From an optimization exercise on the open Yosys and OpenROAD flow, aimed at small area; shortcuts taken in it are not production practice. In this exercise RTL edits were held to simulation tests only and were not proved equivalent to the original. Not every run is shown, and edits may drop behaviour that the tests do not exercise.

<file path="flow/run.sh">
#!/bin/bash
# synth_recipe.tcl (not shown) runs the flow's synth.tcl, then flattens the netlist and writes it again
# the make line also repeats each setting of config.mk as NAME=value (left out here)
make -C /OpenROAD-flow-scripts/flow DESIGN_CONFIG=/design/flow/config.mk WORK_HOME=/design/flow/orfs CLKGATE_MAP_FILE= SYNTH_SCRIPT=/design/flow/synth_recipe.tcl finish
</file>
<file path="flow/config.mk">
export PLATFORM = sky130hd
export DESIGN_NAME = pid
export DESIGN_NICKNAME = pid
export VERILOG_FILES = /design/flow/design.v
export SDC_FILE = /design/flow/constraint.sdc
export NUM_CORES = 4
export LEC_CHECK = 0
export CAP_MARGIN = 20
export CORE_MARGIN = 2
export CORE_UTILIZATION = 40
export SLEW_MARGIN = 20
</file>
<file path="flow/constraint.sdc">
create_clock -name core_clock -period 60.0 [get_ports {clk}]
set_input_delay 12.0000 -clock core_clock [delete_from_list [all_inputs] [get_ports {clk}]]
set_output_delay 12.0000 -clock core_clock [all_outputs]
set_load 0.01 [all_outputs]
</file>
<file path="flow/design.v">
module seven_segment (
	input en,
	input [3:0]i,
	output reg [6:0]o
);
always@(*)
	begin
		if (en)
			begin
				case (i)
					4'b0000: o = 7'b0000001;
					4'b0001: o = 7'b1001111;
					4'b0010: o = 7'b0010010;
					4'b0011: o = 7'b0000110;
					4'b0100: o = 7'b1001100;
					4'b0101: o = 7'b0100100;
					4'b0110: o = 7'b0100000;
					4'b0111: o = 7'b0001111;
					4'b1000: o = 7'b0000000;
					4'b1001: o = 7'b0000100;
					default: o = 7'b1111111;
				endcase
			end
		else
			begin
				o = 7'b1111111;
			end
	end
endmodule 
module seg7_act_val (
	input [11:0]val_p,
	input [11:0]val_i,
	input [11:0]val_d,
	input [15:0]val_c,
	input [3:0]ui_select,
	output reg [6:0]k_active,
	output reg [6:0]k_equals,
	output [6:0]seg7_thousands,
	output [6:0]seg7_hundreds,
	output [6:0]seg7_tens,
	output [6:0]seg7_ones
);
reg [3:0]res_thousands;
reg [3:0]res_hundreds;
reg [3:0]res_tens;
reg [3:0]res_ones;
reg disp_vals;
always @(*)
	begin
		case (ui_select)
			4'b1000:
				begin
					res_thousands = val_c / 1000;
					res_hundreds = (val_c / 100) % 10;
					res_tens = (val_c / 10) % 10;
					res_ones = val_c % 10;
					k_active = 7'b0110001;
					k_equals = 7'b1110110;
					disp_vals = 1'b1;
				end
			4'b0100:
				begin
					res_thousands = 4'd0;
					res_hundreds = val_p / 100;
					res_tens = (val_p / 10) % 10;
					res_ones = val_p % 10;
					k_active = 7'b0011000;
					k_equals = 7'b1110110;
					disp_vals = 1'b1;
				end
			4'b0010:
				begin
					res_thousands = 4'd0;
					res_hundreds = val_i / 100;
					res_tens = (val_i / 10) % 10;
					res_ones = val_i % 10;
					k_active = 7'b1111001;
					k_equals = 7'b1110110;
					disp_vals = 1'b1;
				end
			4'b0001:
				begin
					res_thousands = 4'd0;
					res_hundreds = val_d / 100;
					res_tens = (val_d / 10) % 10;
					res_ones = val_d % 10;
					k_active = 7'b1000010;
					k_equals = 7'b1110110;
					disp_vals = 1'b1;
				end
			default:
				begin
					res_thousands = 4'd0;
					res_hundreds = 4'd0;
					res_tens = 4'd0;
					res_ones = 4'd0;
					k_active = 7'b1111111;
					k_equals = 7'b1111111;
					disp_vals = 1'b0;
				end
		endcase
	end
seven_segment thousands(disp_vals, res_thousands, seg7_thousands);
seven_segment hundreds(disp_vals, res_hundreds, seg7_hundreds);
seven_segment tens(disp_vals, res_tens, seg7_tens);
seven_segment ones(disp_vals, res_ones, seg7_ones);
endmodule 
module decimal_val(
	input [11:0]val,
	output reg [7:0]ascii_hundreds,
	output reg [7:0]ascii_tens,
	output reg [7:0]ascii_ones
);
reg [3:0]dec_hundreds;
reg [3:0]dec_tens;
reg [3:0]dec_ones;
always @(*)
	begin
		dec_hundreds = val / 100;
		dec_tens = (val / 10) % 10;
		dec_ones = val % 10;
		case (dec_hundreds)
			4'd0:
				begin
					ascii_hundreds = 8'd48;
				end
			4'd1:
				begin
					ascii_hundreds = 8'd49;
				end
			4'd2:
				begin
					ascii_hundreds = 8'd50;
				end
			4'd3:
				begin
					ascii_hundreds = 8'd51;
				end
			4'd4:
				begin
					ascii_hundreds = 8'd52;
				end
			4'd5:
				begin
					ascii_hundreds = 8'd53;
				end
			4'd6:
				begin
					ascii_hundreds = 8'd54;
				end
			4'd7:
				begin
					ascii_hundreds = 8'd55;
				end
			4'd8:
				begin
					ascii_hundreds = 8'd56;
				end
			4'd9:
				begin
					ascii_hundreds = 8'd57;
				end
			default:
				begin
					ascii_hundreds = 8'd3;
				end
		endcase
		case (dec_tens)
			4'd0:
				begin
					ascii_tens = 8'd48;
				end
			4'd1:
				begin
					ascii_tens = 8'd49;
				end
			4'd2:
				begin
					ascii_tens = 8'd50;
				end
			4'd3:
				begin
					ascii_tens = 8'd51;
				end
			4'd4:
				begin
					ascii_tens = 8'd52;
				end
			4'd5:
				begin
					ascii_tens = 8'd53;
				end
			4'd6:
				begin
					ascii_tens = 8'd54;
				end
			4'd7:
				begin
					ascii_tens = 8'd55;
				end
			4'd8:
				begin
					ascii_tens = 8'd56;
				end
			4'd9:
				begin
					ascii_tens = 8'd57;
				end
			default:
				begin
					ascii_tens = 8'd3;
				end
		endcase
		case (dec_ones)
			4'd0:
				begin
					ascii_ones = 8'd48;
				end
			4'd1:
				begin
					ascii_ones = 8'd49;
				end
			4'd2:
				begin
					ascii_ones = 8'd50;
				end
			4'd3:
				begin
					ascii_ones = 8'd51;
				end
			4'd4:
				begin
					ascii_ones = 8'd52;
				end
			4'd5:
				begin
					ascii_ones = 8'd53;
				end
			4'd6:
				begin
					ascii_ones = 8'd54;
				end
			4'd7:
				begin
					ascii_ones = 8'd55;
				end
			4'd8:
				begin
					ascii_ones = 8'd56;
				end
			4'd9:
				begin
					ascii_ones = 8'd57;
				end
			default:
				begin
					ascii_ones = 8'd3;
				end
		endcase
	end
endmodule 
module velocity_decimal_val(
	input signed [15:0]val,
	output reg [7:0]ascii_thousands,
	output reg [7:0]ascii_hundreds,
	output reg [7:0]ascii_tens,
	output reg [7:0]ascii_ones
);
reg [3:0]dec_thousands;
reg [3:0]dec_hundreds;
reg [3:0]dec_tens;
reg [3:0]dec_ones;
always @(*)
	begin
		dec_thousands = val / 1000;
		dec_hundreds = (val / 100) % 10;
		dec_tens = (val / 10) % 10;
		dec_ones = val % 10;
		case (dec_thousands)
			4'd0:
				begin
					ascii_thousands = 8'd48;
				end
			4'd1:
				begin
					ascii_thousands = 8'd49;
				end
			4'd2:
				begin
					ascii_thousands = 8'd50;
				end
			4'd3:
				begin
					ascii_thousands = 8'd51;
				end
			4'd4:
				begin
					ascii_thousands = 8'd52;
				end
			4'd5:
				begin
					ascii_thousands = 8'd53;
				end
			4'd6:
				begin
					ascii_thousands = 8'd54;
				end
			4'd7:
				begin
					ascii_thousands = 8'd55;
				end
			4'd8:
				begin
					ascii_thousands = 8'd56;
				end
			4'd9:
				begin
					ascii_thousands = 8'd57;
				end
			default:
				begin
					ascii_thousands = 8'd3;
				end
		endcase
		case (dec_hundreds)
			4'd0:
				begin
					ascii_hundreds = 8'd48;
				end
			4'd1:
				begin
					ascii_hundreds = 8'd49;
				end
			4'd2:
				begin
					ascii_hundreds = 8'd50;
				end
			4'd3:
				begin
					ascii_hundreds = 8'd51;
				end
			4'd4:
				begin
					ascii_hundreds = 8'd52;
				end
			4'd5:
				begin
					ascii_hundreds = 8'd53;
				end
			4'd6:
				begin
					ascii_hundreds = 8'd54;
				end
			4'd7:
				begin
					ascii_hundreds = 8'd55;
				end
			4'd8:
				begin
					ascii_hundreds = 8'd56;
				end
			4'd9:
				begin
					ascii_hundreds = 8'd57;
				end
			default:
				begin
					ascii_hundreds = 8'd3;
				end
		endcase
		case (dec_tens)
			4'd0:
				begin
					ascii_tens = 8'd48;
				end
			4'd1:
				begin
					ascii_tens = 8'd49;
				end
			4'd2:
				begin
					ascii_tens = 8'd50;
				end
			4'd3:
				begin
					ascii_tens = 8'd51;
				end
			4'd4:
				begin
					ascii_tens = 8'd52;
				end
			4'd5:
				begin
					ascii_tens = 8'd53;
				end
			4'd6:
				begin
					ascii_tens = 8'd54;
				end
			4'd7:
				begin
					ascii_tens = 8'd55;
				end
			4'd8:
				begin
					ascii_tens = 8'd56;
				end
			4'd9:
				begin
					ascii_tens = 8'd57;
				end
			default:
				begin
					ascii_tens = 8'd3;
				end
		endcase
		case (dec_ones)
			4'd0:
				begin
					ascii_ones = 8'd48;
				end
			4'd1:
				begin
					ascii_ones = 8'd49;
				end
			4'd2:
				begin
					ascii_ones = 8'd50;
				end
			4'd3:
				begin
					ascii_ones = 8'd51;
				end
			4'd4:
				begin
					ascii_ones = 8'd52;
				end
			4'd5:
				begin
					ascii_ones = 8'd53;
				end
			4'd6:
				begin
					ascii_ones = 8'd54;
				end
			4'd7:
				begin
					ascii_ones = 8'd55;
				end
			4'd8:
				begin
					ascii_ones = 8'd56;
				end
			4'd9:
				begin
					ascii_ones = 8'd57;
				end
			default:
				begin
					ascii_ones = 8'd3;
				end
		endcase
	end
endmodule 
module motor_rpm_count(
	input clk,
	input res,
	input motor_rot_pulse,
	output wire [15:0]rpm_output
);
reg [31:0]pulse_count;
always @(posedge clk)
	begin
		if (res == 1'b0)
			begin
				pulse_count <= 32'd0;
			end
		else if (pulse_count == 31'd0)
			begin
				pulse_count <= 31'd2_000 - 1;
			end
		else
			begin
				pulse_count <= pulse_count - 1;
			end
	end
reg last_scan_value;
always @(posedge clk)
	begin
		if (res == 1'b0)
			last_scan_value <= 1'b0;
		else
			last_scan_value <= motor_rot_pulse;
	end
reg [15:0]pulse_count_qty;
reg [15:0]output_count_qty;
always @(posedge clk)
	begin
		if (res == 1'b0)
			begin
				output_count_qty <= 16'd0;
				pulse_count_qty <= 16'd0;
			end
		else if (pulse_count == 0)
			begin
				output_count_qty <= pulse_count_qty;
				pulse_count_qty <= 0;
			end
		else if (~last_scan_value && motor_rot_pulse)
			begin
				pulse_count_qty <= pulse_count_qty + 1;
			end
	end
assign rpm_output = output_count_qty;
endmodule 
module output_pwm_gen(
	input clk,
	input res,
	input [15:0]rpm_command,
	output pwm
);
reg [31:0]counter;
always @(posedge clk)
	begin
		if (res == 1'b0)
			begin
				counter <= 0;
			end
		else if (counter < 50000)
			begin
				counter <= counter + 1;
			end
		else
			begin
				counter <= 0;
			end
	end
assign pwm = (counter < (rpm_command * 5)) ? 1 : 0;
endmodule
module lcd(
	input clk,
	input rst_n,
	input step,
	input res,
	input [71:0]k_params,
	input [63:0]v_params,
	output reg lcd_rs,
	output lcd_rw,
	output lcd_en,
	output reg [7:0]lcd_data
);
parameter	INIT = 3'd0,
				LOAD = 3'd1,
				PUSH = 3'd2,
				IDLE = 3'd3;
reg [5:0] index;
reg [2:0]S;
always @(posedge clk) 
	begin
		if (!rst_n || !res) 
			begin
				index <= 0;
				S <= INIT;
			end
		else if (step)
			begin
				case (S)
					INIT: 
						begin
							index <= 0;
							S <= LOAD;
						end	
					LOAD: 
						begin
							if (index > 36)
								begin
									S <= IDLE;
								end
							else
								begin
									S <= PUSH;
								end							
						end
					PUSH: 
						begin
							index <= index + 1;
							S <= LOAD;
						end
					IDLE: 
						begin
							S <= IDLE;
						end
					default: 
						begin
							index <= 0;
							S <= INIT;
						end
				endcase
		end
	end
assign lcd_en = (S == PUSH);
assign lcd_rw = 0;
always @(*)
	begin
		case (index)
			0: {lcd_rs, lcd_data} = {1'b0, 8'b0011_1000};		 
			1: {lcd_rs, lcd_data} = {1'b0, 8'b0000_0110};		 
			2: {lcd_rs, lcd_data} = {1'b0, 8'b0000_0001};		 
			3: {lcd_rs, lcd_data} = {1'b1,  "K"};
			4: {lcd_rs, lcd_data} = {1'b1,  "p"};
			5: {lcd_rs, lcd_data} = {1'b1,  " "};
			6: {lcd_rs, lcd_data} = {1'b1,  " "};
			7: {lcd_rs, lcd_data} = {1'b1,  "K"};
			8: {lcd_rs, lcd_data} = {1'b1,  "i"};
			9: {lcd_rs, lcd_data} = {1'b1,  " "};
			10: {lcd_rs, lcd_data} = {1'b1,  " "};
			11: {lcd_rs, lcd_data} = {1'b1,  "K"};
			12: {lcd_rs, lcd_data} = {1'b1,  "d"};
			13: {lcd_rs, lcd_data} = {1'b1,  " "};
			14: {lcd_rs, lcd_data} = {1'b1,  " "};
			15: {lcd_rs, lcd_data} = {1'b1,  v_params[63:56]};
			16: {lcd_rs, lcd_data} = {1'b1,  v_params[55:48]};
			17: {lcd_rs, lcd_data} = {1'b1,  v_params[47:40]};
			18: {lcd_rs, lcd_data} = {1'b1,  v_params[39:32]};
			19: {lcd_rs, lcd_data} = {1'b0, 8'b1100_0000};		 
			20: {lcd_rs, lcd_data} = {1'b1,  k_params[71:64]};
			21: {lcd_rs, lcd_data} = {1'b1,  k_params[63:56]};
			22: {lcd_rs, lcd_data} = {1'b1,  k_params[55:48]};
			23: {lcd_rs, lcd_data} = {1'b1,  " "};
			24: {lcd_rs, lcd_data} = {1'b1,  k_params[47:40]};
			25: {lcd_rs, lcd_data} = {1'b1,  k_params[39:32]};
			26: {lcd_rs, lcd_data} = {1'b1,  k_params[31:24]};
			27: {lcd_rs, lcd_data} = {1'b1,  " "};
			28: {lcd_rs, lcd_data} = {1'b1,  k_params[23:16]};
			29: {lcd_rs, lcd_data} = {1'b1,  k_params[15:8]};
			30: {lcd_rs, lcd_data} = {1'b1,  k_params[7:0]};
			31: {lcd_rs, lcd_data} = {1'b1,  " "};
			32: {lcd_rs, lcd_data} = {1'b1,  v_params[31:24]};
			33: {lcd_rs, lcd_data} = {1'b1,  v_params[23:16]};
			34: {lcd_rs, lcd_data} = {1'b1,  v_params[15:8]};
			35: {lcd_rs, lcd_data} = {1'b1,  v_params[7:0]};
			default: {lcd_rs, lcd_data} = {1'b0, 8'b1000_0000};		 
		endcase 
	end
endmodule 
module pid (
	input clk,
	input res,
	input c_active,
	input kp_active,
	input ki_active,
	input kd_active,
	input inc_up,
	input inc_dn,
	input motor_rot_pulse,
	output disp_rs,
	output disp_rw,
	output disp_en,
	output display_on,
	output [7:0]disp_data,
	output [6:0]seg7_k,
	output [6:0]seg7_eq,
	output [6:0]seg7_thousands,
	output [6:0]seg7_hundreds,
	output [6:0]seg7_tens,
	output [6:0]seg7_ones,
	output velocity_command_pulse,
	output [15:0]command_speed_out
);
reg signed [15:0]command_speed;					 
reg signed [15:0]prev_command_speed; 			 
reg signed [15:0]current_error;					 
reg signed [15:0]last_error;						 
reg signed [15:0]prior_error;						 
reg signed [15:0]user_control_speed;			 
reg signed [15:0]feedback_speed;					 
wire [15:0]motor_rpm_return;						 
reg [71:0]kval_to_lcd;
reg [63:0]velocity_to_lcd;
reg signed [11:0]k_p;
reg signed [11:0]k_i;
reg signed [11:0]k_d;
wire [7:0]p100;
wire [7:0]p10;
wire [7:0]p1;
wire [7:0]i100;
wire [7:0]i10;
wire [7:0]i1;
wire [7:0]d100;
wire [7:0]d10;
wire [7:0]d1;
wire [7:0]c1000;
wire [7:0]c100;
wire [7:0]c10;
wire [7:0]c1;
wire [7:0]s1000;
wire [7:0]s100;
wire [7:0]s10;
wire [7:0]s1;
reg signed [15:0]k_1;
reg signed [15:0]k_2;
reg signed [15:0]k_3;
reg [3:0]active_ui_control;
reg [3:0]ui_clock_counter;
reg [15:0]lcd_clock_counter;
reg [31:0]lcd_reset_counter;
reg ui_clock_pulse;
reg lcd_clock_pulse;
reg lcd_reset_pulse;
wire ui_tick = (ui_clock_counter == 4'b1111) && !ui_clock_pulse;
wire lcd_tick = (lcd_clock_counter == 16'd4) && !lcd_clock_pulse;
 assign command_speed_out = command_speed;
 assign display_on = 1'b1;
 always @(posedge clk)
 	begin
		if (res == 1'b0)
			begin
				k_1 <= 16'd0;
				k_2 <= 16'd0;
				k_3 <= 16'd0;
			end
		else
			begin
 				k_1 <= k_p + k_i + k_d;
 				k_2 <= -k_p - (2 * k_d);
 				k_3 <= k_d; 
			end
 	end
always @(posedge clk)
	begin
		if (res == 1'b0)
			begin
				prev_command_speed <= 16'd0;
				current_error <= 16'd0;
				last_error <= 16'd0;
				prior_error <= 16'd0;
				command_speed <= 16'd0;
			end
		else
			begin
				prev_command_speed <= command_speed;
				prior_error <= last_error;
				last_error <= current_error;
				current_error <= user_control_speed - feedback_speed;
				command_speed <= prev_command_speed + (((k_1 * current_error) + (k_2 * last_error) + (k_3 * prior_error)) / 10000);
			end
	end
always @(posedge clk)
	begin
	if (res == 1'b0)
		begin
			active_ui_control <= 4'b0000;
			k_p <= 12'd0;
			k_i <= 12'd0;
			k_d <= 12'd0;
			user_control_speed <= 16'd1000;
			kval_to_lcd <= 72'd0;
			velocity_to_lcd <= 64'd0;
		end
	else if (ui_tick)
		begin
		active_ui_control<= {c_active, kp_active, ki_active, kd_active};
		case (active_ui_control)
		4'b1000:
			begin
				if (~inc_up && inc_dn && user_control_speed < 16'd9999)
					begin
						user_control_speed <= user_control_speed + 1'b1;
					end
				else if (~inc_up && inc_dn && user_control_speed == 16'd9999)
					begin
						user_control_speed <= 16'd0;
					end
				else if (inc_up && ~inc_dn && user_control_speed > 16'd0)
					begin
						user_control_speed <= user_control_speed - 1'b1;
					end
				else if (inc_up && ~inc_dn && user_control_speed == 16'd0)
					begin
						user_control_speed <= 16'd9999;
					end
				else
					begin
						user_control_speed <= user_control_speed;
					end
			end
		4'b0100:
			begin
				if (~inc_up && inc_dn && k_p < 12'd999)
					begin
						k_p <= k_p + 1'b1;
					end
				else if (~inc_up && inc_dn && k_p == 12'd999)
					begin
						k_p <= 12'd0;
					end
				else if (inc_up && ~inc_dn && k_p > 12'd0)
					begin
						k_p <= k_p - 1'b1;
					end
				else if (inc_up && ~inc_dn && k_p == 12'd0)
					begin
						k_p <= 12'd999;
					end
				else
					begin
						k_p <= k_p;
					end
			end
		4'b0010:
			begin
				if (~inc_up && inc_dn && k_i < 12'd999)
					begin
						k_i <= k_i + 1'b1;
					end
				else if (~inc_up && inc_dn && k_i == 12'd999)
					begin
						k_i <= 12'd0;
					end
				else if (inc_up && ~inc_dn && k_i > 12'd0)
					begin
						k_i <= k_i - 1'b1;
					end
				else if (inc_up && ~inc_dn && k_i == 12'd0)
					begin
						k_i <= 12'd999;
					end
				else
					begin
						k_i <= k_i;
					end
			end
		4'b0001:
			begin
				if (~inc_up && inc_dn && k_d < 12'd999)
					begin
						k_d <= k_d + 1'b1;
					end
				else if (~inc_up && inc_dn && k_d == 12'd999)
					begin
						k_d <= 12'd0;
					end
				else if (inc_up && ~inc_dn && k_d > 12'd0)
					begin
						k_d <= k_d - 1'b1;
					end
				else if (inc_up && ~inc_dn && k_d == 12'd0)
					begin
						k_d <= 12'd999;
					end
				else
					begin
						k_d <= k_d;
					end
			end
		default:
			begin
				k_p <= k_p;
				k_i <= k_i;
				k_d <= k_d;
				user_control_speed <= user_control_speed;
			end
		endcase
		kval_to_lcd <= {p100, p10, p1, i100, i10, i1, d100, d10, d1};
		velocity_to_lcd <= {c1000, c100, c10, c1, s1000, s100, s10, s1};
		end
	end
decimal_val kp_ascii(k_p, p100, p10, p1);
decimal_val ki_ascii(k_i, i100, i10, i1);
decimal_val kd_ascii(k_d, d100, d10, d1);
velocity_decimal_val comm_ascii(command_speed, c1000, c100, c10, c1);
velocity_decimal_val sens_ascii(feedback_speed, s1000, s100, s10, s1);
always @(posedge clk)
	begin
		ui_clock_counter <= ui_clock_counter + 1'b1;
		if (res == 1'b0)
			begin
				ui_clock_counter <= 4'd0;
				ui_clock_pulse <= 1'b0;
			end
		else if (ui_clock_counter == 4'b1111)
			begin
				ui_clock_counter <= 4'd0;
				ui_clock_pulse <= ~ui_clock_pulse;
			end
	end
always @(posedge clk)
	begin
		lcd_clock_counter <= lcd_clock_counter + 1'b1;
		if (res == 1'b0)
			begin
				lcd_clock_counter <= 16'd0;
				lcd_clock_pulse <= 1'b0;
			end
		else if (lcd_clock_counter == 16'd4)
			begin
				lcd_clock_counter <= 0;
				lcd_clock_pulse <= ~lcd_clock_pulse;
			end
	end
always @(posedge clk)
	begin
		if (res == 1'b0)
			begin
				lcd_reset_counter <= 32'd0;
				lcd_reset_pulse <= 1'b0;
			end
		else if (lcd_reset_counter == 32'd0)
			begin
				lcd_reset_counter <= 32'd1_000;
				lcd_reset_pulse <= ~lcd_reset_pulse;
			end
		else 
			begin
				lcd_reset_counter <= lcd_reset_counter - 1'b1;
			end
	end
motor_rpm_count count_pulse(clk, res, motor_rot_pulse, motor_rpm_return);
always @(*)
	begin
		feedback_speed <= motor_rpm_return;
	end
output_pwm_gen out_pulse(clk, res, command_speed, velocity_command_pulse);
seg7_act_val kval_disp(k_p, k_i, k_d, user_control_speed, active_ui_control, seg7_k, seg7_eq, seg7_thousands, seg7_hundreds, seg7_tens, seg7_ones);
lcd lcd(clk, res, lcd_tick, lcd_reset_pulse, kval_to_lcd, velocity_to_lcd, disp_rs, disp_rw, disp_en, disp_data);
endmodule 
</file>
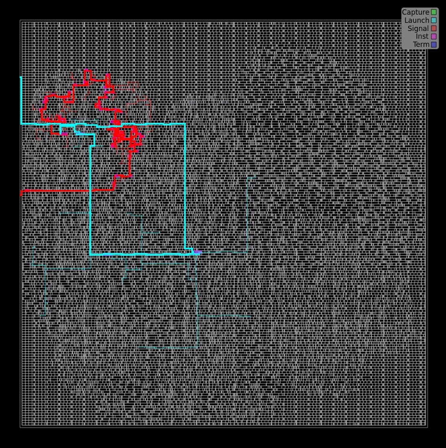
run_1/worst_path.png
final worst slack: 25.07 ns
fin cells: 13111
Layout Utilization: 42.72%
TNS Setup: 0 ns

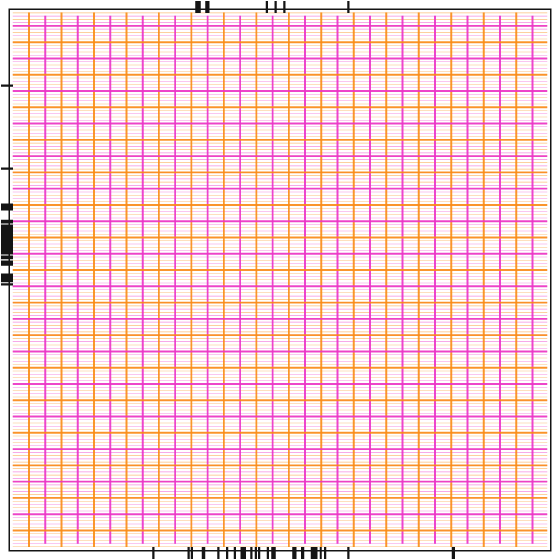
run_1/power_grid.png
Pins as bars on the die edge.
net	colour
VSS	orange
VDD	magenta
signal pins	80
met4 straps	32
chip width: 451.2 um
total core area: 199200 sq um
die height: 451.2 um

==> impl_metrics.yaml, run 1 <==
setup_path:
  path_buf_inv: 4
  endpoint_kind: "output port"
  crit_end: "seg7_tens[6]"
  cp-start-kind: "flip-flop"
  setup.reg_to_reg.worst_slack_ns: 25.86
  crit_arrival_ns: 22.93
  cpLargestDelayFamily: "simple AND/OR/NAND/NOR gates"
  reg2reg_depth: 104
  path_common_cell: "a21oi_1"
  path_class: "flip-flop to output port"
  r2r-end: "command_speed[15]$_SDFF_PN0_"
  path_depth: 65
  cp_slowest_stage_delay_ns: 0.85
  rr_startpoint: "k_2[15]$_SDFF_PN0_"
logic_synthesis:
  avgSynthCellArea_sq_um: 7.518
  ys_seq_elements: 423
  async_reset_ff_share_pct: 0
  seq_area_frac_synth_pct: 10.59
  yosysWarnings: 8
run_status:
  outcome: "timing/DRC/antenna clean"
sta:
  maxSlewViolCount: 0
  post-route-period-util_pct: 58.22
  slew-limit-headroom_pct: 23.93
  hold_violations: 0
  setup_viol: 0
route:
  drcViolationCount: 0
  ant_nets: 0
  via_per_inst: 5.779
  dr_total_vias: 75765
  first_pass_iters: 7
  initialDrtViolationCount: 6295
clocking:
  cts_setup_buffers: 0
  cts_tree: "done"
  insertion_delay_ns: 0.73
  root_buffer: "clkbuf_16"
  cts_sinks: 423
min_path:
  hold_path.class: "flip-flop to flip-flop"
  worstHoldStart: "lcd_reset_counter[0]$_SDFF_PP0_"
placed_design:
  hpwlAfterDp_mm: 197.9
  gp_routability_congestion: 0.9322
  place_inst: 13004
cells_and_area:
  area_growth_pct: 6.400
  top_regs: "kval_to_lcd x45, velocity_to_lcd x40"
  drive_gt1_share_pct: 4.401
  layout_common_cells: "nand2_1, inv_1, nor2_1"
global_routing:
  overflow: 0
  grt_max_degree: 83
floorplan:
  core.rowCount: 164
flow_run:
  cap_violations: 0
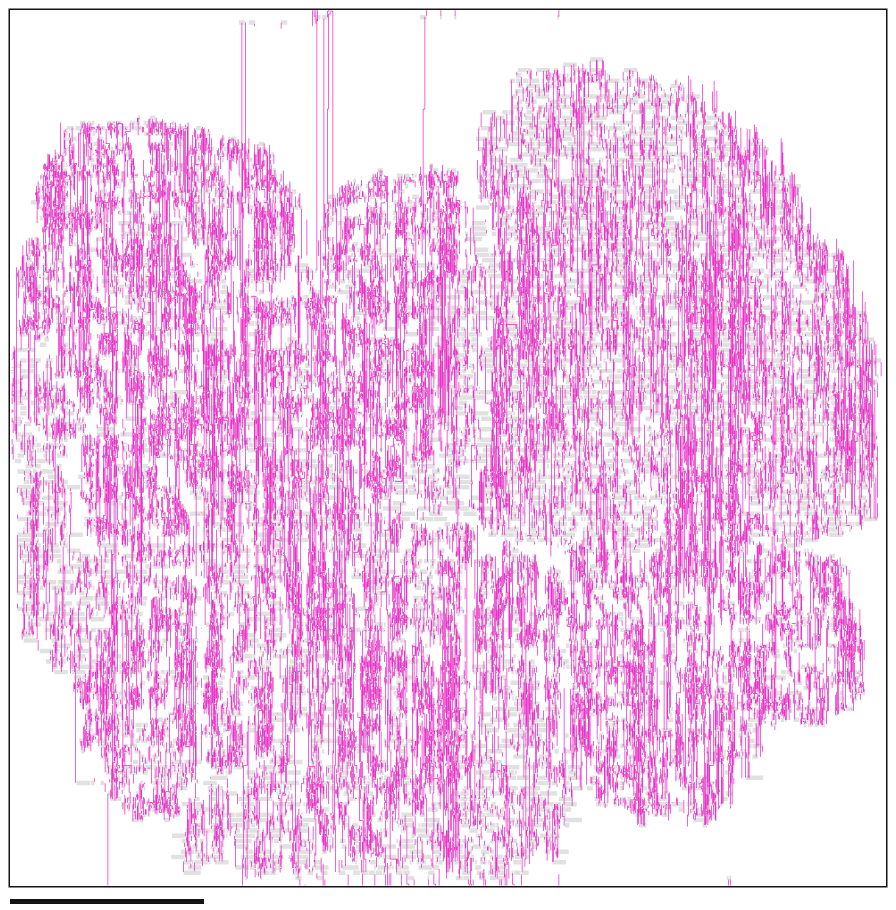
run_1/layer_met2.png
Scale bar: 100 um.
wire length on this layer	115 mm
main direction	vertical
longest straight run	130 um
nets with wire on the layer	9690

-- run 1: cell usage after synthesis (46+ instances only) --
master / instances / area, sq um
a21oi_1: 718 / 3593
dfxtp_1: 423 / 8468
o31ai_1: 79 / 593.1
or4_1: 48 / 360.4
nor4_1: 67 / 419.2
a211oi_1: 97 / 728.2
or3_1: 98 / 613.1
o22ai_1: 86 / 538.0
clkbuf_1: 449 / 1685
nand2_1: 1187 / 4456
and3_1: 86 / 538.0
ha_1: 378 / 4730
nor2b_1: 75 / 469.2
xnor2_1: 576 / 5045
a31oi_1: 111 / 694.4
mux2i_1: 104 / 1041
nand2b_1: 145 / 907.1
inv_1: 1028 / 3859
o21ai_0: 578 / 2893
xor2_1: 196 / 1717
nor3_1: 291 / 1456
o211ai_1: 85 / 638.1
o21a_1: 58 / 435.4
fa_1: 818 / 16380
or2_2: 63 / 394.1
and2_1: 355 / 2221
a22oi_1: 59 / 442.9
nand4_1: 81 / 506.7
a221oi_1: 46 / 402.9
maj3_1: 70 / 700.7
a21o_1: 84 / 630.6
nor2_1: 1003 / 3765
nand3_1: 254 / 1271
-- run 1: cell families (layout without fill, tap and decap cells) --
group | Yosys count | count (layout) | share of synthesized area [%]
xor+xnor | 776 | 776 | 8.534
compound gates | 2590 | 2590 | 21.19
buf+inv | 1551 | 1343 | 7.371
other cells | 2 | 25 | 0.009388
flops | 423 | 423 | 10.59
fa+ha+maj | 1266 | 1266 | 27.26
mux | 147 | 147 | 1.925
simple gates | 3885 | 3885 | 23.13
-- run 1: routing by layer --
| layer | share of wire (%) | global-route usage, % | vias to the layer above | routed length, um |
|---|---|---|---|---|
| met5 | 0 | 0 | - | 0 |
| met4 | 3.2 | 7.368 | 0 | 8076 |
| met3 | 6.2 | 3.021 | 386 | 15480 |
| met2 | 46 | 39.33 | 2354 | 115400 |
| met1 | 44 | 32.65 | 36869 | 111200 |
| li1 | - | - | 36156 | - |
-- run 1: area by class of cell --
cell class | instances | area (sq um)
clock inverters | 33 | 451.7
clock buffers | 67 | 1470
well taps | 2656 | 3323
repair buffers | 197 | 1652
flip-flops and latches | 423 | 8468
diodes | 2 | 5.005
multi-input cells | 8687 | 65810
fillers | 20067 | 114100
inverters | 1046 | 3934
==> run 2: a larger rewrite; changed files in full <==
removed: flow/run.sh
==> flow/design.v <==
module csa_fa(input a, input b, input c, output s, output co);
  assign s = a ^ b ^ c;
  assign co = (a & b) | (a & c) | (b & c);
endmodule
module csa_ha(input a, input b, output s, output co);
  assign s = a ^ b;
  assign co = a & b;
endmodule
module rca #(parameter W = 8) (input [W-1:0] a, input [W-1:0] b, input ci, output [W-1:0] s);
  wire [W:0] c;
  assign c[0] = ci;
  genvar i;
  generate for (i = 0; i < W; i = i + 1) begin : g
    csa_fa f (a[i], b[i], c[i], s[i], c[i+1]);
  end endgenerate
endmodule
module seg_dec(input [3:0] d, output reg [6:0] o);
  always @(*)
    case (d)
      4'd0: o = 7'b0000001;
      4'd1: o = 7'b1001111;
      4'd2: o = 7'b0010010;
      4'd3: o = 7'b0000110;
      4'd4: o = 7'b1001100;
      4'd5: o = 7'b0100100;
      4'd6: o = 7'b0100000;
      4'd7: o = 7'b0001111;
      4'd8: o = 7'b0000000;
      default: o = 7'b0000100;
    endcase
endmodule
module pid_upd(input [27:0] s, input [11:0] k, input [14:0] xp, input [11:0] nk,
               input [11:0] tx, input tn, output [27:0] o);
  wire [27:0] ox;
  wire m1, m2; csa_fa u_m1 (~s[0], ~nk[0], ~tx[0], m1, m2);
  wire m3, m4; csa_fa u_m3 (~tn, ~(k[0] & xp[0]), m1, m3, m4);
  wire m5, m6; csa_fa u_m5 (~s[1], ~nk[1], ~tx[1], m5, m6);
  wire m7, m8; csa_fa u_m7 (~(k[0] & xp[1]), ~(k[1] & xp[0]), m2, m7, m8);
  wire m9, m10; csa_fa u_m9 (m5, m4, m7, m9, m10);
  wire m11, m12; csa_fa u_m11 (~s[2], ~nk[2], ~tx[2], m11, m12);
  wire m13, m14; csa_fa u_m13 (~(k[0] & xp[2]), ~(k[1] & xp[1]), ~(k[2] & xp[0]), m13, m14);
  wire m15, m16; csa_fa u_m15 (m6, m11, m8, m15, m16);
  wire m17, m18; csa_fa u_m17 (m13, m10, m15, m17, m18);
  wire m19, m20; csa_fa u_m19 (~s[3], ~nk[3], ~tx[3], m19, m20);
  wire m21, m22; csa_fa u_m21 (~(k[0] & xp[3]), ~(k[1] & xp[2]), ~(k[2] & xp[1]), m21, m22);
  wire m23, m24; csa_fa u_m23 (~(k[3] & xp[0]), m12, m19, m23, m24);
  wire m25, m26; csa_fa u_m25 (m14, m21, m23, m25, m26);
  wire m27, m28; csa_fa u_m27 (m16, m25, m18, m27, m28);
  wire m29, m30; csa_fa u_m29 (~s[4], ~nk[4], ~tx[4], m29, m30);
  wire m31, m32; csa_fa u_m31 (~(k[0] & xp[4]), ~(k[1] & xp[3]), ~(k[2] & xp[2]), m31, m32);
  wire m33, m34; csa_fa u_m33 (~(k[3] & xp[1]), ~(k[4] & xp[0]), m20, m33, m34);
  wire m35, m36; csa_fa u_m35 (m29, m22, m24, m35, m36);
  wire m37, m38; csa_fa u_m37 (m31, m33, m26, m37, m38);
  wire m39, m40; csa_fa u_m39 (m35, m37, m28, m39, m40);
  wire m41, m42; csa_fa u_m41 (~s[5], ~nk[5], ~tx[5], m41, m42);
  wire m43, m44; csa_fa u_m43 (~(k[0] & xp[5]), ~(k[1] & xp[4]), ~(k[2] & xp[3]), m43, m44);
  wire m45, m46; csa_fa u_m45 (~(k[3] & xp[2]), ~(k[4] & xp[1]), ~(k[5] & xp[0]), m45, m46);
  wire m47, m48; csa_fa u_m47 (m30, m41, m32, m47, m48);
  wire m49, m50; csa_fa u_m49 (m34, m43, m45, m49, m50);
  wire m51, m52; csa_fa u_m51 (m36, m47, m49, m51, m52);
  wire m53, m54; csa_fa u_m53 (m38, m51, m40, m53, m54);
  wire m55, m56; csa_fa u_m55 (~s[6], ~nk[6], ~tx[6], m55, m56);
  wire m57, m58; csa_fa u_m57 (~(k[0] & xp[6]), ~(k[1] & xp[5]), ~(k[2] & xp[4]), m57, m58);
  wire m59, m60; csa_fa u_m59 (~(k[3] & xp[3]), ~(k[4] & xp[2]), ~(k[5] & xp[1]), m59, m60);
  wire m61, m62; csa_fa u_m61 (~(k[6] & xp[0]), m42, m55, m61, m62);
  wire m63, m64; csa_fa u_m63 (m44, m46, m57, m63, m64);
  wire m65, m66; csa_fa u_m65 (m59, m61, m48, m65, m66);
  wire m67, m68; csa_fa u_m67 (m50, m63, m52, m67, m68);
  wire m69, m70; csa_fa u_m69 (m65, m67, m54, m69, m70);
  wire m71, m72; csa_fa u_m71 (~s[7], ~nk[7], ~tx[7], m71, m72);
  wire m73, m74; csa_fa u_m73 (~(k[0] & xp[7]), ~(k[1] & xp[6]), ~(k[2] & xp[5]), m73, m74);
  wire m75, m76; csa_fa u_m75 (~(k[3] & xp[4]), ~(k[4] & xp[3]), ~(k[5] & xp[2]), m75, m76);
  wire m77, m78; csa_fa u_m77 (~(k[6] & xp[1]), ~(k[7] & xp[0]), m56, m77, m78);
  wire m79, m80; csa_fa u_m79 (m71, m58, m60, m79, m80);
  wire m81, m82; csa_fa u_m81 (m62, m73, m75, m81, m82);
  wire m83, m84; csa_fa u_m83 (m77, m64, m79, m83, m84);
  wire m85, m86; csa_fa u_m85 (m81, m66, m83, m85, m86);
  wire m87, m88; csa_fa u_m87 (m68, m85, m70, m87, m88);
  wire m89, m90; csa_fa u_m89 (~s[8], ~nk[8], ~tx[8], m89, m90);
  wire m91, m92; csa_fa u_m91 (~(k[0] & xp[8]), ~(k[1] & xp[7]), ~(k[2] & xp[6]), m91, m92);
  wire m93, m94; csa_fa u_m93 (~(k[3] & xp[5]), ~(k[4] & xp[4]), ~(k[5] & xp[3]), m93, m94);
  wire m95, m96; csa_fa u_m95 (~(k[6] & xp[2]), ~(k[7] & xp[1]), ~(k[8] & xp[0]), m95, m96);
  wire m97, m98; csa_fa u_m97 (m72, m89, m74, m97, m98);
  wire m99, m100; csa_fa u_m99 (m76, m78, m91, m99, m100);
  wire m101, m102; csa_fa u_m101 (m93, m95, m80, m101, m102);
  wire m103, m104; csa_fa u_m103 (m82, m97, m99, m103, m104);
  wire m105, m106; csa_fa u_m105 (m84, m101, m103, m105, m106);
  wire m107, m108; csa_fa u_m107 (m86, m105, m88, m107, m108);
  wire m109, m110; csa_fa u_m109 (~s[9], ~nk[9], ~tx[9], m109, m110);
  wire m111, m112; csa_fa u_m111 (~(k[0] & xp[9]), ~(k[1] & xp[8]), ~(k[2] & xp[7]), m111, m112);
  wire m113, m114; csa_fa u_m113 (~(k[3] & xp[6]), ~(k[4] & xp[5]), ~(k[5] & xp[4]), m113, m114);
  wire m115, m116; csa_fa u_m115 (~(k[6] & xp[3]), ~(k[7] & xp[2]), ~(k[8] & xp[1]), m115, m116);
  wire m117, m118; csa_fa u_m117 (~(k[9] & xp[0]), m90, m109, m117, m118);
  wire m119, m120; csa_fa u_m119 (m92, m94, m96, m119, m120);
  wire m121, m122; csa_fa u_m121 (m111, m113, m115, m121, m122);
  wire m123, m124; csa_fa u_m123 (m117, m98, m100, m123, m124);
  wire m125, m126; csa_fa u_m125 (m119, m121, m102, m125, m126);
  wire m127, m128; csa_fa u_m127 (m104, m123, m106, m127, m128);
  wire m129, m130; csa_fa u_m129 (m125, m127, m108, m129, m130);
  wire m131, m132; csa_fa u_m131 (~s[10], ~nk[10], ~tx[10], m131, m132);
  wire m133, m134; csa_fa u_m133 (~(k[0] & xp[10]), ~(k[1] & xp[9]), ~(k[2] & xp[8]), m133, m134);
  wire m135, m136; csa_fa u_m135 (~(k[3] & xp[7]), ~(k[4] & xp[6]), ~(k[5] & xp[5]), m135, m136);
  wire m137, m138; csa_fa u_m137 (~(k[6] & xp[4]), ~(k[7] & xp[3]), ~(k[8] & xp[2]), m137, m138);
  wire m139, m140; csa_fa u_m139 (~(k[9] & xp[1]), ~(k[10] & xp[0]), m110, m139, m140);
  wire m141, m142; csa_fa u_m141 (m131, m112, m114, m141, m142);
  wire m143, m144; csa_fa u_m143 (m116, m118, m133, m143, m144);
  wire m145, m146; csa_fa u_m145 (m135, m137, m139, m145, m146);
  wire m147, m148; csa_fa u_m147 (m120, m122, m141, m147, m148);
  wire m149, m150; csa_fa u_m149 (m143, m145, m124, m149, m150);
  wire m151, m152; csa_fa u_m151 (m147, m126, m149, m151, m152);
  wire m153, m154; csa_fa u_m153 (m128, m151, m130, m153, m154);
  wire m155, m156; csa_fa u_m155 (~s[11], ~nk[11], ~tx[11], m155, m156);
  wire m157, m158; csa_fa u_m157 (~(k[0] & xp[11]), ~(k[1] & xp[10]), ~(k[2] & xp[9]), m157, m158);
  wire m159, m160; csa_fa u_m159 (~(k[3] & xp[8]), ~(k[4] & xp[7]), ~(k[5] & xp[6]), m159, m160);
  wire m161, m162; csa_fa u_m161 (~(k[6] & xp[5]), ~(k[7] & xp[4]), ~(k[8] & xp[3]), m161, m162);
  wire m163, m164; csa_fa u_m163 (~(k[9] & xp[2]), ~(k[10] & xp[1]), ~(k[11] & xp[0]), m163, m164);
  wire m165, m166; csa_fa u_m165 (m132, m155, m134, m165, m166);
  wire m167, m168; csa_fa u_m167 (m136, m138, m140, m167, m168);
  wire m169, m170; csa_fa u_m169 (m157, m159, m161, m169, m170);
  wire m171, m172; csa_fa u_m171 (m163, m142, m144, m171, m172);
  wire m173, m174; csa_fa u_m173 (m146, m165, m167, m173, m174);
  wire m175, m176; csa_fa u_m175 (m169, m148, m171, m175, m176);
  wire m177, m178; csa_fa u_m177 (m173, m150, m175, m177, m178);
  wire m179, m180; csa_fa u_m179 (m152, m177, m154, m179, m180);
  wire m181, m182; csa_ha u_m181 (~s[12], tn, m181, m182);
  wire m183, m184; csa_fa u_m183 (~(k[0] & xp[12]), ~(k[1] & xp[11]), ~(k[2] & xp[10]), m183, m184);
  wire m185, m186; csa_fa u_m185 (~(k[3] & xp[9]), ~(k[4] & xp[8]), ~(k[5] & xp[7]), m185, m186);
  wire m187, m188; csa_fa u_m187 (~(k[6] & xp[6]), ~(k[7] & xp[5]), ~(k[8] & xp[4]), m187, m188);
  wire m189, m190; csa_fa u_m189 (~(k[9] & xp[3]), ~(k[10] & xp[2]), ~(k[11] & xp[1]), m189, m190);
  wire m191, m192; csa_fa u_m191 (m156, m181, m158, m191, m192);
  wire m193, m194; csa_fa u_m193 (m160, m162, m164, m193, m194);
  wire m195, m196; csa_fa u_m195 (m183, m185, m187, m195, m196);
  wire m197, m198; csa_fa u_m197 (m189, m166, m168, m197, m198);
  wire m199, m200; csa_fa u_m199 (m170, m191, m193, m199, m200);
  wire m201, m202; csa_fa u_m201 (m195, m172, m174, m201, m202);
  wire m203, m204; csa_fa u_m203 (m197, m199, m176, m203, m204);
  wire m205, m206; csa_fa u_m205 (m201, m178, m203, m205, m206);
  wire m207 = ~(m205 ^ m180); wire m208 = m205 | m180;
  wire m209, m210; csa_ha u_m209 (~s[13], ~(k[0] & xp[13]), m209, m210);
  wire m211, m212; csa_fa u_m211 (~(k[1] & xp[12]), ~(k[2] & xp[11]), ~(k[3] & xp[10]), m211, m212);
  wire m213, m214; csa_fa u_m213 (~(k[4] & xp[9]), ~(k[5] & xp[8]), ~(k[6] & xp[7]), m213, m214);
  wire m215, m216; csa_fa u_m215 (~(k[7] & xp[6]), ~(k[8] & xp[5]), ~(k[9] & xp[4]), m215, m216);
  wire m217, m218; csa_fa u_m217 (~(k[10] & xp[3]), ~(k[11] & xp[2]), m182, m217, m218);
  wire m219, m220; csa_fa u_m219 (m184, m186, m188, m219, m220);
  wire m221, m222; csa_fa u_m221 (m190, m209, m211, m221, m222);
  wire m223, m224; csa_fa u_m223 (m213, m215, m217, m223, m224);
  wire m225, m226; csa_fa u_m225 (m192, m194, m196, m225, m226);
  wire m227, m228; csa_fa u_m227 (m219, m221, m223, m227, m228);
  wire m229, m230; csa_fa u_m229 (m198, m200, m225, m229, m230);
  wire m231, m232; csa_fa u_m231 (m227, m202, m229, m231, m232);
  wire m233, m234; csa_fa u_m233 (m204, m231, m206, m233, m234);
  wire m235 = ~(m233 ^ m208); wire m236 = m233 | m208;
  wire m237, m238; csa_fa u_m237 (~s[14], (k[0] & xp[14]), ~(k[1] & xp[13]), m237, m238);
  wire m239, m240; csa_fa u_m239 (~(k[2] & xp[12]), ~(k[3] & xp[11]), ~(k[4] & xp[10]), m239, m240);
  wire m241, m242; csa_fa u_m241 (~(k[5] & xp[9]), ~(k[6] & xp[8]), ~(k[7] & xp[7]), m241, m242);
  wire m243, m244; csa_fa u_m243 (~(k[8] & xp[6]), ~(k[9] & xp[5]), ~(k[10] & xp[4]), m243, m244);
  wire m245, m246; csa_fa u_m245 (~(k[11] & xp[3]), m210, m212, m245, m246);
  wire m247, m248; csa_fa u_m247 (m214, m216, m218, m247, m248);
  wire m249, m250; csa_fa u_m249 (m237, m239, m241, m249, m250);
  wire m251, m252; csa_fa u_m251 (m243, m220, m222, m251, m252);
  wire m253, m254; csa_fa u_m253 (m224, m245, m247, m253, m254);
  wire m255, m256; csa_fa u_m255 (m249, m226, m228, m255, m256);
  wire m257, m258; csa_fa u_m257 (m251, m253, m230, m257, m258);
  wire m259, m260; csa_fa u_m259 (m255, m232, m257, m259, m260);
  wire m261, m262; csa_fa u_m261 (m259, m234, m236, m261, m262);
  wire m263, m264; csa_fa u_m263 (~s[15], (k[1] & xp[14]), ~(k[2] & xp[13]), m263, m264);
  wire m265, m266; csa_fa u_m265 (~(k[3] & xp[12]), ~(k[4] & xp[11]), ~(k[5] & xp[10]), m265, m266);
  wire m267, m268; csa_fa u_m267 (~(k[6] & xp[9]), ~(k[7] & xp[8]), ~(k[8] & xp[7]), m267, m268);
  wire m269, m270; csa_fa u_m269 (~(k[9] & xp[6]), ~(k[10] & xp[5]), ~(k[11] & xp[4]), m269, m270);
  wire m271, m272; csa_fa u_m271 (m238, m240, m242, m271, m272);
  wire m273, m274; csa_fa u_m273 (m244, m263, m265, m273, m274);
  wire m275, m276; csa_fa u_m275 (m267, m269, m246, m275, m276);
  wire m277, m278; csa_fa u_m277 (m248, m250, m271, m277, m278);
  wire m279, m280; csa_fa u_m279 (m273, m252, m254, m279, m280);
  wire m281, m282; csa_fa u_m281 (m275, m277, m256, m281, m282);
  wire m283, m284; csa_fa u_m283 (m279, m258, m281, m283, m284);
  wire m285, m286; csa_fa u_m285 (m260, m283, m262, m285, m286);
  wire m287, m288; csa_fa u_m287 (~s[16], (k[2] & xp[14]), ~(k[3] & xp[13]), m287, m288);
  wire m289, m290; csa_fa u_m289 (~(k[4] & xp[12]), ~(k[5] & xp[11]), ~(k[6] & xp[10]), m289, m290);
  wire m291, m292; csa_fa u_m291 (~(k[7] & xp[9]), ~(k[8] & xp[8]), ~(k[9] & xp[7]), m291, m292);
  wire m293, m294; csa_fa u_m293 (~(k[10] & xp[6]), ~(k[11] & xp[5]), m264, m293, m294);
  wire m295, m296; csa_fa u_m295 (m266, m268, m270, m295, m296);
  wire m297, m298; csa_fa u_m297 (m287, m289, m291, m297, m298);
  wire m299, m300; csa_fa u_m299 (m272, m274, m293, m299, m300);
  wire m301, m302; csa_fa u_m301 (m295, m297, m276, m301, m302);
  wire m303, m304; csa_fa u_m303 (m278, m299, m280, m303, m304);
  wire m305, m306; csa_fa u_m305 (m301, m282, m303, m305, m306);
  wire m307, m308; csa_fa u_m307 (m284, m305, m286, m307, m308);
  wire m309, m310; csa_fa u_m309 (~s[17], (k[3] & xp[14]), ~(k[4] & xp[13]), m309, m310);
  wire m311, m312; csa_fa u_m311 (~(k[5] & xp[12]), ~(k[6] & xp[11]), ~(k[7] & xp[10]), m311, m312);
  wire m313, m314; csa_fa u_m313 (~(k[8] & xp[9]), ~(k[9] & xp[8]), ~(k[10] & xp[7]), m313, m314);
  wire m315, m316; csa_fa u_m315 (~(k[11] & xp[6]), m288, m290, m315, m316);
  wire m317, m318; csa_fa u_m317 (m292, m309, m311, m317, m318);
  wire m319, m320; csa_fa u_m319 (m313, m294, m296, m319, m320);
  wire m321, m322; csa_fa u_m321 (m298, m315, m317, m321, m322);
  wire m323, m324; csa_fa u_m323 (m300, m319, m321, m323, m324);
  wire m325, m326; csa_fa u_m325 (m302, m323, m304, m325, m326);
  wire m327, m328; csa_fa u_m327 (m306, m325, m308, m327, m328);
  wire m329, m330; csa_fa u_m329 (~s[18], (k[4] & xp[14]), ~(k[5] & xp[13]), m329, m330);
  wire m331, m332; csa_fa u_m331 (~(k[6] & xp[12]), ~(k[7] & xp[11]), ~(k[8] & xp[10]), m331, m332);
  wire m333, m334; csa_fa u_m333 (~(k[9] & xp[9]), ~(k[10] & xp[8]), ~(k[11] & xp[7]), m333, m334);
  wire m335, m336; csa_fa u_m335 (m310, m312, m314, m335, m336);
  wire m337, m338; csa_fa u_m337 (m329, m331, m333, m337, m338);
  wire m339, m340; csa_fa u_m339 (m316, m318, m335, m339, m340);
  wire m341, m342; csa_fa u_m341 (m337, m320, m322, m341, m342);
  wire m343, m344; csa_fa u_m343 (m339, m324, m341, m343, m344);
  wire m345, m346; csa_fa u_m345 (m343, m326, m328, m345, m346);
  wire m347, m348; csa_fa u_m347 (~s[19], (k[5] & xp[14]), ~(k[6] & xp[13]), m347, m348);
  wire m349, m350; csa_fa u_m349 (~(k[7] & xp[12]), ~(k[8] & xp[11]), ~(k[9] & xp[10]), m349, m350);
  wire m351, m352; csa_fa u_m351 (~(k[10] & xp[9]), ~(k[11] & xp[8]), m330, m351, m352);
  wire m353, m354; csa_fa u_m353 (m332, m334, m347, m353, m354);
  wire m355, m356; csa_fa u_m355 (m349, m336, m338, m355, m356);
  wire m357, m358; csa_fa u_m357 (m351, m353, m340, m357, m358);
  wire m359, m360; csa_fa u_m359 (m355, m342, m357, m359, m360);
  wire m361, m362; csa_fa u_m361 (m344, m359, m346, m361, m362);
  wire m363, m364; csa_fa u_m363 (~s[20], (k[6] & xp[14]), ~(k[7] & xp[13]), m363, m364);
  wire m365, m366; csa_fa u_m365 (~(k[8] & xp[12]), ~(k[9] & xp[11]), ~(k[10] & xp[10]), m365, m366);
  wire m367, m368; csa_fa u_m367 (~(k[11] & xp[9]), m348, m350, m367, m368);
  wire m369, m370; csa_fa u_m369 (m363, m365, m352, m369, m370);
  wire m371, m372; csa_fa u_m371 (m354, m367, m356, m371, m372);
  wire m373, m374; csa_fa u_m373 (m369, m358, m371, m373, m374);
  wire m375, m376; csa_fa u_m375 (m360, m373, m362, m375, m376);
  wire m377, m378; csa_fa u_m377 (~s[21], (k[7] & xp[14]), ~(k[8] & xp[13]), m377, m378);
  wire m379, m380; csa_fa u_m379 (~(k[9] & xp[12]), ~(k[10] & xp[11]), ~(k[11] & xp[10]), m379, m380);
  wire m381, m382; csa_fa u_m381 (m364, m366, m377, m381, m382);
  wire m383, m384; csa_fa u_m383 (m379, m368, m381, m383, m384);
  wire m385, m386; csa_fa u_m385 (m370, m383, m372, m385, m386);
  wire m387, m388; csa_fa u_m387 (m374, m385, m376, m387, m388);
  wire m389, m390; csa_fa u_m389 (~s[22], (k[8] & xp[14]), ~(k[9] & xp[13]), m389, m390);
  wire m391, m392; csa_fa u_m391 (~(k[10] & xp[12]), ~(k[11] & xp[11]), m378, m391, m392);
  wire m393, m394; csa_fa u_m393 (m380, m389, m382, m393, m394);
  wire m395, m396; csa_fa u_m395 (m391, m384, m393, m395, m396);
  wire m397, m398; csa_fa u_m397 (m395, m386, m388, m397, m398);
  wire m399, m400; csa_fa u_m399 (~s[23], (k[9] & xp[14]), ~(k[10] & xp[13]), m399, m400);
  wire m401, m402; csa_fa u_m401 (~(k[11] & xp[12]), m390, m399, m401, m402);
  wire m403, m404; csa_fa u_m403 (m392, m401, m394, m403, m404);
  wire m405, m406; csa_fa u_m405 (m396, m403, m398, m405, m406);
  wire m407, m408; csa_fa u_m407 (~s[24], (k[10] & xp[14]), ~(k[11] & xp[13]), m407, m408);
  wire m409, m410; csa_fa u_m409 (m400, m407, m402, m409, m410);
  wire m411, m412; csa_fa u_m411 (m409, m404, m406, m411, m412);
  wire m413, m414; csa_fa u_m413 (~s[25], (k[11] & xp[14]), m408, m413, m414);
  wire m415, m416; csa_fa u_m415 (m413, m410, m412, m415, m416);
  wire m417, m418; csa_ha u_m417 (~s[26], m414, m417, m418);
  wire m419 = ~(m417 ^ m416); wire m420 = m417 | m416;
  wire m421, m422; csa_ha u_m421 (~s[27], m418, m421, m422);
  wire m423 = ~(m421 ^ m420); wire m424 = m421 | m420;
  assign ox = {m423, m419, m415, m411, m405, m397, m387, m375, m361, m345, m327, m307, m285, m261, m235, m207, m179, m153, m129, m107, m87, m69, m53, m39, m27, m17, m9, m3};
  assign o = ~ox;
endmodule
module pid (
	input clk,
	input res,
	input c_active,
	input kp_active,
	input ki_active,
	input kd_active,
	input inc_up,
	input inc_dn,
	input motor_rot_pulse,
	output disp_rs,
	output disp_rw,
	output disp_en,
	output display_on,
	output [7:0]disp_data,
	output [6:0]seg7_k,
	output [6:0]seg7_eq,
	output [6:0]seg7_thousands,
	output [6:0]seg7_hundreds,
	output [6:0]seg7_tens,
	output [6:0]seg7_ones,
	output velocity_command_pulse,
	output [15:0]command_speed_out
);
  function [4:0] bcd_step(input [3:0] d, input up);
    begin
      if (up) bcd_step = (d == 4'd9) ? {1'b1, 4'd0} : {1'b0, d + 4'd1};
      else    bcd_step = (d == 4'd0) ? {1'b1, 4'd9} : {1'b0, d - 4'd1};
    end
  endfunction
  reg [4:0] ui_cnt;
  wire ui_tick = (ui_cnt == 5'd15);
  reg [2:0] lc;
  reg lp;
  wire lcd_tick = lc[2] & ~lp;
  reg [9:0] lrc;
  reg lrp;
  reg [7:0] win;
  wire win_end = (win == 8'd0) & (lc == 3'd0) & ~lp;
  reg [13:0] pq;
  reg [2:0] pr;
  wire pq_end = pq[13] & pq[10] & pq[9] & pq[8] & pq[4];
  always @(posedge clk) begin
    if (!res) begin
      ui_cnt <= 5'd0;
      lc <= 3'd0; lp <= 1'b0;
      lrc <= 10'd0; lrp <= 1'b0;
      win <= 8'd0;
      pq <= 14'd0; pr <= 3'd0;
    end else begin
      ui_cnt <= ui_cnt + 5'd1;
      if (lc[2]) begin lc <= 3'd0; lp <= ~lp; end
      else lc <= lc + 3'd1;
      if (lrc == 10'd0) begin lrc <= 10'd1000; lrp <= ~lrp; end
      else lrc <= lrc - 10'd1;
      if (lc[2] & lp) win <= (win == 8'd199) ? 8'd0 : win + 8'd1;
      if (pq_end) begin pq <= 14'd0; pr <= 3'd0; end
      else if (pr[2]) begin pr <= 3'd0; pq <= pq + 14'd1; end
      else pr <= pr + 3'd1;
    end
  end
  reg [3:0] act;                   
  reg [15:0] ucs;                  
  reg [11:0] kp, ki, kd;           
  reg [13:0] ucs_b;                
  wire up = ~inc_up & inc_dn;
  wire dn = inc_up & ~inc_dn;
  wire selc = (act == 4'b1000);
  wire selp = (act == 4'b0100);
  wire seli = (act == 4'b0010);
  wire seld = (act == 4'b0001);
  wire step = ui_tick & (up | dn);
  wire [11:0] ksel = selp ? kp : seli ? ki : kd;
  wire [4:0] k0 = bcd_step(ksel[3:0], up);
  wire [4:0] k1 = bcd_step(ksel[7:4], up);
  wire [4:0] k2 = bcd_step(ksel[11:8], up);
  wire [11:0] knext = {k0[4] & k1[4] ? k2[3:0] : ksel[11:8],
                       k0[4] ? k1[3:0] : ksel[7:4], k0[3:0]};
  wire [4:0] u0 = bcd_step(ucs[3:0], up);
  wire [4:0] u1 = bcd_step(ucs[7:4], up);
  wire [4:0] u2 = bcd_step(ucs[11:8], up);
  wire [4:0] u3 = bcd_step(ucs[15:12], up);
  wire [15:0] unext = {u0[4] & u1[4] & u2[4] ? u3[3:0] : ucs[15:12],
                       u0[4] & u1[4] ? u2[3:0] : ucs[11:8],
                       u0[4] ? u1[3:0] : ucs[7:4], u0[3:0]};
  wire [13:0] ucs_bn = up ? ((ucs_b == 14'd9999) ? 14'd0 : ucs_b + 14'd1)
                          : ((ucs_b == 14'd0) ? 14'd9999 : ucs_b - 14'd1);
  reg [11:0] kold;
  reg [1:0] ktag;                  
  reg [9:0] kpb, kib, kdb;
  wire [9:0] kb = selp ? kpb : seli ? kib : kdb;
  wire [9:0] kbn = up ? ((kb == 10'd999) ? 10'd0 : kb + 10'd1)
                      : ((kb == 10'd0) ? 10'd999 : kb - 10'd1);
  wire ucs_wrap = up ? (ucs_b == 14'd9999) : (ucs_b == 14'd0);
  wire ki_wrap = up ? (kib == 10'd999) : (kib == 10'd0);
  reg uev, uup, uwr, kev, kup, kwr;
  always @(posedge clk) begin
    if (!res) begin
      act <= 4'd0;
      ucs <= 16'h1000; ucs_b <= 14'd1000;
      kp <= 12'd0; ki <= 12'd0; kd <= 12'd0;
      kold <= 12'd0; ktag <= 2'd0;
      kpb <= 10'd0; kib <= 10'd0; kdb <= 10'd0;
      uev <= 1'b0; uup <= 1'b0; uwr <= 1'b0; kev <= 1'b0; kup <= 1'b0; kwr <= 1'b0;
    end else begin
      if (ui_tick) begin
        uev <= step & selc; uup <= up; uwr <= ucs_wrap;
        kev <= step & seli; kup <= up; kwr <= ki_wrap;
        act <= {c_active, kp_active, ki_active, kd_active};
        ktag <= 2'd0;
        if (step & selc) begin ucs <= unext; ucs_b <= ucs_bn; end
        if (step & (selp | seli | seld)) begin
          kold <= ksel;
          ktag <= selp ? 2'd1 : seli ? 2'd2 : 2'd3;
        end
        if (step & selp) begin kp <= knext; kpb <= kbn; end
        if (step & seli) begin ki <= knext; kib <= kbn; end
        if (step & seld) begin kd <= knext; kdb <= kbn; end
      end
    end
  end
  reg last_pulse;
  reg [9:0] pcq;                   
  reg [9:0] fb;                    
  reg [10:0] dl;                   
  wire [10:0] dln;
  rca #(11) sub_f (.a({1'b0, fb}), .b(~{1'b0, pcq}), .ci(1'b1), .s(dln));
  always @(posedge clk) begin
    last_pulse <= motor_rot_pulse;
    if (!res) begin
      pcq <= 10'd0; fb <= 10'd0; dl <= 11'd0;
    end else if (win_end) begin
      fb <= pcq; pcq <= 10'd0; dl <= dln;
    end else if (~last_pulse & motor_rot_pulse)
      pcq <= pcq + 10'd1;
  end
  reg [15:0] cmd, prv;
  wire P16 = (ui_cnt == 5'd16);
  wire P17 = (ui_cnt == 5'd17);
  wire P18 = (ui_cnt == 5'd18);
  wire P19 = (ui_cnt == 5'd19);
  wire P20 = (ui_cnt == 5'd20);
  wire wz = (win == 8'd0) & ~lp;
  wire W1 = wz & (lc == 3'd1);
  wire W2 = wz & (lc == 3'd2);
  wire W3 = wz & (lc == 3'd3);
  wire [11:0] kpi, ks1, m, dik;
  rca #(12) add_k0 (.a({2'b00, kpb}), .b({2'b00, kib}), .ci(1'b0), .s(kpi));
  rca #(12) add_k1 (.a(kpi), .b({2'b00, kdb}), .ci(1'b0), .s(ks1));           
  rca #(12) add_m  (.a({2'b00, kpb}), .b({1'b0, kdb, 1'b0}), .ci(1'b0), .s(m));  
  rca #(12) sub_ik (.a({2'b00, kib}), .b(~{2'b00, kdb}), .ci(1'b1), .s(dik));   
  wire [14:0] e;                   
  rca #(15) sub_e (.a({1'b0, ucs_b}), .b(~{5'd0, fb}), .ci(1'b1), .s(e));
  wire mk = P16 & kev;
  wire mf = P20 & uev & uwr;
  wire [11:0] K = W1 ? ks1 : W2 ? m : W3 ? {2'b00, kdb} :
                  mk ? (kwr ? 12'd999 : 12'd1) : mf ? {2'b00, kib} : 12'd0;
  wire [14:0] X = (W1 | W2 | W3) ? {{4{dl[10]}}, dl} : mk ? e : 15'd10000;
  wire neg = W2 | (mk & ~(kup ^ kwr)) | (mf & uup);
  wire [14:0] Xp = X ^ {15{neg}};
  wire [11:0] NK = K & {12{neg}};
  wire [11:0] Kt = ~uev ? 12'd0 : P16 ? ks1 : P17 ? m : P18 ? {2'b00, kdb} : 12'd0;
  wire tneg = uev & (P16 | P17 | P18) & (~uup ^ P17);
  wire [11:0] TX = Kt ^ {12{tneg}};
  reg [27:0] S;
  wire [27:0] Sn;
  pid_upd upd (.s(S), .k(K), .xp(Xp), .nk(NK), .tx(TX), .tn(tneg), .o(Sn));
  wire hact = uev & uwr;
  wire [12:0] Hs = ~hact ? 13'd0 : P17 ? {1'b0, ks1} : P18 ? {dik[11], dik} :
                   (P19 | P20) ? {3'b000, kib} : 13'd0;
  wire hneg = hact & uup;
  wire sgn = S[27];
  wire [26:0] am = S[26:0] ^ {27{sgn}};
  reg [13:0] quo;
  reg [10:0] rr;
  reg [11:0] bw;
  reg ge;
  integer i, j;
  localparam [10:0] D625 = 11'd625;
  always @(*) begin
    rr = 11'd0;
    quo = 14'd0;
    for (i = 22; i >= 0; i = i - 1) begin
      rr = {rr[9:0], am[i + 4]};
      bw[0] = 1'b0;
      for (j = 0; j < 11; j = j + 1)
        bw[j+1] = D625[j] ? (~rr[j] | bw[j]) : (~rr[j] & bw[j]);
      ge = ~bw[11];
      for (j = 0; j < 11; j = j + 1)
        rr[j] = rr[j] ^ (ge & (D625[j] ^ bw[j]));
      if (i < 14) quo[i] = ge;
    end
  end
  wire [14:0] qf = {sgn, quo ^ {14{sgn}}};
  wire rem_nz = sgn ? ~((rr[9:0] == 10'd624) & (&am[3:0])) : ((|rr[9:0]) | (|am[3:0]));
  wire [14:0] y;
  rca #(15) add_h (.a(qf), .b({{2{Hs[12]}}, Hs} ^ {15{hneg}}), .ci(hneg), .s(y));
  wire [15:0] cmdn;
  rca #(16) add_c (.a(prv), .b({y[14], y}), .ci(y[14] & rem_nz), .s(cmdn));
  always @(posedge clk) begin
    if (!res) begin
      S <= 28'd0;
      cmd <= 16'd0; prv <= 16'd0;
    end else begin
      S <= Sn;
      prv <= cmd;
      cmd <= cmdn;
    end
  end
  assign command_speed_out = cmd;
  assign velocity_command_pulse = ({2'b00, pq} < cmd);
  wire anysel = selc | selp | seli | seld;
  wire [15:0] dsel = selc ? ucs : {4'd0, selp ? kp : seli ? ki : kd};
  wire [6:0] s3, s2, s1, s0;
  seg_dec dec3 (dsel[15:12], s3);
  seg_dec dec2 (dsel[11:8], s2);
  seg_dec dec1 (dsel[7:4], s1);
  seg_dec dec0 (dsel[3:0], s0);
  assign seg7_thousands = anysel ? s3 : 7'b1111111;
  assign seg7_hundreds  = anysel ? s2 : 7'b1111111;
  assign seg7_tens      = anysel ? s1 : 7'b1111111;
  assign seg7_ones      = anysel ? s0 : 7'b1111111;
  assign seg7_k  = selc ? 7'b0110001 : selp ? 7'b0011000 : seli ? 7'b1111001 :
                   seld ? 7'b1000010 : 7'b1111111;
  assign seg7_eq = anysel ? 7'b1110110 : 7'b1111111;
  reg [5:0] idx;
  reg [1:0] st;                    
  always @(posedge clk) begin
    if (!res || !lrp) begin
      idx <= 6'd0; st <= 2'd0;
    end else if (lcd_tick) begin
      case (st)
        2'd0: begin idx <= 6'd0; st <= 2'd1; end
        2'd1: st <= (idx[5] & idx[2] & idx[0]) ? 2'd3 : 2'd2;
        2'd2: begin idx <= idx + 6'd1; st <= 2'd1; end
        default: st <= 2'd3;
      endcase
    end
  end
  assign disp_en = (st == 2'd2);
  assign disp_rw = 1'b0;
  assign display_on = 1'b1;
  reg [15:0] vcmd;
  reg [9:0] vfb;
  always @(posedge clk) begin
    if (!res) begin
      vcmd <= 16'd0; vfb <= 10'd0;
    end else if (ui_tick) begin
      vcmd <= cmd; vfb <= fb;
    end
  end
  wire vsel_fb = idx[5];           
  wire vneg = ~vsel_fb & vcmd[15];
  wire [15:0] vval = vsel_fb ? {6'd0, vfb} : vcmd;
  wire [15:0] vmag = (vval ^ {16{vneg}}) + {15'd0, vneg};
  function [3:0] add3(input [3:0] d);
    begin
      add3[3] = d[3] | (d[2] & (d[1] | d[0]));
      add3[2] = (d[2] & ~d[1] & ~d[0]) | (d[3] & d[0]);
      add3[1] = (~d[2] & d[1]) | (d[1] & d[0]) | (d[3] & ~d[0]);
      add3[0] = (~d[3] & ~d[2] & d[0]) | (d[2] & d[1] & ~d[0]) | (d[3] & ~d[0]);
    end
  endfunction
  reg [35:0] z;
  integer bi;
  always @(*) begin
    z = {20'd0, vmag};
    for (bi = 0; bi < 16; bi = bi + 1) begin
      z[19:16] = add3(z[19:16]);
      z[23:20] = add3(z[23:20]);
      z[27:24] = add3(z[27:24]);
      z[31:28] = add3(z[31:28]);
      z = z << 1;
    end
  end
  wire [3:0] thou4 = {z[32], 3'b000} + {1'b0, z[33:32], 1'b0} + z[31:28];  
  wire [3:0] vdig = (idx == 6'd15 || idx == 6'd32) ? thou4 :
                    (idx == 6'd16 || idx == 6'd33) ? z[27:24] :
                    (idx == 6'd17 || idx == 6'd34) ? z[23:20] : z[19:16];
  wire [3:0] vdig_s = vneg ? (4'd0 - vdig) : vdig;
  wire [7:0] vchar = (vdig_s <= 4'd9) ? {4'h3, vdig_s} : 8'd3;
  wire [11:0] kpl = (ktag == 2'd1) ? kold : kp;
  wire [11:0] kil = (ktag == 2'd2) ? kold : ki;
  wire [11:0] kdl = (ktag == 2'd3) ? kold : kd;
  reg [8:0] lcd_out;
  always @(*) begin
    case (idx)
      6'd0: lcd_out = {1'b0, 8'b0011_1000};
      6'd1: lcd_out = {1'b0, 8'b0000_0110};
      6'd2: lcd_out = {1'b0, 8'b0000_0001};
      6'd3: lcd_out = {1'b1, "K"};
      6'd4: lcd_out = {1'b1, "p"};
      6'd5: lcd_out = {1'b1, " "};
      6'd6: lcd_out = {1'b1, " "};
      6'd7: lcd_out = {1'b1, "K"};
      6'd8: lcd_out = {1'b1, "i"};
      6'd9: lcd_out = {1'b1, " "};
      6'd10: lcd_out = {1'b1, " "};
      6'd11: lcd_out = {1'b1, "K"};
      6'd12: lcd_out = {1'b1, "d"};
      6'd13: lcd_out = {1'b1, " "};
      6'd14: lcd_out = {1'b1, " "};
      6'd15, 6'd16, 6'd17, 6'd18: lcd_out = {1'b1, vchar};
      6'd19: lcd_out = {1'b0, 8'b1100_0000};
      6'd20: lcd_out = {1'b1, 4'h3, kpl[11:8]};
      6'd21: lcd_out = {1'b1, 4'h3, kpl[7:4]};
      6'd22: lcd_out = {1'b1, 4'h3, kpl[3:0]};
      6'd23: lcd_out = {1'b1, " "};
      6'd24: lcd_out = {1'b1, 4'h3, kil[11:8]};
      6'd25: lcd_out = {1'b1, 4'h3, kil[7:4]};
      6'd26: lcd_out = {1'b1, 4'h3, kil[3:0]};
      6'd27: lcd_out = {1'b1, " "};
      6'd28: lcd_out = {1'b1, 4'h3, kdl[11:8]};
      6'd29: lcd_out = {1'b1, 4'h3, kdl[7:4]};
      6'd30: lcd_out = {1'b1, 4'h3, kdl[3:0]};
      6'd31: lcd_out = {1'b1, " "};
      6'd32, 6'd33, 6'd34, 6'd35: lcd_out = {1'b1, vchar};
      default: lcd_out = {1'b0, 8'b1000_0000};
    endcase
  end
  assign disp_rs = lcd_out[8];
  assign disp_data = lcd_out[7:0];
endmodule
==> flow/flow/run.sh <==
#!/bin/bash
# Layout flow: the standard synthesis, then the combinational logic of the
# synthesized netlist is re-mapped by ABC for area (registers, full/half adders and
# tie cells are kept as they are), then the standard layout from the netlist on.
set -euo pipefail
HERE=$(pwd)
RES=$HERE/orfs/results/$FLOW_PLATFORM/pid/base
LIB=$FLOW_HOME/platforms/$FLOW_PLATFORM/lib/sky130_fd_sc_hd__tt_025C_1v80.lib

# 1. standard synthesis up to the Yosys netlist
bash standard.sh "$RES/1_2_yosys.v" > synth.log 2>&1
cp "$RES/1_2_yosys.v" "$HERE/1_2_yosys_standard.v"

# 2. area re-mapping of the combinational logic
DONT_USE=""
for c in $(sed -n '/^export DONT_USE_CELLS/,/^$/p' "$FLOW_HOME/platforms/$FLOW_PLATFORM/config.mk" | grep -o 'sky130_fd_sc_hd__[a-z0-9_]*'); do
  DONT_USE="$DONT_USE -dont_use $c"
done
cat > remap.abc <<'A'
strash
&get -n
&deepsyn -T 120
&put
dch -f
amap
topo
A
cat > remap.ys <<Y
read_liberty -ignore_miss_func $LIB
blackbox sky130_fd_sc_hd__dfxtp_1 sky130_fd_sc_hd__fa_1 sky130_fd_sc_hd__ha_1 sky130_fd_sc_hd__conb_1
read_verilog $HERE/1_2_yosys_standard.v
hierarchy -top $FLOW_TOP
flatten
opt_clean
abc -liberty $LIB -script $HERE/remap.abc $DONT_USE
opt_clean -purge
read_liberty -lib -ignore_miss_func $LIB
splitnets
opt_clean -purge
hilomap -singleton -hicell sky130_fd_sc_hd__conb_1 HI -locell sky130_fd_sc_hd__conb_1 LO
insbuf -buf sky130_fd_sc_hd__buf_4 A X
check -assert
tee -o $HERE/remap_stat.txt stat -liberty $LIB
write_verilog -noattr -nohex -nodec $HERE/1_2_yosys_remap.v
Y
YOSYS=$FLOW_HOME/../tools/install/yosys/bin/yosys
if "$YOSYS" -s remap.ys > remap.log 2>&1 && [[ -s "$HERE/1_2_yosys_remap.v" ]]; then
  cp "$HERE/1_2_yosys_remap.v" "$RES/1_2_yosys.v"
  touch "$RES/1_2_yosys.v"
else
  echo "remap failed; keeping the standard netlist" >> remap.log
fi

# 3. standard layout from the re-mapped netlist
bash standard.sh finish > layout.log 2>&1
==> flow/standard.sh <==
#!/bin/bash
# synth_recipe.tcl (not shown) runs the flow's synth.tcl, then flattens the netlist and writes it again
# the make line also repeats each setting of config.mk as NAME=value (left out here)
make -C /OpenROAD-flow-scripts/flow DESIGN_CONFIG=/design/flow/config.mk WORK_HOME=/design/flow/orfs CLKGATE_MAP_FILE= SYNTH_SCRIPT=/design/flow/synth_recipe.tcl "${@:-finish}"
==> flow/config.mk <==
export PLATFORM = sky130hd
export DESIGN_NAME = pid
export DESIGN_NICKNAME = pid
export VERILOG_FILES = /design/flow/design.v
export SDC_FILE = /design/flow/constraint.sdc
export NUM_CORES = 4
export LEC_CHECK = 0
export ABC_AREA = 1
export ABC_CLOCK_PERIOD_IN_PS = 60000
export CAP_MARGIN = 20
export CORE_MARGIN = 2
export CORE_UTILIZATION = 40
export SLEW_MARGIN = 20
export SYNTH_HIERARCHICAL = 1
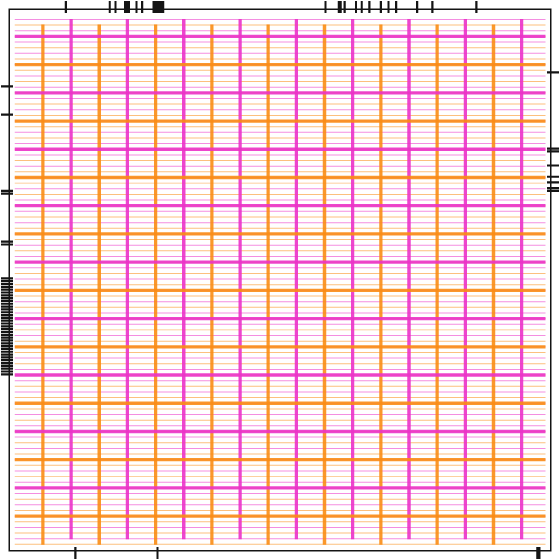
run_2/power_grid.png
Pins as bars on the die edge.
net	colour
VDD	magenta
VSS	orange
rows	93
met4 straps	18
signal pins	80
met5 straps	18
met1 rails	94
total core area: 64700 sq um
die height: 260.2 um
chip width: 260.2 um

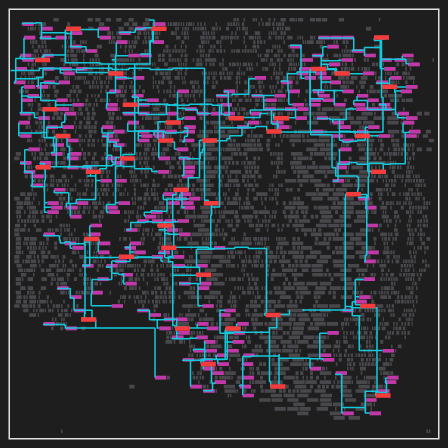
run_2/clk_routes.png
[flip-flops] magenta | count: 290
[clock drivers] red | count: 38
[clock wires] cyan | length: 4800 um
routed clock nets	39
flops lie	widely spread
worst clock skew: 0.02599 ns
worst skew pair latency: 0.58 ns

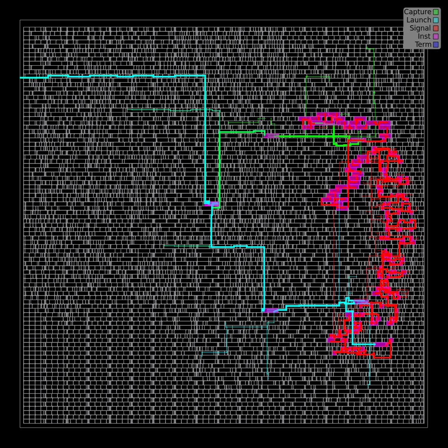
run_2/worst_path.png
final worst slack: 22.33 ns
fin cells: 4333
Layout Utilization: 45.97%
Tmin final: 37.67 ns

==> impl_metrics.yaml, run 2 <==
route:
  drcViolationCount: 0
  avgRoutedWirePerCell_um: 17.74
  initialDrtViolationCount: 2041
  via_per_inst: 5.496
  ant_nets: 0
  first_pass_iters: 7
  dr_total_vias: 23814
setup_path:
  cp-start-kind: "flip-flop"
  r2r-end: "cmd[15]$_SDFF_PN0_"
  path_common_cell: "fa_1"
  path_class: "flip-flop to flip-flop"
  reg2reg_depth: 145
  rr_startpoint: "S[27]$_SDFF_PN0_"
  setup.reg_to_reg.worst_slack_ns: 22.33
  endpoint_kind: "flip-flop"
  crit_arrival_ns: 38.09
  cp_slowest_stage_delay_ns: 0.68
min_path:
  hold_path.class: "flip-flop to flip-flop"
  worstHoldStart: "pr[0]$_SDFF_PP0_"
  worstHoldEndpoint: "pr[0]$_SDFF_PP0_"
  hold_path_depth: 1
clocking:
  root_buffer: "clkbuf_16"
  h-tree-depth: 2
  cts_buffers: 38
  cts_setup_buffers: 0
  cts_tree: "done"
  cts_resized: 0
  cts_sinks: 290
cells_and_area:
  diodes: 0
  largest_register_ffs: 28
  fill_cells: 6452
  final_common_cell: "nor2_1"
  layout_common_cells: "nor2_1, clkinv_1, fa_1"
  drive_gt1_share_pct: 3.565
  area_growth_pct: 13.25
global_routing:
  overflow: 0
  grt_max_degree: 67
  antenna_found_initial: 0
floorplan:
  start_util_pct: 40.59
  core.rowCount: 93
flow_run:
  cap_violations: 0
placed_design:
  port_buffers: 72
  gp_routability_congestion: 0.8970
  hpwlAfterDp_mm: 59.72
sta:
  tns_ns: 0
  fmax_mhz: 26.54
  setup_viol: 0
  maxSlewViolCount: 0
  slew-limit-headroom_pct: 24.52
  post-route-period-util_pct: 62.79
  hold_violations: 0
logic_synthesis:
  yosysWarnings: 8
  avgSynthCellArea_sq_um: 7.997
run_status:
  outcome: "timing/DRC/antenna clean"
==> run 2: how the worst max path moves through the flow <==
stage | from | endpoint | cells after the start | slack (ns)
2_1_floorplan | S[27]$_SDFF_PN0_ | cmd[15]$_SDFF_PN0_ | 145 | 26.35
3_3_place_gp | S[27]$_SDFF_PN0_ | cmd[15]$_SDFF_PN0_ | 148 | 23.57
3_5_place_dp | S[27]$_SDFF_PN0_ | cmd[15]$_SDFF_PN0_ | 146 | 22.93
4_1_cts | S[27]$_SDFF_PN0_ | cmd[15]$_SDFF_PN0_ | 145 | 22.66
5_1_grt | S[27]$_SDFF_PN0_ | cmd[15]$_SDFF_PN0_ | 150 | 17.99
6_report | S[27]$_SDFF_PN0_ | cmd[15]$_SDFF_PN0_ | 145 | 22.33
==> run 2: cell type report <==
type,count,area [sq um],area share [%]
Clock buffer,50,1066,3.584
Inverter,466,1750,5.885
Sequential cell,290,5806,19.52
Timing Repair Buffer,126,1124,3.778
Clock inverter,19,282.8,0.9507
Tap cell,855,1070,3.597
Multi-Input combinational cell,2527,18640,62.69
==> run 2: critical path: cells and delay by family, from the launching register on <==
family | cells | cell delay (ns)
fa+ha+maj | 34 | 13.09
compound gates | 36 | 10.32
simple gates | 56 | 10.04
buf+inv | 19 | 3.75
flops | 1 | 0.31
==> run 2: per-stage QoR <==
step | hold WS, ns | util (%) | area (sq um) | cells | worst slack [ns]
2_1_floorplan | 0.3978 | - | 26390 | 3317 | 26.35
3_3_place_gp | 0.4136 | 43.87 | 28380 | 4262 | 23.57
3_5_place_dp | 0.4115 | 43.87 | 28380 | 4262 | 22.93
4_1_cts | 0.4260 | 45.95 | 29730 | 4331 | 22.66
5_1_grt | 0.4753 | 45.97 | 29740 | 4333 | 17.99
6_report | 0.4230 | 45.97 | 29740 | 4333 | 22.33
==> run 2: metal layers <==
metal / track usage, % / wire length, um / part of all wire, %
met5: 0 / 0 / 0
met4: 7.175 / 2234 / 2.9
met3: 2.963 / 4221 / 5.5
met2: 36.44 / 34170 / 44
met1: 32.59 / 36240 / 47
==> run 3: changes to the inputs <==
--- a/flow/design.v
+++ b/flow/design.v
@@ -16,20 +16,14 @@
 endmodule
-module seg_dec(input [3:0] d, output reg [6:0] o);
-  always @(*)
-    case (d)
-      4'd0: o = 7'b0000001;
-      4'd1: o = 7'b1001111;
-      4'd2: o = 7'b0010010;
-      4'd3: o = 7'b0000110;
-      4'd4: o = 7'b1001100;
-      4'd5: o = 7'b0100100;
-      4'd6: o = 7'b0100000;
-      4'd7: o = 7'b0001111;
-      4'd8: o = 7'b0000000;
-      default: o = 7'b0000100;
-    endcase
+module seg_dec(input [3:0] d, output [6:0] o);
+  assign o[6] = (~d[3] & ~d[2] & ~d[1] & d[0]) | (d[2] & ~d[1] & ~d[0]);
+  assign o[5] = (d[2] & ~d[1] & d[0]) | (d[2] & d[1] & ~d[0]);
+  assign o[4] = ~d[2] & d[1] & ~d[0];
+  assign o[3] = (~d[3] & ~d[2] & ~d[1] & d[0]) | (d[2] & ~d[1] & ~d[0]) | (d[2] & d[1] & d[0]);
+  assign o[2] = (d[2] & ~d[1]) | d[0];
+  assign o[1] = (~d[3] & ~d[2] & d[0]) | (~d[2] & d[1]) | (d[1] & d[0]);
+  assign o[0] = (~d[3] & ~d[2] & ~d[1]) | (d[2] & d[1] & d[0]);
 endmodule
-module pid_upd(input [27:0] s, input [11:0] k, input [14:0] xp, input [11:0] nk,
-               input [11:0] tx, input tn, output [27:0] o);
-  wire [27:0] ox;
+module pid_upd(input [26:0] s, input [11:0] k, input [14:0] xp, input [11:0] nk,
+               input [11:0] tx, input tn, output [26:0] o);
+  wire [26:0] ox;
   wire m1, m2; csa_fa u_m1 (~s[0], ~nk[0], ~tx[0], m1, m2);
@@ -244,5 +238,3 @@
   wire m419 = ~(m417 ^ m416); wire m420 = m417 | m416;
-  wire m421, m422; csa_ha u_m421 (~s[27], m418, m421, m422);
-  wire m423 = ~(m421 ^ m420); wire m424 = m421 | m420;
-  assign ox = {m423, m419, m415, m411, m405, m397, m387, m375, m361, m345, m327, m307, m285, m261, m235, m207, m179, m153, m129, m107, m87, m69, m53, m39, m27, m17, m9, m3};
+  assign ox = {m419, m415, m411, m405, m397, m387, m375, m361, m345, m327, m307, m285, m261, m235, m207, m179, m153, m129, m107, m87, m69, m53, m39, m27, m17, m9, m3};
   assign o = ~ox;
@@ -313,3 +305,2 @@
   reg [11:0] kp, ki, kd;           
-  reg [13:0] ucs_b;                
   wire up = ~inc_up & inc_dn;
@@ -334,4 +325,2 @@
                        u0[4] ? u1[3:0] : ucs[7:4], u0[3:0]};
-  wire [13:0] ucs_bn = up ? ((ucs_b == 14'd9999) ? 14'd0 : ucs_b + 14'd1)
-                          : ((ucs_b == 14'd0) ? 14'd9999 : ucs_b - 14'd1);
   reg [11:0] kold;
@@ -342,3 +331,3 @@
                       : ((kb == 10'd0) ? 10'd999 : kb - 10'd1);
-  wire ucs_wrap = up ? (ucs_b == 14'd9999) : (ucs_b == 14'd0);
+  wire ucs_wrap = up ? (ucs == 16'h9999) : (ucs == 16'h0000);
   wire ki_wrap = up ? (kib == 10'd999) : (kib == 10'd0);
@@ -348,3 +337,3 @@
       act <= 4'd0;
-      ucs <= 16'h1000; ucs_b <= 14'd1000;
+      ucs <= 16'h1000;
       kp <= 12'd0; ki <= 12'd0; kd <= 12'd0;
@@ -359,3 +348,3 @@
         ktag <= 2'd0;
-        if (step & selc) begin ucs <= unext; ucs_b <= ucs_bn; end
+        if (step & selc) ucs <= unext;
         if (step & (selp | seli | seld)) begin
@@ -395,9 +384,12 @@
   wire W3 = wz & (lc == 3'd3);
-  wire [11:0] kpi, ks1, m, dik;
-  rca #(12) add_k0 (.a({2'b00, kpb}), .b({2'b00, kib}), .ci(1'b0), .s(kpi));
-  rca #(12) add_k1 (.a(kpi), .b({2'b00, kdb}), .ci(1'b0), .s(ks1));           
-  rca #(12) add_m  (.a({2'b00, kpb}), .b({1'b0, kdb, 1'b0}), .ci(1'b0), .s(m));  
+  wire [11:0] kpd, ks1, m, dik;
+  rca #(12) add_k0 (.a({2'b00, kpb}), .b({2'b00, kdb}), .ci(1'b0), .s(kpd));     
+  rca #(12) add_k1 (.a(kpd), .b({2'b00, kib}), .ci(1'b0), .s(ks1));             
+  rca #(12) add_m  (.a(kpd), .b({2'b00, kdb}), .ci(1'b0), .s(m));               
   rca #(12) sub_ik (.a({2'b00, kib}), .b(~{2'b00, kdb}), .ci(1'b1), .s(dik));   
-  wire [14:0] e;                   
-  rca #(15) sub_e (.a({1'b0, ucs_b}), .b(~{5'd0, fb}), .ci(1'b1), .s(e));
+  reg [14:0] e;
+  wire [14:0] de = win_end ? {{4{dln[10]}}, dln} :
+                   (step & selc) ? (ucs_wrap ? (up ? -15'sd9999 : 15'sd9999) : (up ? 15'sd1 : -15'sd1)) : 15'd0;
+  wire [14:0] en;
+  rca #(15) add_e (.a(e), .b(de), .ci(1'b0), .s(en));
   wire mk = P16 & kev;
@@ -413,4 +405,4 @@
   wire [11:0] TX = Kt ^ {12{tneg}};
-  reg [27:0] S;
-  wire [27:0] Sn;
+  reg [26:0] S;
+  wire [26:0] Sn;
   pid_upd upd (.s(S), .k(K), .xp(Xp), .nk(NK), .tx(TX), .tn(tneg), .o(Sn));
@@ -420,5 +412,5 @@
   wire hneg = hact & uup;
-  wire sgn = S[27];
-  wire [26:0] am = S[26:0] ^ {27{sgn}};
-  reg [13:0] quo;
+  wire sgn = S[26];
+  wire [25:0] am = S[25:0] ^ {26{sgn}};
+  reg [12:0] quo;
   reg [10:0] rr;
@@ -430,4 +422,4 @@
     rr = 11'd0;
-    quo = 14'd0;
-    for (i = 22; i >= 0; i = i - 1) begin
+    quo = 13'd0;
+    for (i = 21; i >= 0; i = i - 1) begin
       rr = {rr[9:0], am[i + 4]};
@@ -439,6 +431,6 @@
         rr[j] = rr[j] ^ (ge & (D625[j] ^ bw[j]));
-      if (i < 14) quo[i] = ge;
+      if (i < 13) quo[i] = ge;
     end
   end
-  wire [14:0] qf = {sgn, quo ^ {14{sgn}}};
+  wire [14:0] qf = {sgn, sgn, quo ^ {13{sgn}}};
   wire rem_nz = sgn ? ~((rr[9:0] == 10'd624) & (&am[3:0])) : ((|rr[9:0]) | (|am[3:0]));
@@ -450,6 +442,6 @@
     if (!res) begin
-      S <= 28'd0;
+      S <= 27'd0; e <= 15'd1000;
       cmd <= 16'd0; prv <= 16'd0;
     end else begin
-      S <= Sn;
+      S <= Sn; e <= en;
       prv <= cmd;
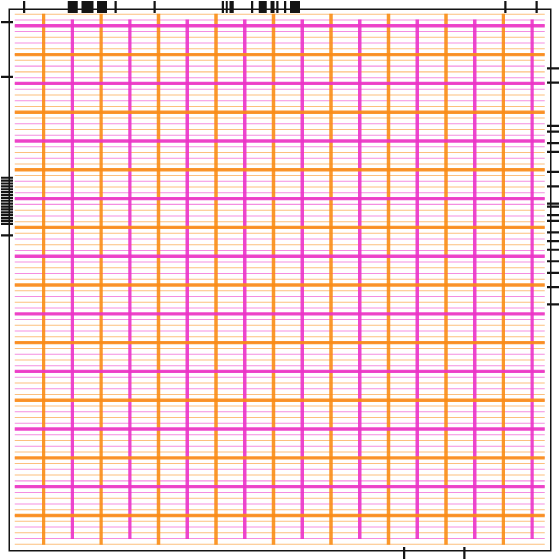
run_3/power_grid.png
Pins as bars on the die edge.
net	colour
VSS	orange
VDD	magenta
signal pins	80
rows	92
met4 straps	18
met1 rails	93
met5 straps	18
chip width: 255.0 um
total core area: 62620 sq um

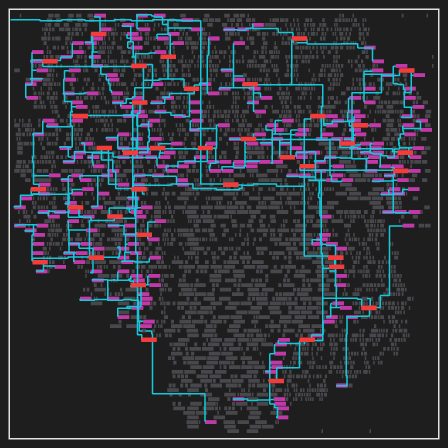
run_3/clk_routes.png
[clock wires] cyan | length: 4680 um
[flip-flops] magenta | count: 290
[clock drivers] red | count: 37
routed clock nets	38

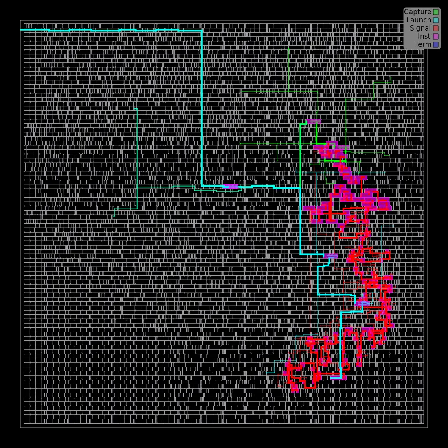
run_3/worst_path.png
fin cells: 4116
final worst slack: 23.54 ns
Layout Utilization: 45.43%
Tmin final: 36.46 ns

==> impl_metrics.yaml, run 3 <==
setup_path:
  cp_slowest_stage_delay_ns: 0.57
  path_class: "flip-flop to flip-flop"
  reg2reg_depth: 140
  crit_arrival_ns: 36.88
  setup.reg_to_reg.worst_slack_ns: 23.54
  endpoint_kind: "flip-flop"
clocking:
  cts_buffers: 37
  cts_setup_buffers: 0
  h-tree-depth: 2
  cts_sinks: 290
  cts_tree: "done"
  insertion_delay_ns: 0.55
global_routing:
  overflow: 0
placed_design:
  port_buffers: 72
sta:
  slew-limit-headroom_pct: 29.65
  hold_violations: 0
  tns_ns: 0
  setup_viol: 0
  fmax_mhz: 27.43
route:
  ant_nets: 0
  initialDrtViolationCount: 1569
logic_synthesis:
  avgSynthCellArea_sq_um: 8.123
cells_and_area:
  diodes: 0
  area_growth_pct: 12.92
run_status:
  outcome: "timing/DRC/antenna clean"
min_path:
  hold_path_depth: 1
  worstHoldEndpoint: "pr[0]$_SDFF_PP0_"
-- run 3: how the worst max path moves through the flow --
stage	from	endpoint	slack, ns
floorplan	S[26]$_SDFF_PN0_	cmd[15]$_SDFF_PN0_	27.09
global placement	S[26]$_SDFF_PN0_	cmd[15]$_SDFF_PN0_	24.44
detailed placement	S[26]$_SDFF_PN0_	cmd[15]$_SDFF_PN0_	23.69
CTS	S[26]$_SDFF_PN0_	cmd[15]$_SDFF_PN0_	23.57
global route	S[26]$_SDFF_PN0_	cmd[15]$_SDFF_PN0_	19.79
finish	S[26]$_SDFF_PN0_	cmd[15]$_SDFF_PN0_	23.54
-- run 3: layout make-up --
type                            instances  area [sq um]  share of cell area, %
Clock inverter                         13         173.9                 0.6113
Inverter                              456          1714                  6.025
Sequential cell                       290          5806                  20.41
Clock buffer                           52          1094                  3.844
Tap cell                              846          1059                  3.721
Timing Repair Buffer                  112          1021                  3.589
Multi-Input combinational cell       2347         17580                  61.81
-- run 3: through the flow --
| step | cells | utilization [%] | setup slack, ns | hold slack [ns] |
|---|---|---|---|---|
| 6_report | 4116 | 45.43 | 23.54 | 0.4141 |
| 3_5_place_dp | 4051 | 43.41 | 23.69 | 0.4139 |
| 4_1_cts | 4116 | 45.43 | 23.57 | 0.4221 |
| 5_1_grt | 4116 | 45.43 | 19.79 | 0.4438 |
| 2_1_floorplan | 3127 | - | 27.09 | 0.3958 |
| 3_3_place_gp | 4051 | 43.41 | 24.44 | 0.4119 |
-- run 3: worst max-delay path: cells and delay by family, from the launching register on --
family                   cells  cell delay (ns)
flip-flops                   1             0.31
adder cells (fa/ha/maj)     34            13.08
AND/OR/NAND/NOR             59            11.45
AO/OA/AOI/OAI               30             7.64
buffers and inverters       17             3.87
-- run 3: metal layers --
layer  global-route usage [%]  wire length [um]  up-vias
li1                         -                 -    11053
met1                    32.29             34010    10725
met2                    35.58             32560      558
met3                    3.234              4029       72
met4                    4.311              1016        0
met5                        0                 0        -
==> run 4: changes to the inputs <==
==> flow/flow/run.sh (replaced) <==
#!/bin/bash
# Layout flow: the standard synthesis; the combinational logic of the synthesized
# netlist is then re-mapped by ABC for area (registers, full/half adders and tie cells
# are kept as they are); then the standard layout from the netlist on, with the
# ports buffered by the smallest buffer and a clock tree of small buffers without
# dummy loads. Each tool's output goes to its own log here.
set -euo pipefail
HERE=$(pwd)
RES=$HERE/orfs/results/$FLOW_PLATFORM/pid/base
LIB=$FLOW_HOME/platforms/$FLOW_PLATFORM/lib/sky130_fd_sc_hd__tt_025C_1v80.lib
YOSYS=$FLOW_HOME/../tools/install/yosys/bin/yosys

# 1. standard synthesis up to the Yosys netlist
bash standard.sh "$RES/1_2_yosys.v" > synth.log 2>&1
cp "$RES/1_2_yosys.v" "$HERE/1_2_yosys_standard.v"

# 2. area re-mapping of the combinational logic
DONT_USE=""
for c in $(sed -n '/^export DONT_USE_CELLS/,/^$/p' "$FLOW_HOME/platforms/$FLOW_PLATFORM/config.mk" | grep -o 'sky130_fd_sc_hd__[a-z0-9_]*'); do
  DONT_USE="$DONT_USE -dont_use $c"
done
cat > remap.abc <<'A'
strash
&get -n
&deepsyn -T 120
&put
dch -f
amap
topo
A
cat > remap.ys <<Y
read_liberty -ignore_miss_func $LIB
blackbox sky130_fd_sc_hd__*df* sky130_fd_sc_hd__*dl* sky130_fd_sc_hd__*sdf* sky130_fd_sc_hd__fa_* sky130_fd_sc_hd__ha_* sky130_fd_sc_hd__conb_*
read_verilog $HERE/1_2_yosys_standard.v
hierarchy -top $FLOW_TOP
flatten
opt_clean
abc -liberty $LIB -script $HERE/remap.abc $DONT_USE
opt_clean -purge
read_liberty -lib -ignore_miss_func $LIB
splitnets
opt_clean -purge
hilomap -singleton -hicell sky130_fd_sc_hd__conb_1 HI -locell sky130_fd_sc_hd__conb_1 LO
insbuf -buf sky130_fd_sc_hd__buf_1 A X
check -assert
select -assert-none t:\$*
tee -o $HERE/remap_stat.txt stat -liberty $LIB
write_verilog -noattr -nohex -nodec $HERE/1_2_yosys_remap.v
Y
# keep the re-mapped netlist only if it has the same registers (names and cell types)
regs() { grep -oE '^ *sky130_fd_sc_hd__[a-z0-9_]*(df|dl)[a-z0-9_]* +[^ ]+' "$1" | sed 's/^ *//' | sort; }
if "$YOSYS" -s remap.ys > remap.log 2>&1 && [[ -s "$HERE/1_2_yosys_remap.v" ]] \
   && [[ "$(regs "$HERE/1_2_yosys_standard.v")" == "$(regs "$HERE/1_2_yosys_remap.v")" ]]; then
  cp "$HERE/1_2_yosys_remap.v" "$RES/1_2_yosys.v"
  touch "$RES/1_2_yosys.v"
  echo "re-mapped netlist in use" >> remap.log
else
  echo "re-mapping failed or changed the registers; keeping the standard netlist" >> remap.log
fi

# 3. standard layout from the netlist
export BUFFER_PORTS_ARGS="-buffer_cell sky130_fd_sc_hd__buf_1"
export CTS_ARGS="-sink_clustering_enable -repair_clock_nets -dont_use_dummy_load -buf_list sky130_fd_sc_hd__clkbuf_4"
bash standard.sh finish > layout.log 2>&1
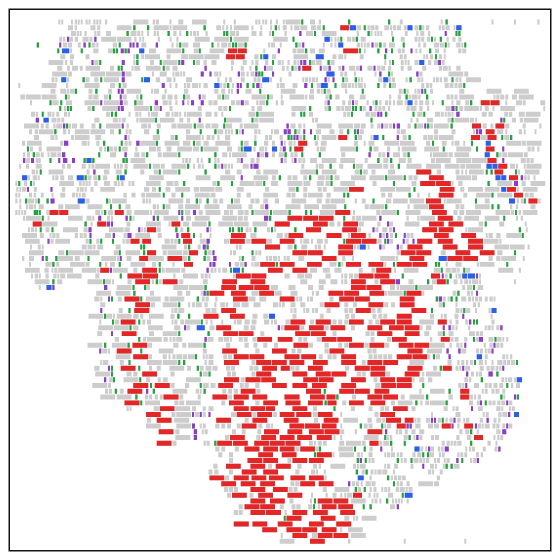
run_4/logic_types.png
family	colour	cells	most used
inv cells	green	456	clkinv_1
nand cells	purple	232	nand2_1
fa/ha/maj cells	red	368	fa_1
non-inverting ao/oa cells	blue	50	o21a_1

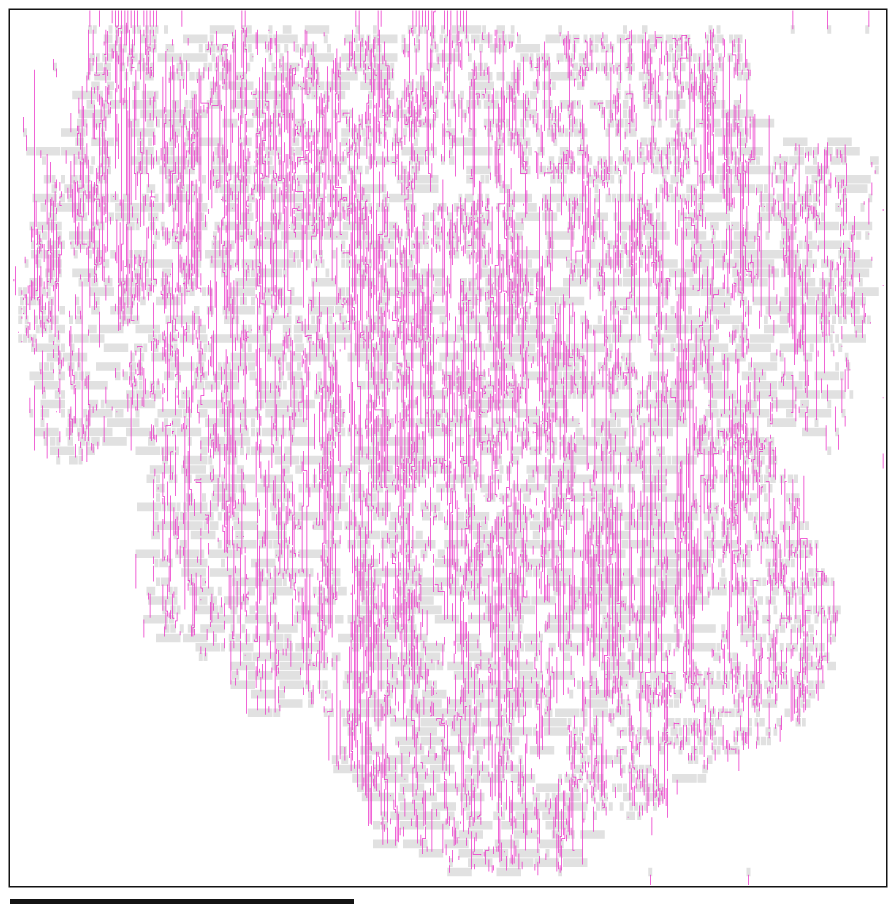
run_4/layer_met2.png
Scale bar: 100 um.
main direction	vertical
nets with wire on the layer	3055

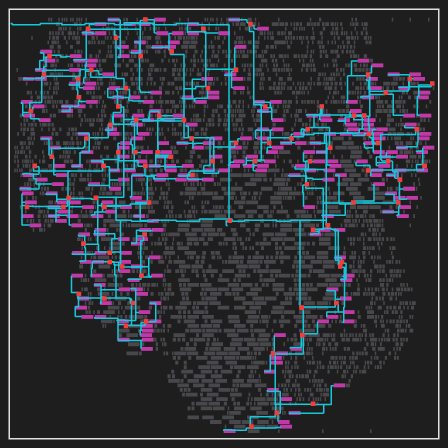
run_4/clk_routes.png
[flip-flops] magenta | count: 290
[clock drivers] red | count: 87
[clock wires] cyan | length: 4860 um
routed clock nets	88
worst clock skew: 0.1743 ns
worst skew pair latency: 0.88 ns

==> impl_metrics.yaml, run 4 <==
logic_synthesis:
  yosysWarnings: 7
  avgSynthCellArea_sq_um: 8.095
global_routing:
  grt.busiest_layer: "met2"
  grt_use_met3_pct: 4.603
  grtUsageTotal_pct: 22.34
  grt.met1_usage_pct: 30.92
  grt_max_degree: 52
  antenna_found_initial: 3
  overflow: 0
sta:
  finalCriticalPeriod_ns: 36.27
  slew-limit-headroom_pct: 33.39
  fmax_mhz: 27.57
  setup_viol: 0
  maxSlewViolCount: 0
  post-route-period-util_pct: 60.45
  tns_ns: 0
  hold_violations: 0
route:
  first_pass_iters: 6
  ant_nets: 0
  avgRoutedWirePerCell_um: 17.19
  via_per_inst: 5.444
  dr_total_vias: 22511
placed_design:
  hpwlAfterDp_mm: 55.79
  port_buffers: 72
  gp_routability_congestion: 0.9192
floorplan:
  start_util_pct: 40.54
  core.rowCount: 91
  coreArea_sq_um: 61940
  die_w_um: 254.6
  fp.dieH_um: 254.6
  die_area_sq_um: 64800
cells_and_area:
  final_common_cell: "nor2_1"
  layout_common_cells: "nor2_1, clkinv_1, fa_1"
  largest_register_ffs: 27
  area_growth_pct: 9.138
  layoutNonFillerInstCount: 4135
  drive_gt1_share_pct: 4.125
flow_run:
  cap_violations: 0
setup_path:
  crit_arrival_ns: 36.91
  path_class: "flip-flop to flip-flop"
  cp_slowest_stage_delay_ns: 0.55
  endpoint_kind: "flip-flop"
  cp-start-kind: "flip-flop"
clocking:
  cts_setup_buffers: 0
  cts_tree: "done"
  root_buffer: "clkbuf_4"
  h-tree-depth: 3
  cts_buffers: 87
  cts_sinks: 290
  cts_resized: 0
run_status:
  outcome: "timing/DRC/antenna clean"
[run 4: area by class of cell]
class	count	area [sq um]
Multi-Input combinational cell	2347	17570
Tap cell	837	1047
Inverter	456	1714
Clock buffer	87	653.1
Fill cell	6288	34530
Sequential cell	290	5806
Timing Repair Buffer	117	608.1
Antenna cell	1	2.502
[run 4: layer usage]
layer	part of all wire, %	wire length, um
met1	47	33050
met2	45	31960
met3	6.7	4736
met4	1.8	1299
met5	0.035	25
[run 4: final timing paths]
check                                      start                 end  cells after the start  slack (ns)
worst min-delay path            pr[0]$_SDFF_PP0_    pr[0]$_SDFF_PP0_                      1        0.42
worst max register to register  S[26]$_SDFF_PN0_  cmd[15]$_SDFF_PN0_                    139       23.73
worst max-delay path            S[26]$_SDFF_PN0_  cmd[15]$_SDFF_PN0_                    139       23.73
worst min register to register  pr[0]$_SDFF_PP0_    pr[0]$_SDFF_PP0_                      1        0.42
[run 4: worst max-delay path, delay by kind of cell, from the launching register on]
family	cells	cell delay [ns]
compound gates	31	7.88
fa+ha+maj	34	13.07
buf+inv	18	4.01
flops	1	0.30
simple gates	56	10.91
[run 4: through the flow]
stage | instance area [sq um] | hold WS [ns] | worst slack (ns) | utilization [%]
global route | 27410 | 0.4613 | 19.85 | 44.24
finish | 27410 | 0.4191 | 23.73 | 44.24
detailed placement | 26750 | 0.4180 | 23.73 | 43.19
CTS | 27400 | 0.4246 | 23.68 | 44.24
floorplan | 25200 | 0.3958 | 27.09 | -
global placement | 26750 | 0.4118 | 24.46 | 43.19
==> run 5: changes to the inputs <==
--- a/flow/config.mk
+++ b/flow/config.mk
@@ -11,3 +11,3 @@
 export CORE_MARGIN = 2
-export CORE_UTILIZATION = 40
+export CORE_UTILIZATION = 60
 export SLEW_MARGIN = 20
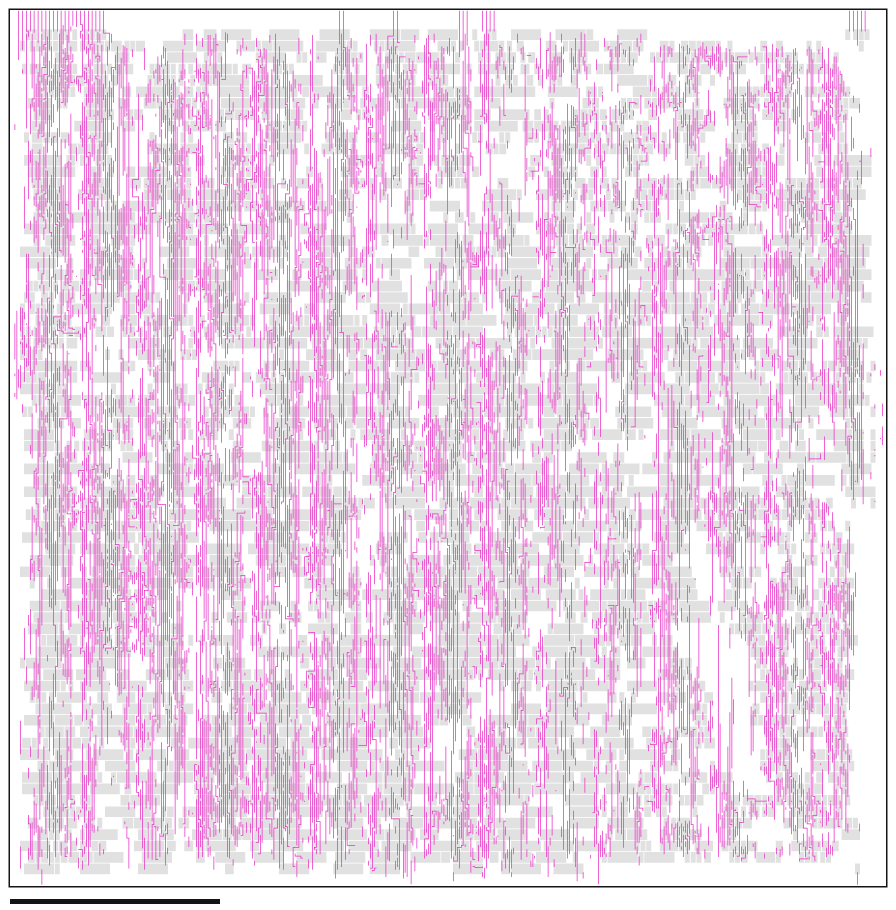
run_5/layer_met2.png
Scale bar: 50 um.
main direction	vertical
wire length on this layer	33.2 mm
longest straight run	79.4 um

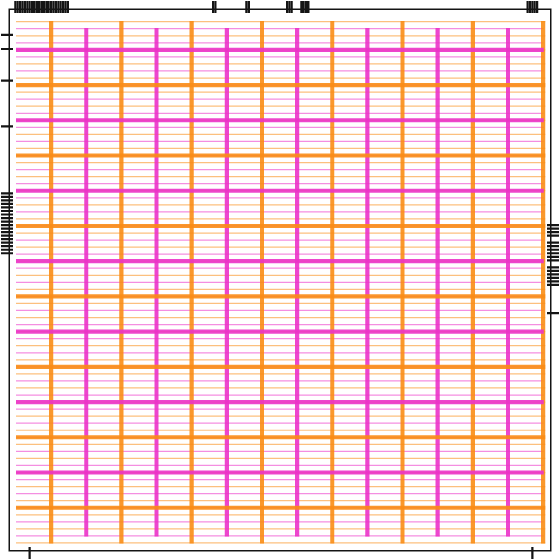
run_5/power_grid.png
Pins as bars on the die edge.
net	colour
VSS	orange
VDD	magenta
met4 straps	15
met1 rails	75
rows	74
met5 straps	14
signal pins	80
chip width: 208.5 um
die height: 208.5 um
total core area: 41020 sq um

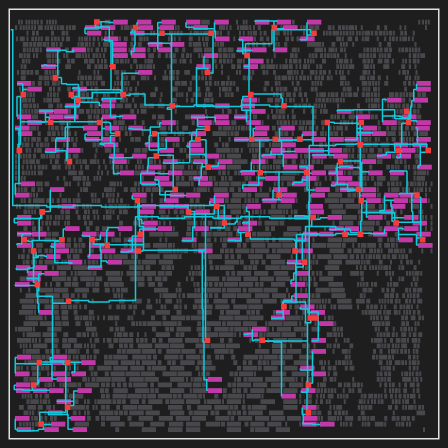
run_5/clk_routes.png
[clock wires] cyan | length: 4290 um
[clock drivers] red | count: 79
[flip-flops] magenta | count: 290
routed clock nets	80

==> impl_metrics.yaml, run 5 <==
setup_path:
  cp_slowest_stage_delay_ns: 0.55
  cp-start-kind: "flip-flop"
  crit_arrival_ns: 37.53
  endpoint_kind: "flip-flop"
  slowest_stage: "o21ai_0"
  path_class: "flip-flop to flip-flop"
  path_common_cell: "fa_1"
placed_design:
  hpwlAfterDp_mm: 57.49
  gp_routability_congestion: 0.9616
  place_inst: 3719
  port_buffers: 72
  dp_slack_ns: 23.73
cells_and_area:
  drive_gt1_share_pct: 4.102
  largest_register_ffs: 27
  area_growth_pct: 7.528
  layout_common_cells: "nor2_1, clkinv_1, fa_1"
  final_common_cell: "nor2_1"
  layoutNonFillerInstCount: 3800
sta:
  tns_ns: 0
  hold_violations: 0
  post-route-period-util_pct: 61.55
  finalClockSkew_ns: 0.08731
  finalCriticalPeriod_ns: 36.93
  setup_viol: 0
  fmax_mhz: 27.08
  fin_ws_ns: 23.07
  slew-limit-headroom_pct: 22.99
  maxSlewViolCount: 0
floorplan:
  start_util_pct: 61.18
  core.rowCount: 74
  die_area_sq_um: 43480
route:
  via_per_inst: 6.192
  avgRoutedWirePerCell_um: 19.42
  dr_total_vias: 23529
  ant_nets: 0
  first_pass_iters: 10
  drcViolationCount: 0
  initialDrtViolationCount: 2394
global_routing:
  grtUsageTotal_pct: 34.60
  grt_max_degree: 71
  antenna_found_initial: 1
  overflow: 0
logic_synthesis:
  yosysWarnings: 7
  syn_inst: 3083
  avgSynthCellArea_sq_um: 8.140
clocking:
  cts_sinks: 290
  cts_resized: 0
  cts_setup_buffers: 0
  root_buffer: "clkbuf_4"
  insertion_delay_ns: 0.80
  cts_tree: "done"
  h-tree-depth: 3
  cts_buffers: 79
flow_run:
  cap_violations: 0
min_path:
  hold_path.class: "flip-flop to flip-flop"
run_status:
  outcome: "timing/DRC/antenna clean"
run 5: final timing paths:
check	start	endpoint	slack [ns]	depth (start not counted)
hold / removal	lrc[0]$_SDFF_PP0_	lrc[0]$_SDFF_PP0_	0.44	1
setup / recovery	S[26]$_SDFF_PN0_	cmd[15]$_SDFF_PN0_	23.07	140
setup reg to reg	S[26]$_SDFF_PN0_	cmd[15]$_SDFF_PN0_	23.07	140
hold reg to reg	lrc[0]$_SDFF_PP0_	lrc[0]$_SDFF_PP0_	0.44	1
run 5: layout make-up:
class,instances,area [sq um]
Timing Repair Buffer,114,585.6
Multi-Input combinational cell,2347,17690
Sequential cell,290,5806
Antenna cell,1,2.502
Fill cell,3512,14030
Tap cell,532,665.6
Clock buffer,79,593.1
Inverter,437,1643
run 5: routing by layer:
layer / GRT usage (%) / wire length [um] / vias to the layer above
met5: 0 / 0 / -
met4: 11.61 / 2100 / 0
met3: 8.800 / 6601 / 170
met2: 54.12 / 33180 / 1031
met1: 47.02 / 31930 / 11249
li1: - / - / 11079
run 5: worst max-delay path: cells and delay by family (launching register included):
family	cells	cell delay, ns
buffers and inverters	12	3.15
and+or+nand+nor	58	10.06
adders and majority gates	35	13.41
AOI/OAI and AO/OA	35	9.59
DFF	1	0.51
run 5: stage by stage:
step	cell area, sq um	hold WS [ns]	util, %
global route	26980	0.4485	65.79
CTS	26970	0.4396	65.76
global placement	26380	0.4062	64.31
floorplan	25190	0.3958	-
detailed placement	26380	0.4322	64.31
finish	26980	0.4413	65.79
==> run 6: changes to the inputs <==
--- a/flow/design.v
+++ b/flow/design.v
@@ -304,3 +304,2 @@
   reg [15:0] ucs;                  
-  reg [11:0] kp, ki, kd;           
   wire up = ~inc_up & inc_dn;
@@ -312,8 +311,2 @@
   wire step = ui_tick & (up | dn);
-  wire [11:0] ksel = selp ? kp : seli ? ki : kd;
-  wire [4:0] k0 = bcd_step(ksel[3:0], up);
-  wire [4:0] k1 = bcd_step(ksel[7:4], up);
-  wire [4:0] k2 = bcd_step(ksel[11:8], up);
-  wire [11:0] knext = {k0[4] & k1[4] ? k2[3:0] : ksel[11:8],
-                       k0[4] ? k1[3:0] : ksel[7:4], k0[3:0]};
   wire [4:0] u0 = bcd_step(ucs[3:0], up);
@@ -325,3 +318,3 @@
                        u0[4] ? u1[3:0] : ucs[7:4], u0[3:0]};
-  reg [11:0] kold;
+  reg [9:0] kold;
   reg [1:0] ktag;                  
@@ -338,4 +331,3 @@
       ucs <= 16'h1000;
-      kp <= 12'd0; ki <= 12'd0; kd <= 12'd0;
-      kold <= 12'd0; ktag <= 2'd0;
+      kold <= 10'd0; ktag <= 2'd0;
       kpb <= 10'd0; kib <= 10'd0; kdb <= 10'd0;
@@ -350,8 +342,8 @@
         if (step & (selp | seli | seld)) begin
-          kold <= ksel;
+          kold <= kb;
           ktag <= selp ? 2'd1 : seli ? 2'd2 : 2'd3;
         end
-        if (step & selp) begin kp <= knext; kpb <= kbn; end
-        if (step & seli) begin ki <= knext; kib <= kbn; end
-        if (step & seld) begin kd <= knext; kdb <= kbn; end
+        if (step & selp) kpb <= kbn;
+        if (step & seli) kib <= kbn;
+        if (step & seld) kdb <= kbn;
       end
@@ -452,4 +444,24 @@
   assign velocity_command_pulse = ({2'b00, pq} < cmd);
+  function [3:0] add3(input [3:0] d);
+    begin
+      add3[3] = d[3] | (d[2] & (d[1] | d[0]));
+      add3[2] = (d[2] & ~d[1] & ~d[0]) | (d[3] & d[0]);
+      add3[1] = (~d[2] & d[1]) | (d[1] & d[0]) | (d[3] & ~d[0]);
+      add3[0] = (~d[3] & ~d[2] & d[0]) | (d[2] & d[1] & ~d[0]) | (d[3] & ~d[0]);
+    end
+  endfunction
+  function [11:0] bcd3(input [9:0] b);
+    integer n; reg [21:0] w;
+    begin
+      w = {12'd0, b};
+      for (n = 0; n < 10; n = n + 1) begin
+        w[13:10] = add3(w[13:10]);
+        w[17:14] = add3(w[17:14]);
+        w = w << 1;
+      end
+      bcd3 = w[21:10];
+    end
+  endfunction
   wire anysel = selc | selp | seli | seld;
-  wire [15:0] dsel = selc ? ucs : {4'd0, selp ? kp : seli ? ki : kd};
+  wire [15:0] dsel = selc ? ucs : {4'd0, bcd3(kb)};
   wire [6:0] s3, s2, s1, s0;
@@ -492,14 +504,11 @@
   end
+  wire [9:0] kpl = (ktag == 2'd1) ? kold : kpb;
+  wire [9:0] kil = (ktag == 2'd2) ? kold : kib;
+  wire [9:0] kdl = (ktag == 2'd3) ? kold : kdb;
   wire vsel_fb = idx[5];           
-  wire vneg = ~vsel_fb & vcmd[15];
-  wire [15:0] vval = vsel_fb ? {6'd0, vfb} : vcmd;
+  wire vsel_k = ~idx[5] & idx[4] & (idx[3] | idx[2]);    
+  wire [9:0] klcd = (idx[3:2] == 2'b01) ? kpl : (idx[3:2] == 2'b10) ? kil : kdl;
+  wire vneg = ~vsel_fb & ~vsel_k & vcmd[15];
+  wire [15:0] vval = vsel_k ? {6'd0, klcd} : vsel_fb ? {6'd0, vfb} : vcmd;
   wire [15:0] vmag = (vval ^ {16{vneg}}) + {15'd0, vneg};
-  function [3:0] add3(input [3:0] d);
-    begin
-      add3[3] = d[3] | (d[2] & (d[1] | d[0]));
-      add3[2] = (d[2] & ~d[1] & ~d[0]) | (d[3] & d[0]);
-      add3[1] = (~d[2] & d[1]) | (d[1] & d[0]) | (d[3] & ~d[0]);
-      add3[0] = (~d[3] & ~d[2] & d[0]) | (d[2] & d[1] & ~d[0]) | (d[3] & ~d[0]);
-    end
-  endfunction
   reg [35:0] z;
@@ -517,10 +526,7 @@
   wire [3:0] thou4 = {z[32], 3'b000} + {1'b0, z[33:32], 1'b0} + z[31:28];  
-  wire [3:0] vdig = (idx == 6'd15 || idx == 6'd32) ? thou4 :
-                    (idx == 6'd16 || idx == 6'd33) ? z[27:24] :
-                    (idx == 6'd17 || idx == 6'd34) ? z[23:20] : z[19:16];
+  wire [1:0] vpos = idx[5] ? idx[1:0] : idx[1:0] + 2'd1;
+  wire [3:0] vdig = (vpos == 2'd0) ? thou4 : (vpos == 2'd1) ? z[27:24] :
+                    (vpos == 2'd2) ? z[23:20] : z[19:16];
   wire [3:0] vdig_s = vneg ? (4'd0 - vdig) : vdig;
   wire [7:0] vchar = (vdig_s <= 4'd9) ? {4'h3, vdig_s} : 8'd3;
-  wire [11:0] kpl = (ktag == 2'd1) ? kold : kp;
-  wire [11:0] kil = (ktag == 2'd2) ? kold : ki;
-  wire [11:0] kdl = (ktag == 2'd3) ? kold : kd;
   reg [8:0] lcd_out;
@@ -545,13 +551,7 @@
       6'd19: lcd_out = {1'b0, 8'b1100_0000};
-      6'd20: lcd_out = {1'b1, 4'h3, kpl[11:8]};
-      6'd21: lcd_out = {1'b1, 4'h3, kpl[7:4]};
-      6'd22: lcd_out = {1'b1, 4'h3, kpl[3:0]};
+      6'd20, 6'd21, 6'd22: lcd_out = {1'b1, vchar};
       6'd23: lcd_out = {1'b1, " "};
-      6'd24: lcd_out = {1'b1, 4'h3, kil[11:8]};
-      6'd25: lcd_out = {1'b1, 4'h3, kil[7:4]};
-      6'd26: lcd_out = {1'b1, 4'h3, kil[3:0]};
+      6'd24, 6'd25, 6'd26: lcd_out = {1'b1, vchar};
       6'd27: lcd_out = {1'b1, " "};
-      6'd28: lcd_out = {1'b1, 4'h3, kdl[11:8]};
-      6'd29: lcd_out = {1'b1, 4'h3, kdl[7:4]};
-      6'd30: lcd_out = {1'b1, 4'h3, kdl[3:0]};
+      6'd28, 6'd29, 6'd30: lcd_out = {1'b1, vchar};
       6'd31: lcd_out = {1'b1, " "};
--- a/flow/flow/run.sh
+++ b/flow/flow/run.sh
@@ -25,5 +25,4 @@
 &deepsyn -T 120
+&nf -R 1000
 &put
-dch -f
-amap
 topo
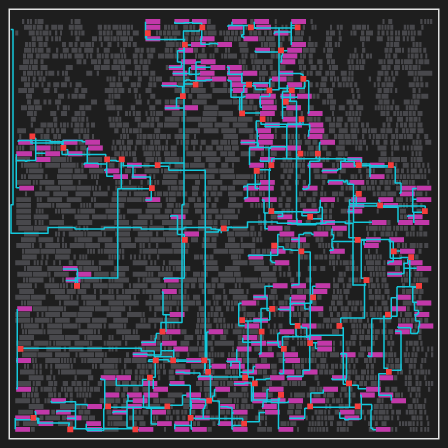
run_6/clk_routes.png
[flip-flops] magenta | count: 252
[clock wires] cyan | length: 4100 um
[clock drivers] red | count: 74
flops lie	widely spread
routed clock nets	75
worst skew pair latency: 0.76 ns

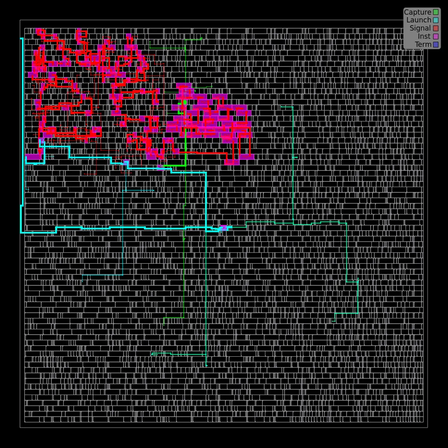
run_6/worst_path.png
fin cells: 3440
Layout Utilization: 65.70%
final worst slack: 25.52 ns
Tmin final: 34.49 ns

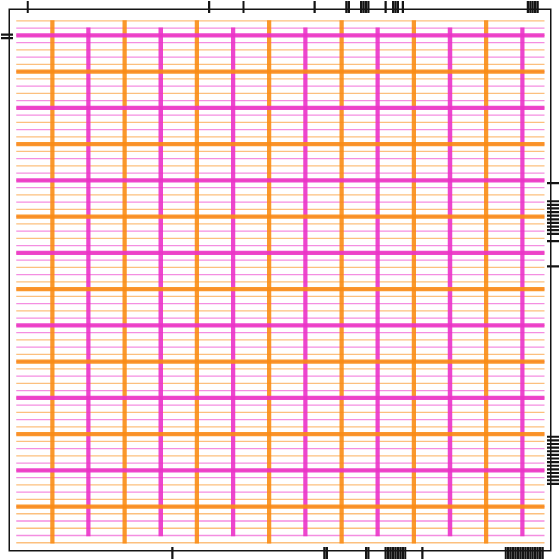
run_6/power_grid.png
Pins as bars on the die edge.
net	colour
VDD	magenta
VSS	orange
met1 rails	73
met5 straps	14
signal pins	80
rows	72
total core area: 38830 sq um
die height: 202.7 um
chip width: 202.7 um

==> impl_metrics.yaml, run 6 <==
logic_synthesis:
  syn_inst: 2735
  avgSynthCellArea_sq_um: 8.659
global_routing:
  overflow: 0
run_status:
  outcome: "timing/DRC/antenna clean"
route:
  avgRoutedWirePerCell_um: 19.32
  ant_nets: 0
  via_per_inst: 6.213
placed_design:
  port_buffers: 72
  placed_area_sq_um: 24950
clocking:
  cts_tree: "done"
  cts_resized: 0
  cts_buffers: 74
cells_and_area:
  final_common_cell: "nand2_1"
min_path:
  hold_path.class: "flip-flop to flip-flop"
  worstHoldStart: "pr[0]$_SDFF_PP0_"
  hold_path_depth: 1
sta:
  maxSlewViolCount: 0
  post-route-period-util_pct: 57.48
  setup_viol: 0
floorplan:
  die_area_sq_um: 41080
  core.rowCount: 72
setup_path:
  path_common_cell: "fa_1"
  setup.reg_to_reg.worst_slack_ns: 25.52
  endpoint_kind: "flip-flop"
  slowest_stage: "a21boi_0"
  rr_startpoint: "S[26]$_SDFF_PN0_"
  reg2reg_depth: 136
  path_class: "flip-flop to flip-flop"
flow_run:
  cap_violations: 0
==> run 6: final cells by class <==
class                      instances  area, sq um  area share, %
inverter                         159        596.8          2.339
multi-input combinational       2326        18110          70.99
tap                              518        648.1          2.541
clock buffer                      74        555.5          2.178
antenna                            2        5.005        0.01962
timing repair buffer             109        549.3          2.153
sequential                       252         5046          19.78
==> run 6: how the worst max path moves through the flow <==
stage | cells after the start | startpoint | slack [ns] | end
final | 136 | S[26]$_SDFF_PN0_ | 25.52 | cmd[15]$_SDFF_PN0_
after global routing | 136 | S[26]$_SDFF_PN0_ | 22.11 | cmd[15]$_SDFF_PN0_
after CTS | 136 | S[26]$_SDFF_PN0_ | 25.66 | cmd[15]$_SDFF_PN0_
after detailed placement | 136 | S[26]$_SDFF_PN0_ | 25.72 | cmd[15]$_SDFF_PN0_
after global placement | 133 | S[26]$_SDFF_PN0_ | 26.98 | cmd[15]$_SDFF_PN0_
after floorplan | 134 | S[26]$_SDFF_PN0_ | 28.10 | cmd[15]$_SDFF_PN0_
==> run 6: metal layers <==
| metal | wire [um] | vias up | global-route usage (%) |
|---|---|---|---|
| met5 | 0 | - | 0 |
| met1 | 27670 | 10463 | 43.58 |
| met2 | 31770 | 837 | 55.30 |
| met4 | 2749 | 0 | 14.62 |
| met3 | 4279 | 158 | 4.799 |
| li1 | - | 9913 | - |
==> run 6: stage by stage <==
| stage | hold slack, ns | util (%) | std cells | setup slack [ns] |
|---|---|---|---|---|
| floorplan | 0.4084 | - | 2760 | 28.10 |
| global placement | 0.4187 | 64.25 | 3364 | 26.98 |
| detailed placement | 0.4320 | 64.25 | 3364 | 25.72 |
| CTS | 0.4418 | 65.68 | 3438 | 25.66 |
| global route | 0.4649 | 65.70 | 3440 | 22.11 |
| finish | 0.4342 | 65.70 | 3440 | 25.52 |
==> run 6: worst max-delay path, delay by kind of cell, from the launching register on <==
family | cells | cell delay, ns
fa+ha+maj | 42 | 15.47
buf+inv | 13 | 2.59
compound gates | 12 | 3.47
simple gates | 61 | 10.93
xor+xnor | 8 | 1.61
flops | 1 | 0.31
--- run 7: outline of the changes from run 6 ---
flow/design.v: 564 -> 599 lines; modules unchanged: 4
  pid_upd: edited, 216 -> 216 lines
  pid_qupd: new, 44 lines
  pid: edited, 323 -> 314 lines
==> module pid_qupd as of run 7 <==
module pid_qupd(input [13:0] q, input [10:0] d, input [11:0] w, input wn, output [13:0] o);
  wire [13:0] ox;
  wire n1, n2; csa_fa u_n1 (~q[0], ~d[0], ~w[0], n1, n2);
  wire n3 = ~(~wn ^ n1); wire n4 = ~wn | n1;
  wire n5, n6; csa_fa u_n5 (~q[1], ~d[1], ~w[1], n5, n6);
  wire n7, n8; csa_fa u_n7 (n2, n5, n4, n7, n8);
  wire n9, n10; csa_fa u_n9 (~q[2], ~d[2], ~w[2], n9, n10);
  wire n11, n12; csa_fa u_n11 (n6, n9, n8, n11, n12);
  wire n13, n14; csa_fa u_n13 (~q[3], ~d[3], ~w[3], n13, n14);
  wire n15, n16; csa_ha u_n15 (n10, n13, n15, n16);
  wire n17 = ~(n15 ^ n12); wire n18 = n15 | n12;
  wire n19, n20; csa_fa u_n19 (~q[4], ~d[4], ~w[4], n19, n20);
  wire n21, n22; csa_ha u_n21 (n14, n19, n21, n22);
  wire n23, n24; csa_fa u_n23 (n16, n21, n18, n23, n24);
  wire n25, n26; csa_fa u_n25 (~q[5], ~d[5], ~w[5], n25, n26);
  wire n27, n28; csa_fa u_n27 (n20, n25, n22, n27, n28);
  wire n29 = ~(n27 ^ n24); wire n30 = n27 | n24;
  wire n31, n32; csa_fa u_n31 (~q[6], ~d[6], ~w[6], n31, n32);
  wire n33, n34; csa_fa u_n33 (n26, n31, n28, n33, n34);
  wire n35 = ~(n33 ^ n30); wire n36 = n33 | n30;
  wire n37, n38; csa_fa u_n37 (~q[7], ~d[7], ~w[7], n37, n38);
  wire n39, n40; csa_fa u_n39 (n32, n37, n34, n39, n40);
  wire n41 = ~(n39 ^ n36); wire n42 = n39 | n36;
  wire n43, n44; csa_fa u_n43 (~q[8], ~d[8], ~w[8], n43, n44);
  wire n45, n46; csa_fa u_n45 (n38, n43, n40, n45, n46);
  wire n47 = ~(n45 ^ n42); wire n48 = n45 | n42;
  wire n49, n50; csa_fa u_n49 (~q[9], ~d[9], ~w[9], n49, n50);
  wire n51, n52; csa_fa u_n51 (n44, n49, n46, n51, n52);
  wire n53 = ~(n51 ^ n48); wire n54 = n51 | n48;
  wire n55, n56; csa_fa u_n55 (~q[10], ~d[10], ~w[10], n55, n56);
  wire n57, n58; csa_ha u_n57 (n50, n55, n57, n58);
  wire n59, n60; csa_fa u_n59 (n57, n52, n54, n59, n60);
  wire n61, n62; csa_ha u_n61 (~q[11], ~w[11], n61, n62);
  wire n63, n64; csa_fa u_n63 (n56, n61, n58, n63, n64);
  wire n65 = ~(n63 ^ n60); wire n66 = n63 | n60;
  wire n67, n68; csa_ha u_n67 (~q[12], ~wn, n67, n68);
  wire n69, n70; csa_fa u_n69 (n62, n67, n64, n69, n70);
  wire n71 = ~(n69 ^ n66); wire n72 = n69 | n66;
  wire n73, n74; csa_ha u_n73 (~q[13], ~wn, n73, n74);
  wire n75, n76; csa_fa u_n75 (n68, n73, n70, n75, n76);
  wire n77 = ~(n75 ^ n72); wire n78 = n75 | n72;
  assign ox = {n77, n71, n65, n59, n53, n47, n41, n35, n29, n23, n17, n11, n7, n3};
  assign o = ~ox;
endmodule
--- a/flow/config.mk
+++ b/flow/config.mk
@@ -10,5 +10,5 @@
 export CAP_MARGIN = 20
 export CORE_MARGIN = 2
-export CORE_UTILIZATION = 60
+export CORE_UTILIZATION = 40
 export SLEW_MARGIN = 20
 export SYNTH_HIERARCHICAL = 1
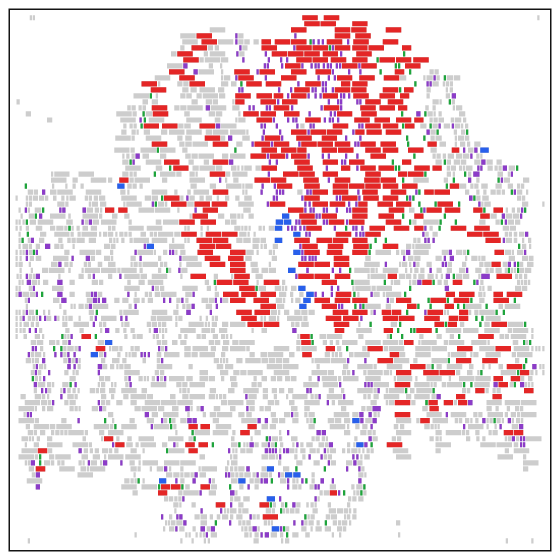
run_7/logic_types.png
family	colour	cells	most used
nand cells	purple	502	nand2_1
fa/ha/maj cells	red	382	fa_1
inv cells	green	182	clkinv_1
mux cells	blue	26	mux2i_1

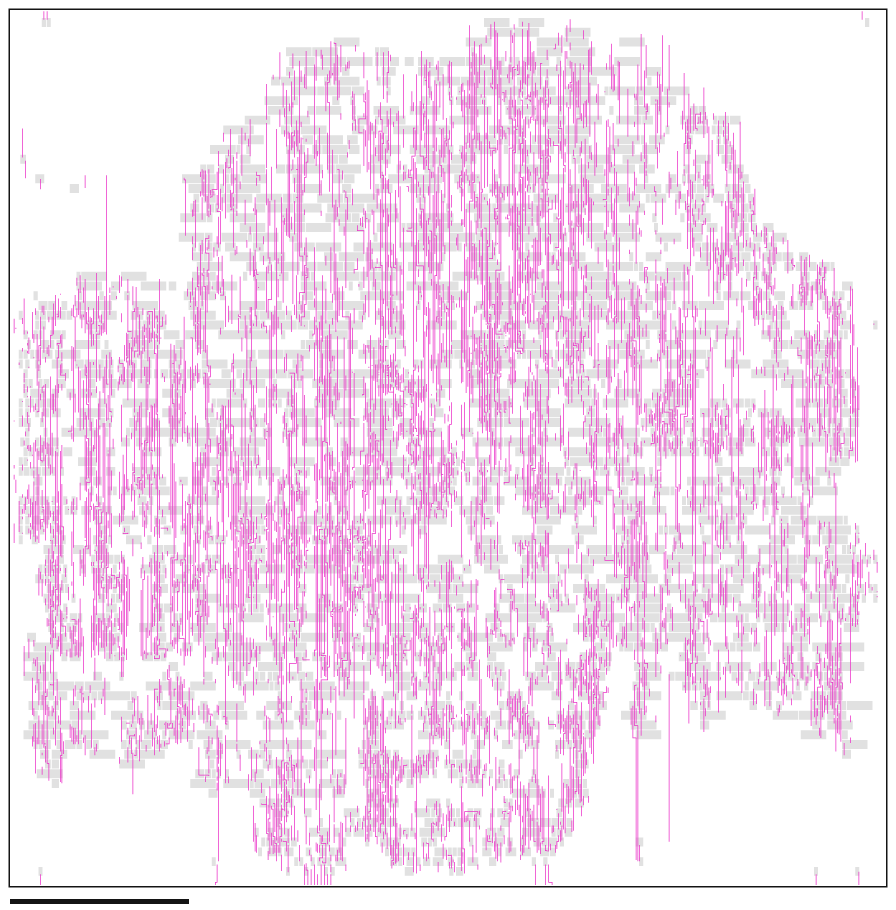
run_7/layer_met2.png
Scale bar: 50 um.
share of all routed wire	45%
wire length on this layer	29.9 mm

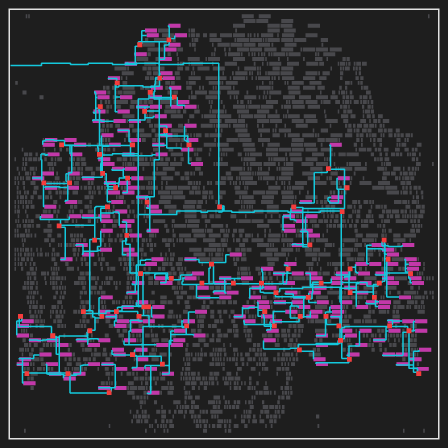
run_7/clk_routes.png
[flip-flops] magenta | count: 253
[clock drivers] red | count: 72
[clock wires] cyan | length: 3980 um
routed clock nets	73

==> impl_metrics.yaml, run 7 <==
sta:
  fmax_mhz: 27.47
  slew-limit-headroom_pct: 26.28
  hold_violations: 0
  post-route-period-util_pct: 60.67
  tns_ns: 0
  maxSlewViolCount: 0
  finalCriticalPeriod_ns: 36.40
cells_and_area:
  fill_cells: 5650
  final_util_pct: 43.72
  final_common_cell: "nand2_1"
  layoutNonFillerInstCount: 3585
  drive_gt1_share_pct: 3.938
placed_design:
  gp_routability_congestion: 0.9235
floorplan:
  die_w_um: 244.2
  coreArea_sq_um: 57370
  start_util_pct: 40.24
global_routing:
  overflow: 0
  grt_use_met3_pct: 4.039
  grt_use_met2_pct: 35.80
route:
  dr_total_vias: 19916
  avgRoutedWirePerCell_um: 18.34
  initialDrtViolationCount: 1324
  first_pass_iters: 6
setup_path:
  crit_arrival_ns: 37.03
  cp-start-kind: "flip-flop"
  endpoint_kind: "flip-flop"
  slowest_stage: "o21ai_0"
  path_buf_inv: 25
  cp_slowest_stage_delay_ns: 0.64
  cpLargestDelayFamily: "adder cells"
clocking:
  h-tree-depth: 3
  root_buffer: "clkbuf_4"
  cts_resized: 0
run_status:
  outcome: "timing/DRC/antenna clean"
flow_run:
  cap_violations: 0
logic_synthesis:
  yosysWarnings: 7
  syn_inst: 2653
[run 7: cell types whose count changed in the layout (fill, tap and decap cells not counted), sizes merged, moves of 22 or more]
cell and delta:
a21oi -37, xnor2 -30, clkinv +23, and2 +22
o22ai -27, ha +28
[run 7: final timing paths]
check	startpoint	end	slack, ns	cells past startpoint
min reg2reg	pr[0]$_SDFF_PP0_	pr[0]$_SDFF_PP0_	0.43	1
max reg2reg	kdb[0]$_SDFFE_PN0P_	Q[13]$_SDFF_PN0_	23.60	152
min	pr[0]$_SDFF_PP0_	pr[0]$_SDFF_PP0_	0.43	1
max	kdb[0]$_SDFFE_PN0P_	Q[13]$_SDFF_PN0_	23.60	152
[run 7: per-stage QoR]
step | worst slack, ns | hold WS, ns | instance area (sq um)
CTS | 23.60 | 0.4299 | 25070
global placement | 24.64 | 0.4163 | 24520
finish | 23.60 | 0.4270 | 25080
global route | 20.56 | 0.4554 | 25080
floorplan | 27.16 | 0.4043 | 23160
detailed placement | 23.65 | 0.4215 | 24530
[run 7: layout make-up]
cell class	count	area [sq um]	area share, %
repair buffers	104	511.7	2.041
well taps	765	957.2	3.817
multi-input cells	2208	17320	69.06
flip-flops and latches	253	5065	20.20
diodes	1	2.502	0.009979
clock buffers	72	540.5	2.155
inverters	182	683.2	2.724
[run 7: worst reg2reg max path: cells and delay by family (launching register included)]
| family | cells | cell delay, ns |
|---|---|---|
| simple gates | 50 | 10.43 |
| mux | 1 | 0.37 |
| flops | 1 | 0.48 |
| buf+inv | 25 | 2.56 |
| xor+xnor | 10 | 2.11 |
| compound gates | 12 | 3.56 |
| fa+ha+maj | 54 | 16.80 |
[run 7: per-layer routing]
| metal | share of wire [%] | routed length (um) |
|---|---|---|
| met3 | 6.3 | 4121 |
| met2 | 45 | 29890 |
| met1 | 45 | 29540 |
| met4 | 3.4 | 2208 |
| met5 | 0 | 0 |

## re-timing with driven ports
The flow's constraints put no driver on any port. The routed layouts listed below were extracted and timed again, unchanged, in two steps. Step 1 assumes that a clkbuf_16 drives the clock port and a buf_2 every other input. Step 2 also shifts input and output timing later by t, the mid clock arrival at the registers, as if the neighbouring blocks saw the same clock. Three values: no drivers, after step 1, after step 2; two values: the first two.
| run | t, ns | slack for setup (ns) | worst setup path at the end | clock arrival spread, ns | worst data-port slew with drivers (ns) |
|---|---|---|---|---|---|
| run 1 | 0.760 | 25.068 / 24.980 / 25.740 | register to output | 0.118 / 0.118 | 0.09 |
| run 2 | 0.624 | 22.327 / 22.327 / 22.327 | register to register | 0.031 / 0.030 | 0.04 |
| run 3 | 0.609 | 23.537 / 23.537 / 23.537 | register to register | 0.015 / 0.015 | 0.04 |
| run 4 | 0.855 | 23.732 / 23.732 / 23.732 | register to register | 0.176 / 0.177 | 0.04 |
| run 5 | 0.819 | 23.072 / 23.072 / 23.072 | register to register | 0.099 / 0.099 | 0.04 |
| run 6 | 0.774 | 25.515 / 25.515 / 25.515 | register to register | 0.069 / 0.069 | 0.04 |
| run 7 | 0.782 | 23.597 / 23.597 / 23.597 | register to register | 0.126 / 0.126 | 0.04 |
After both steps every run listed still meets setup and hold.
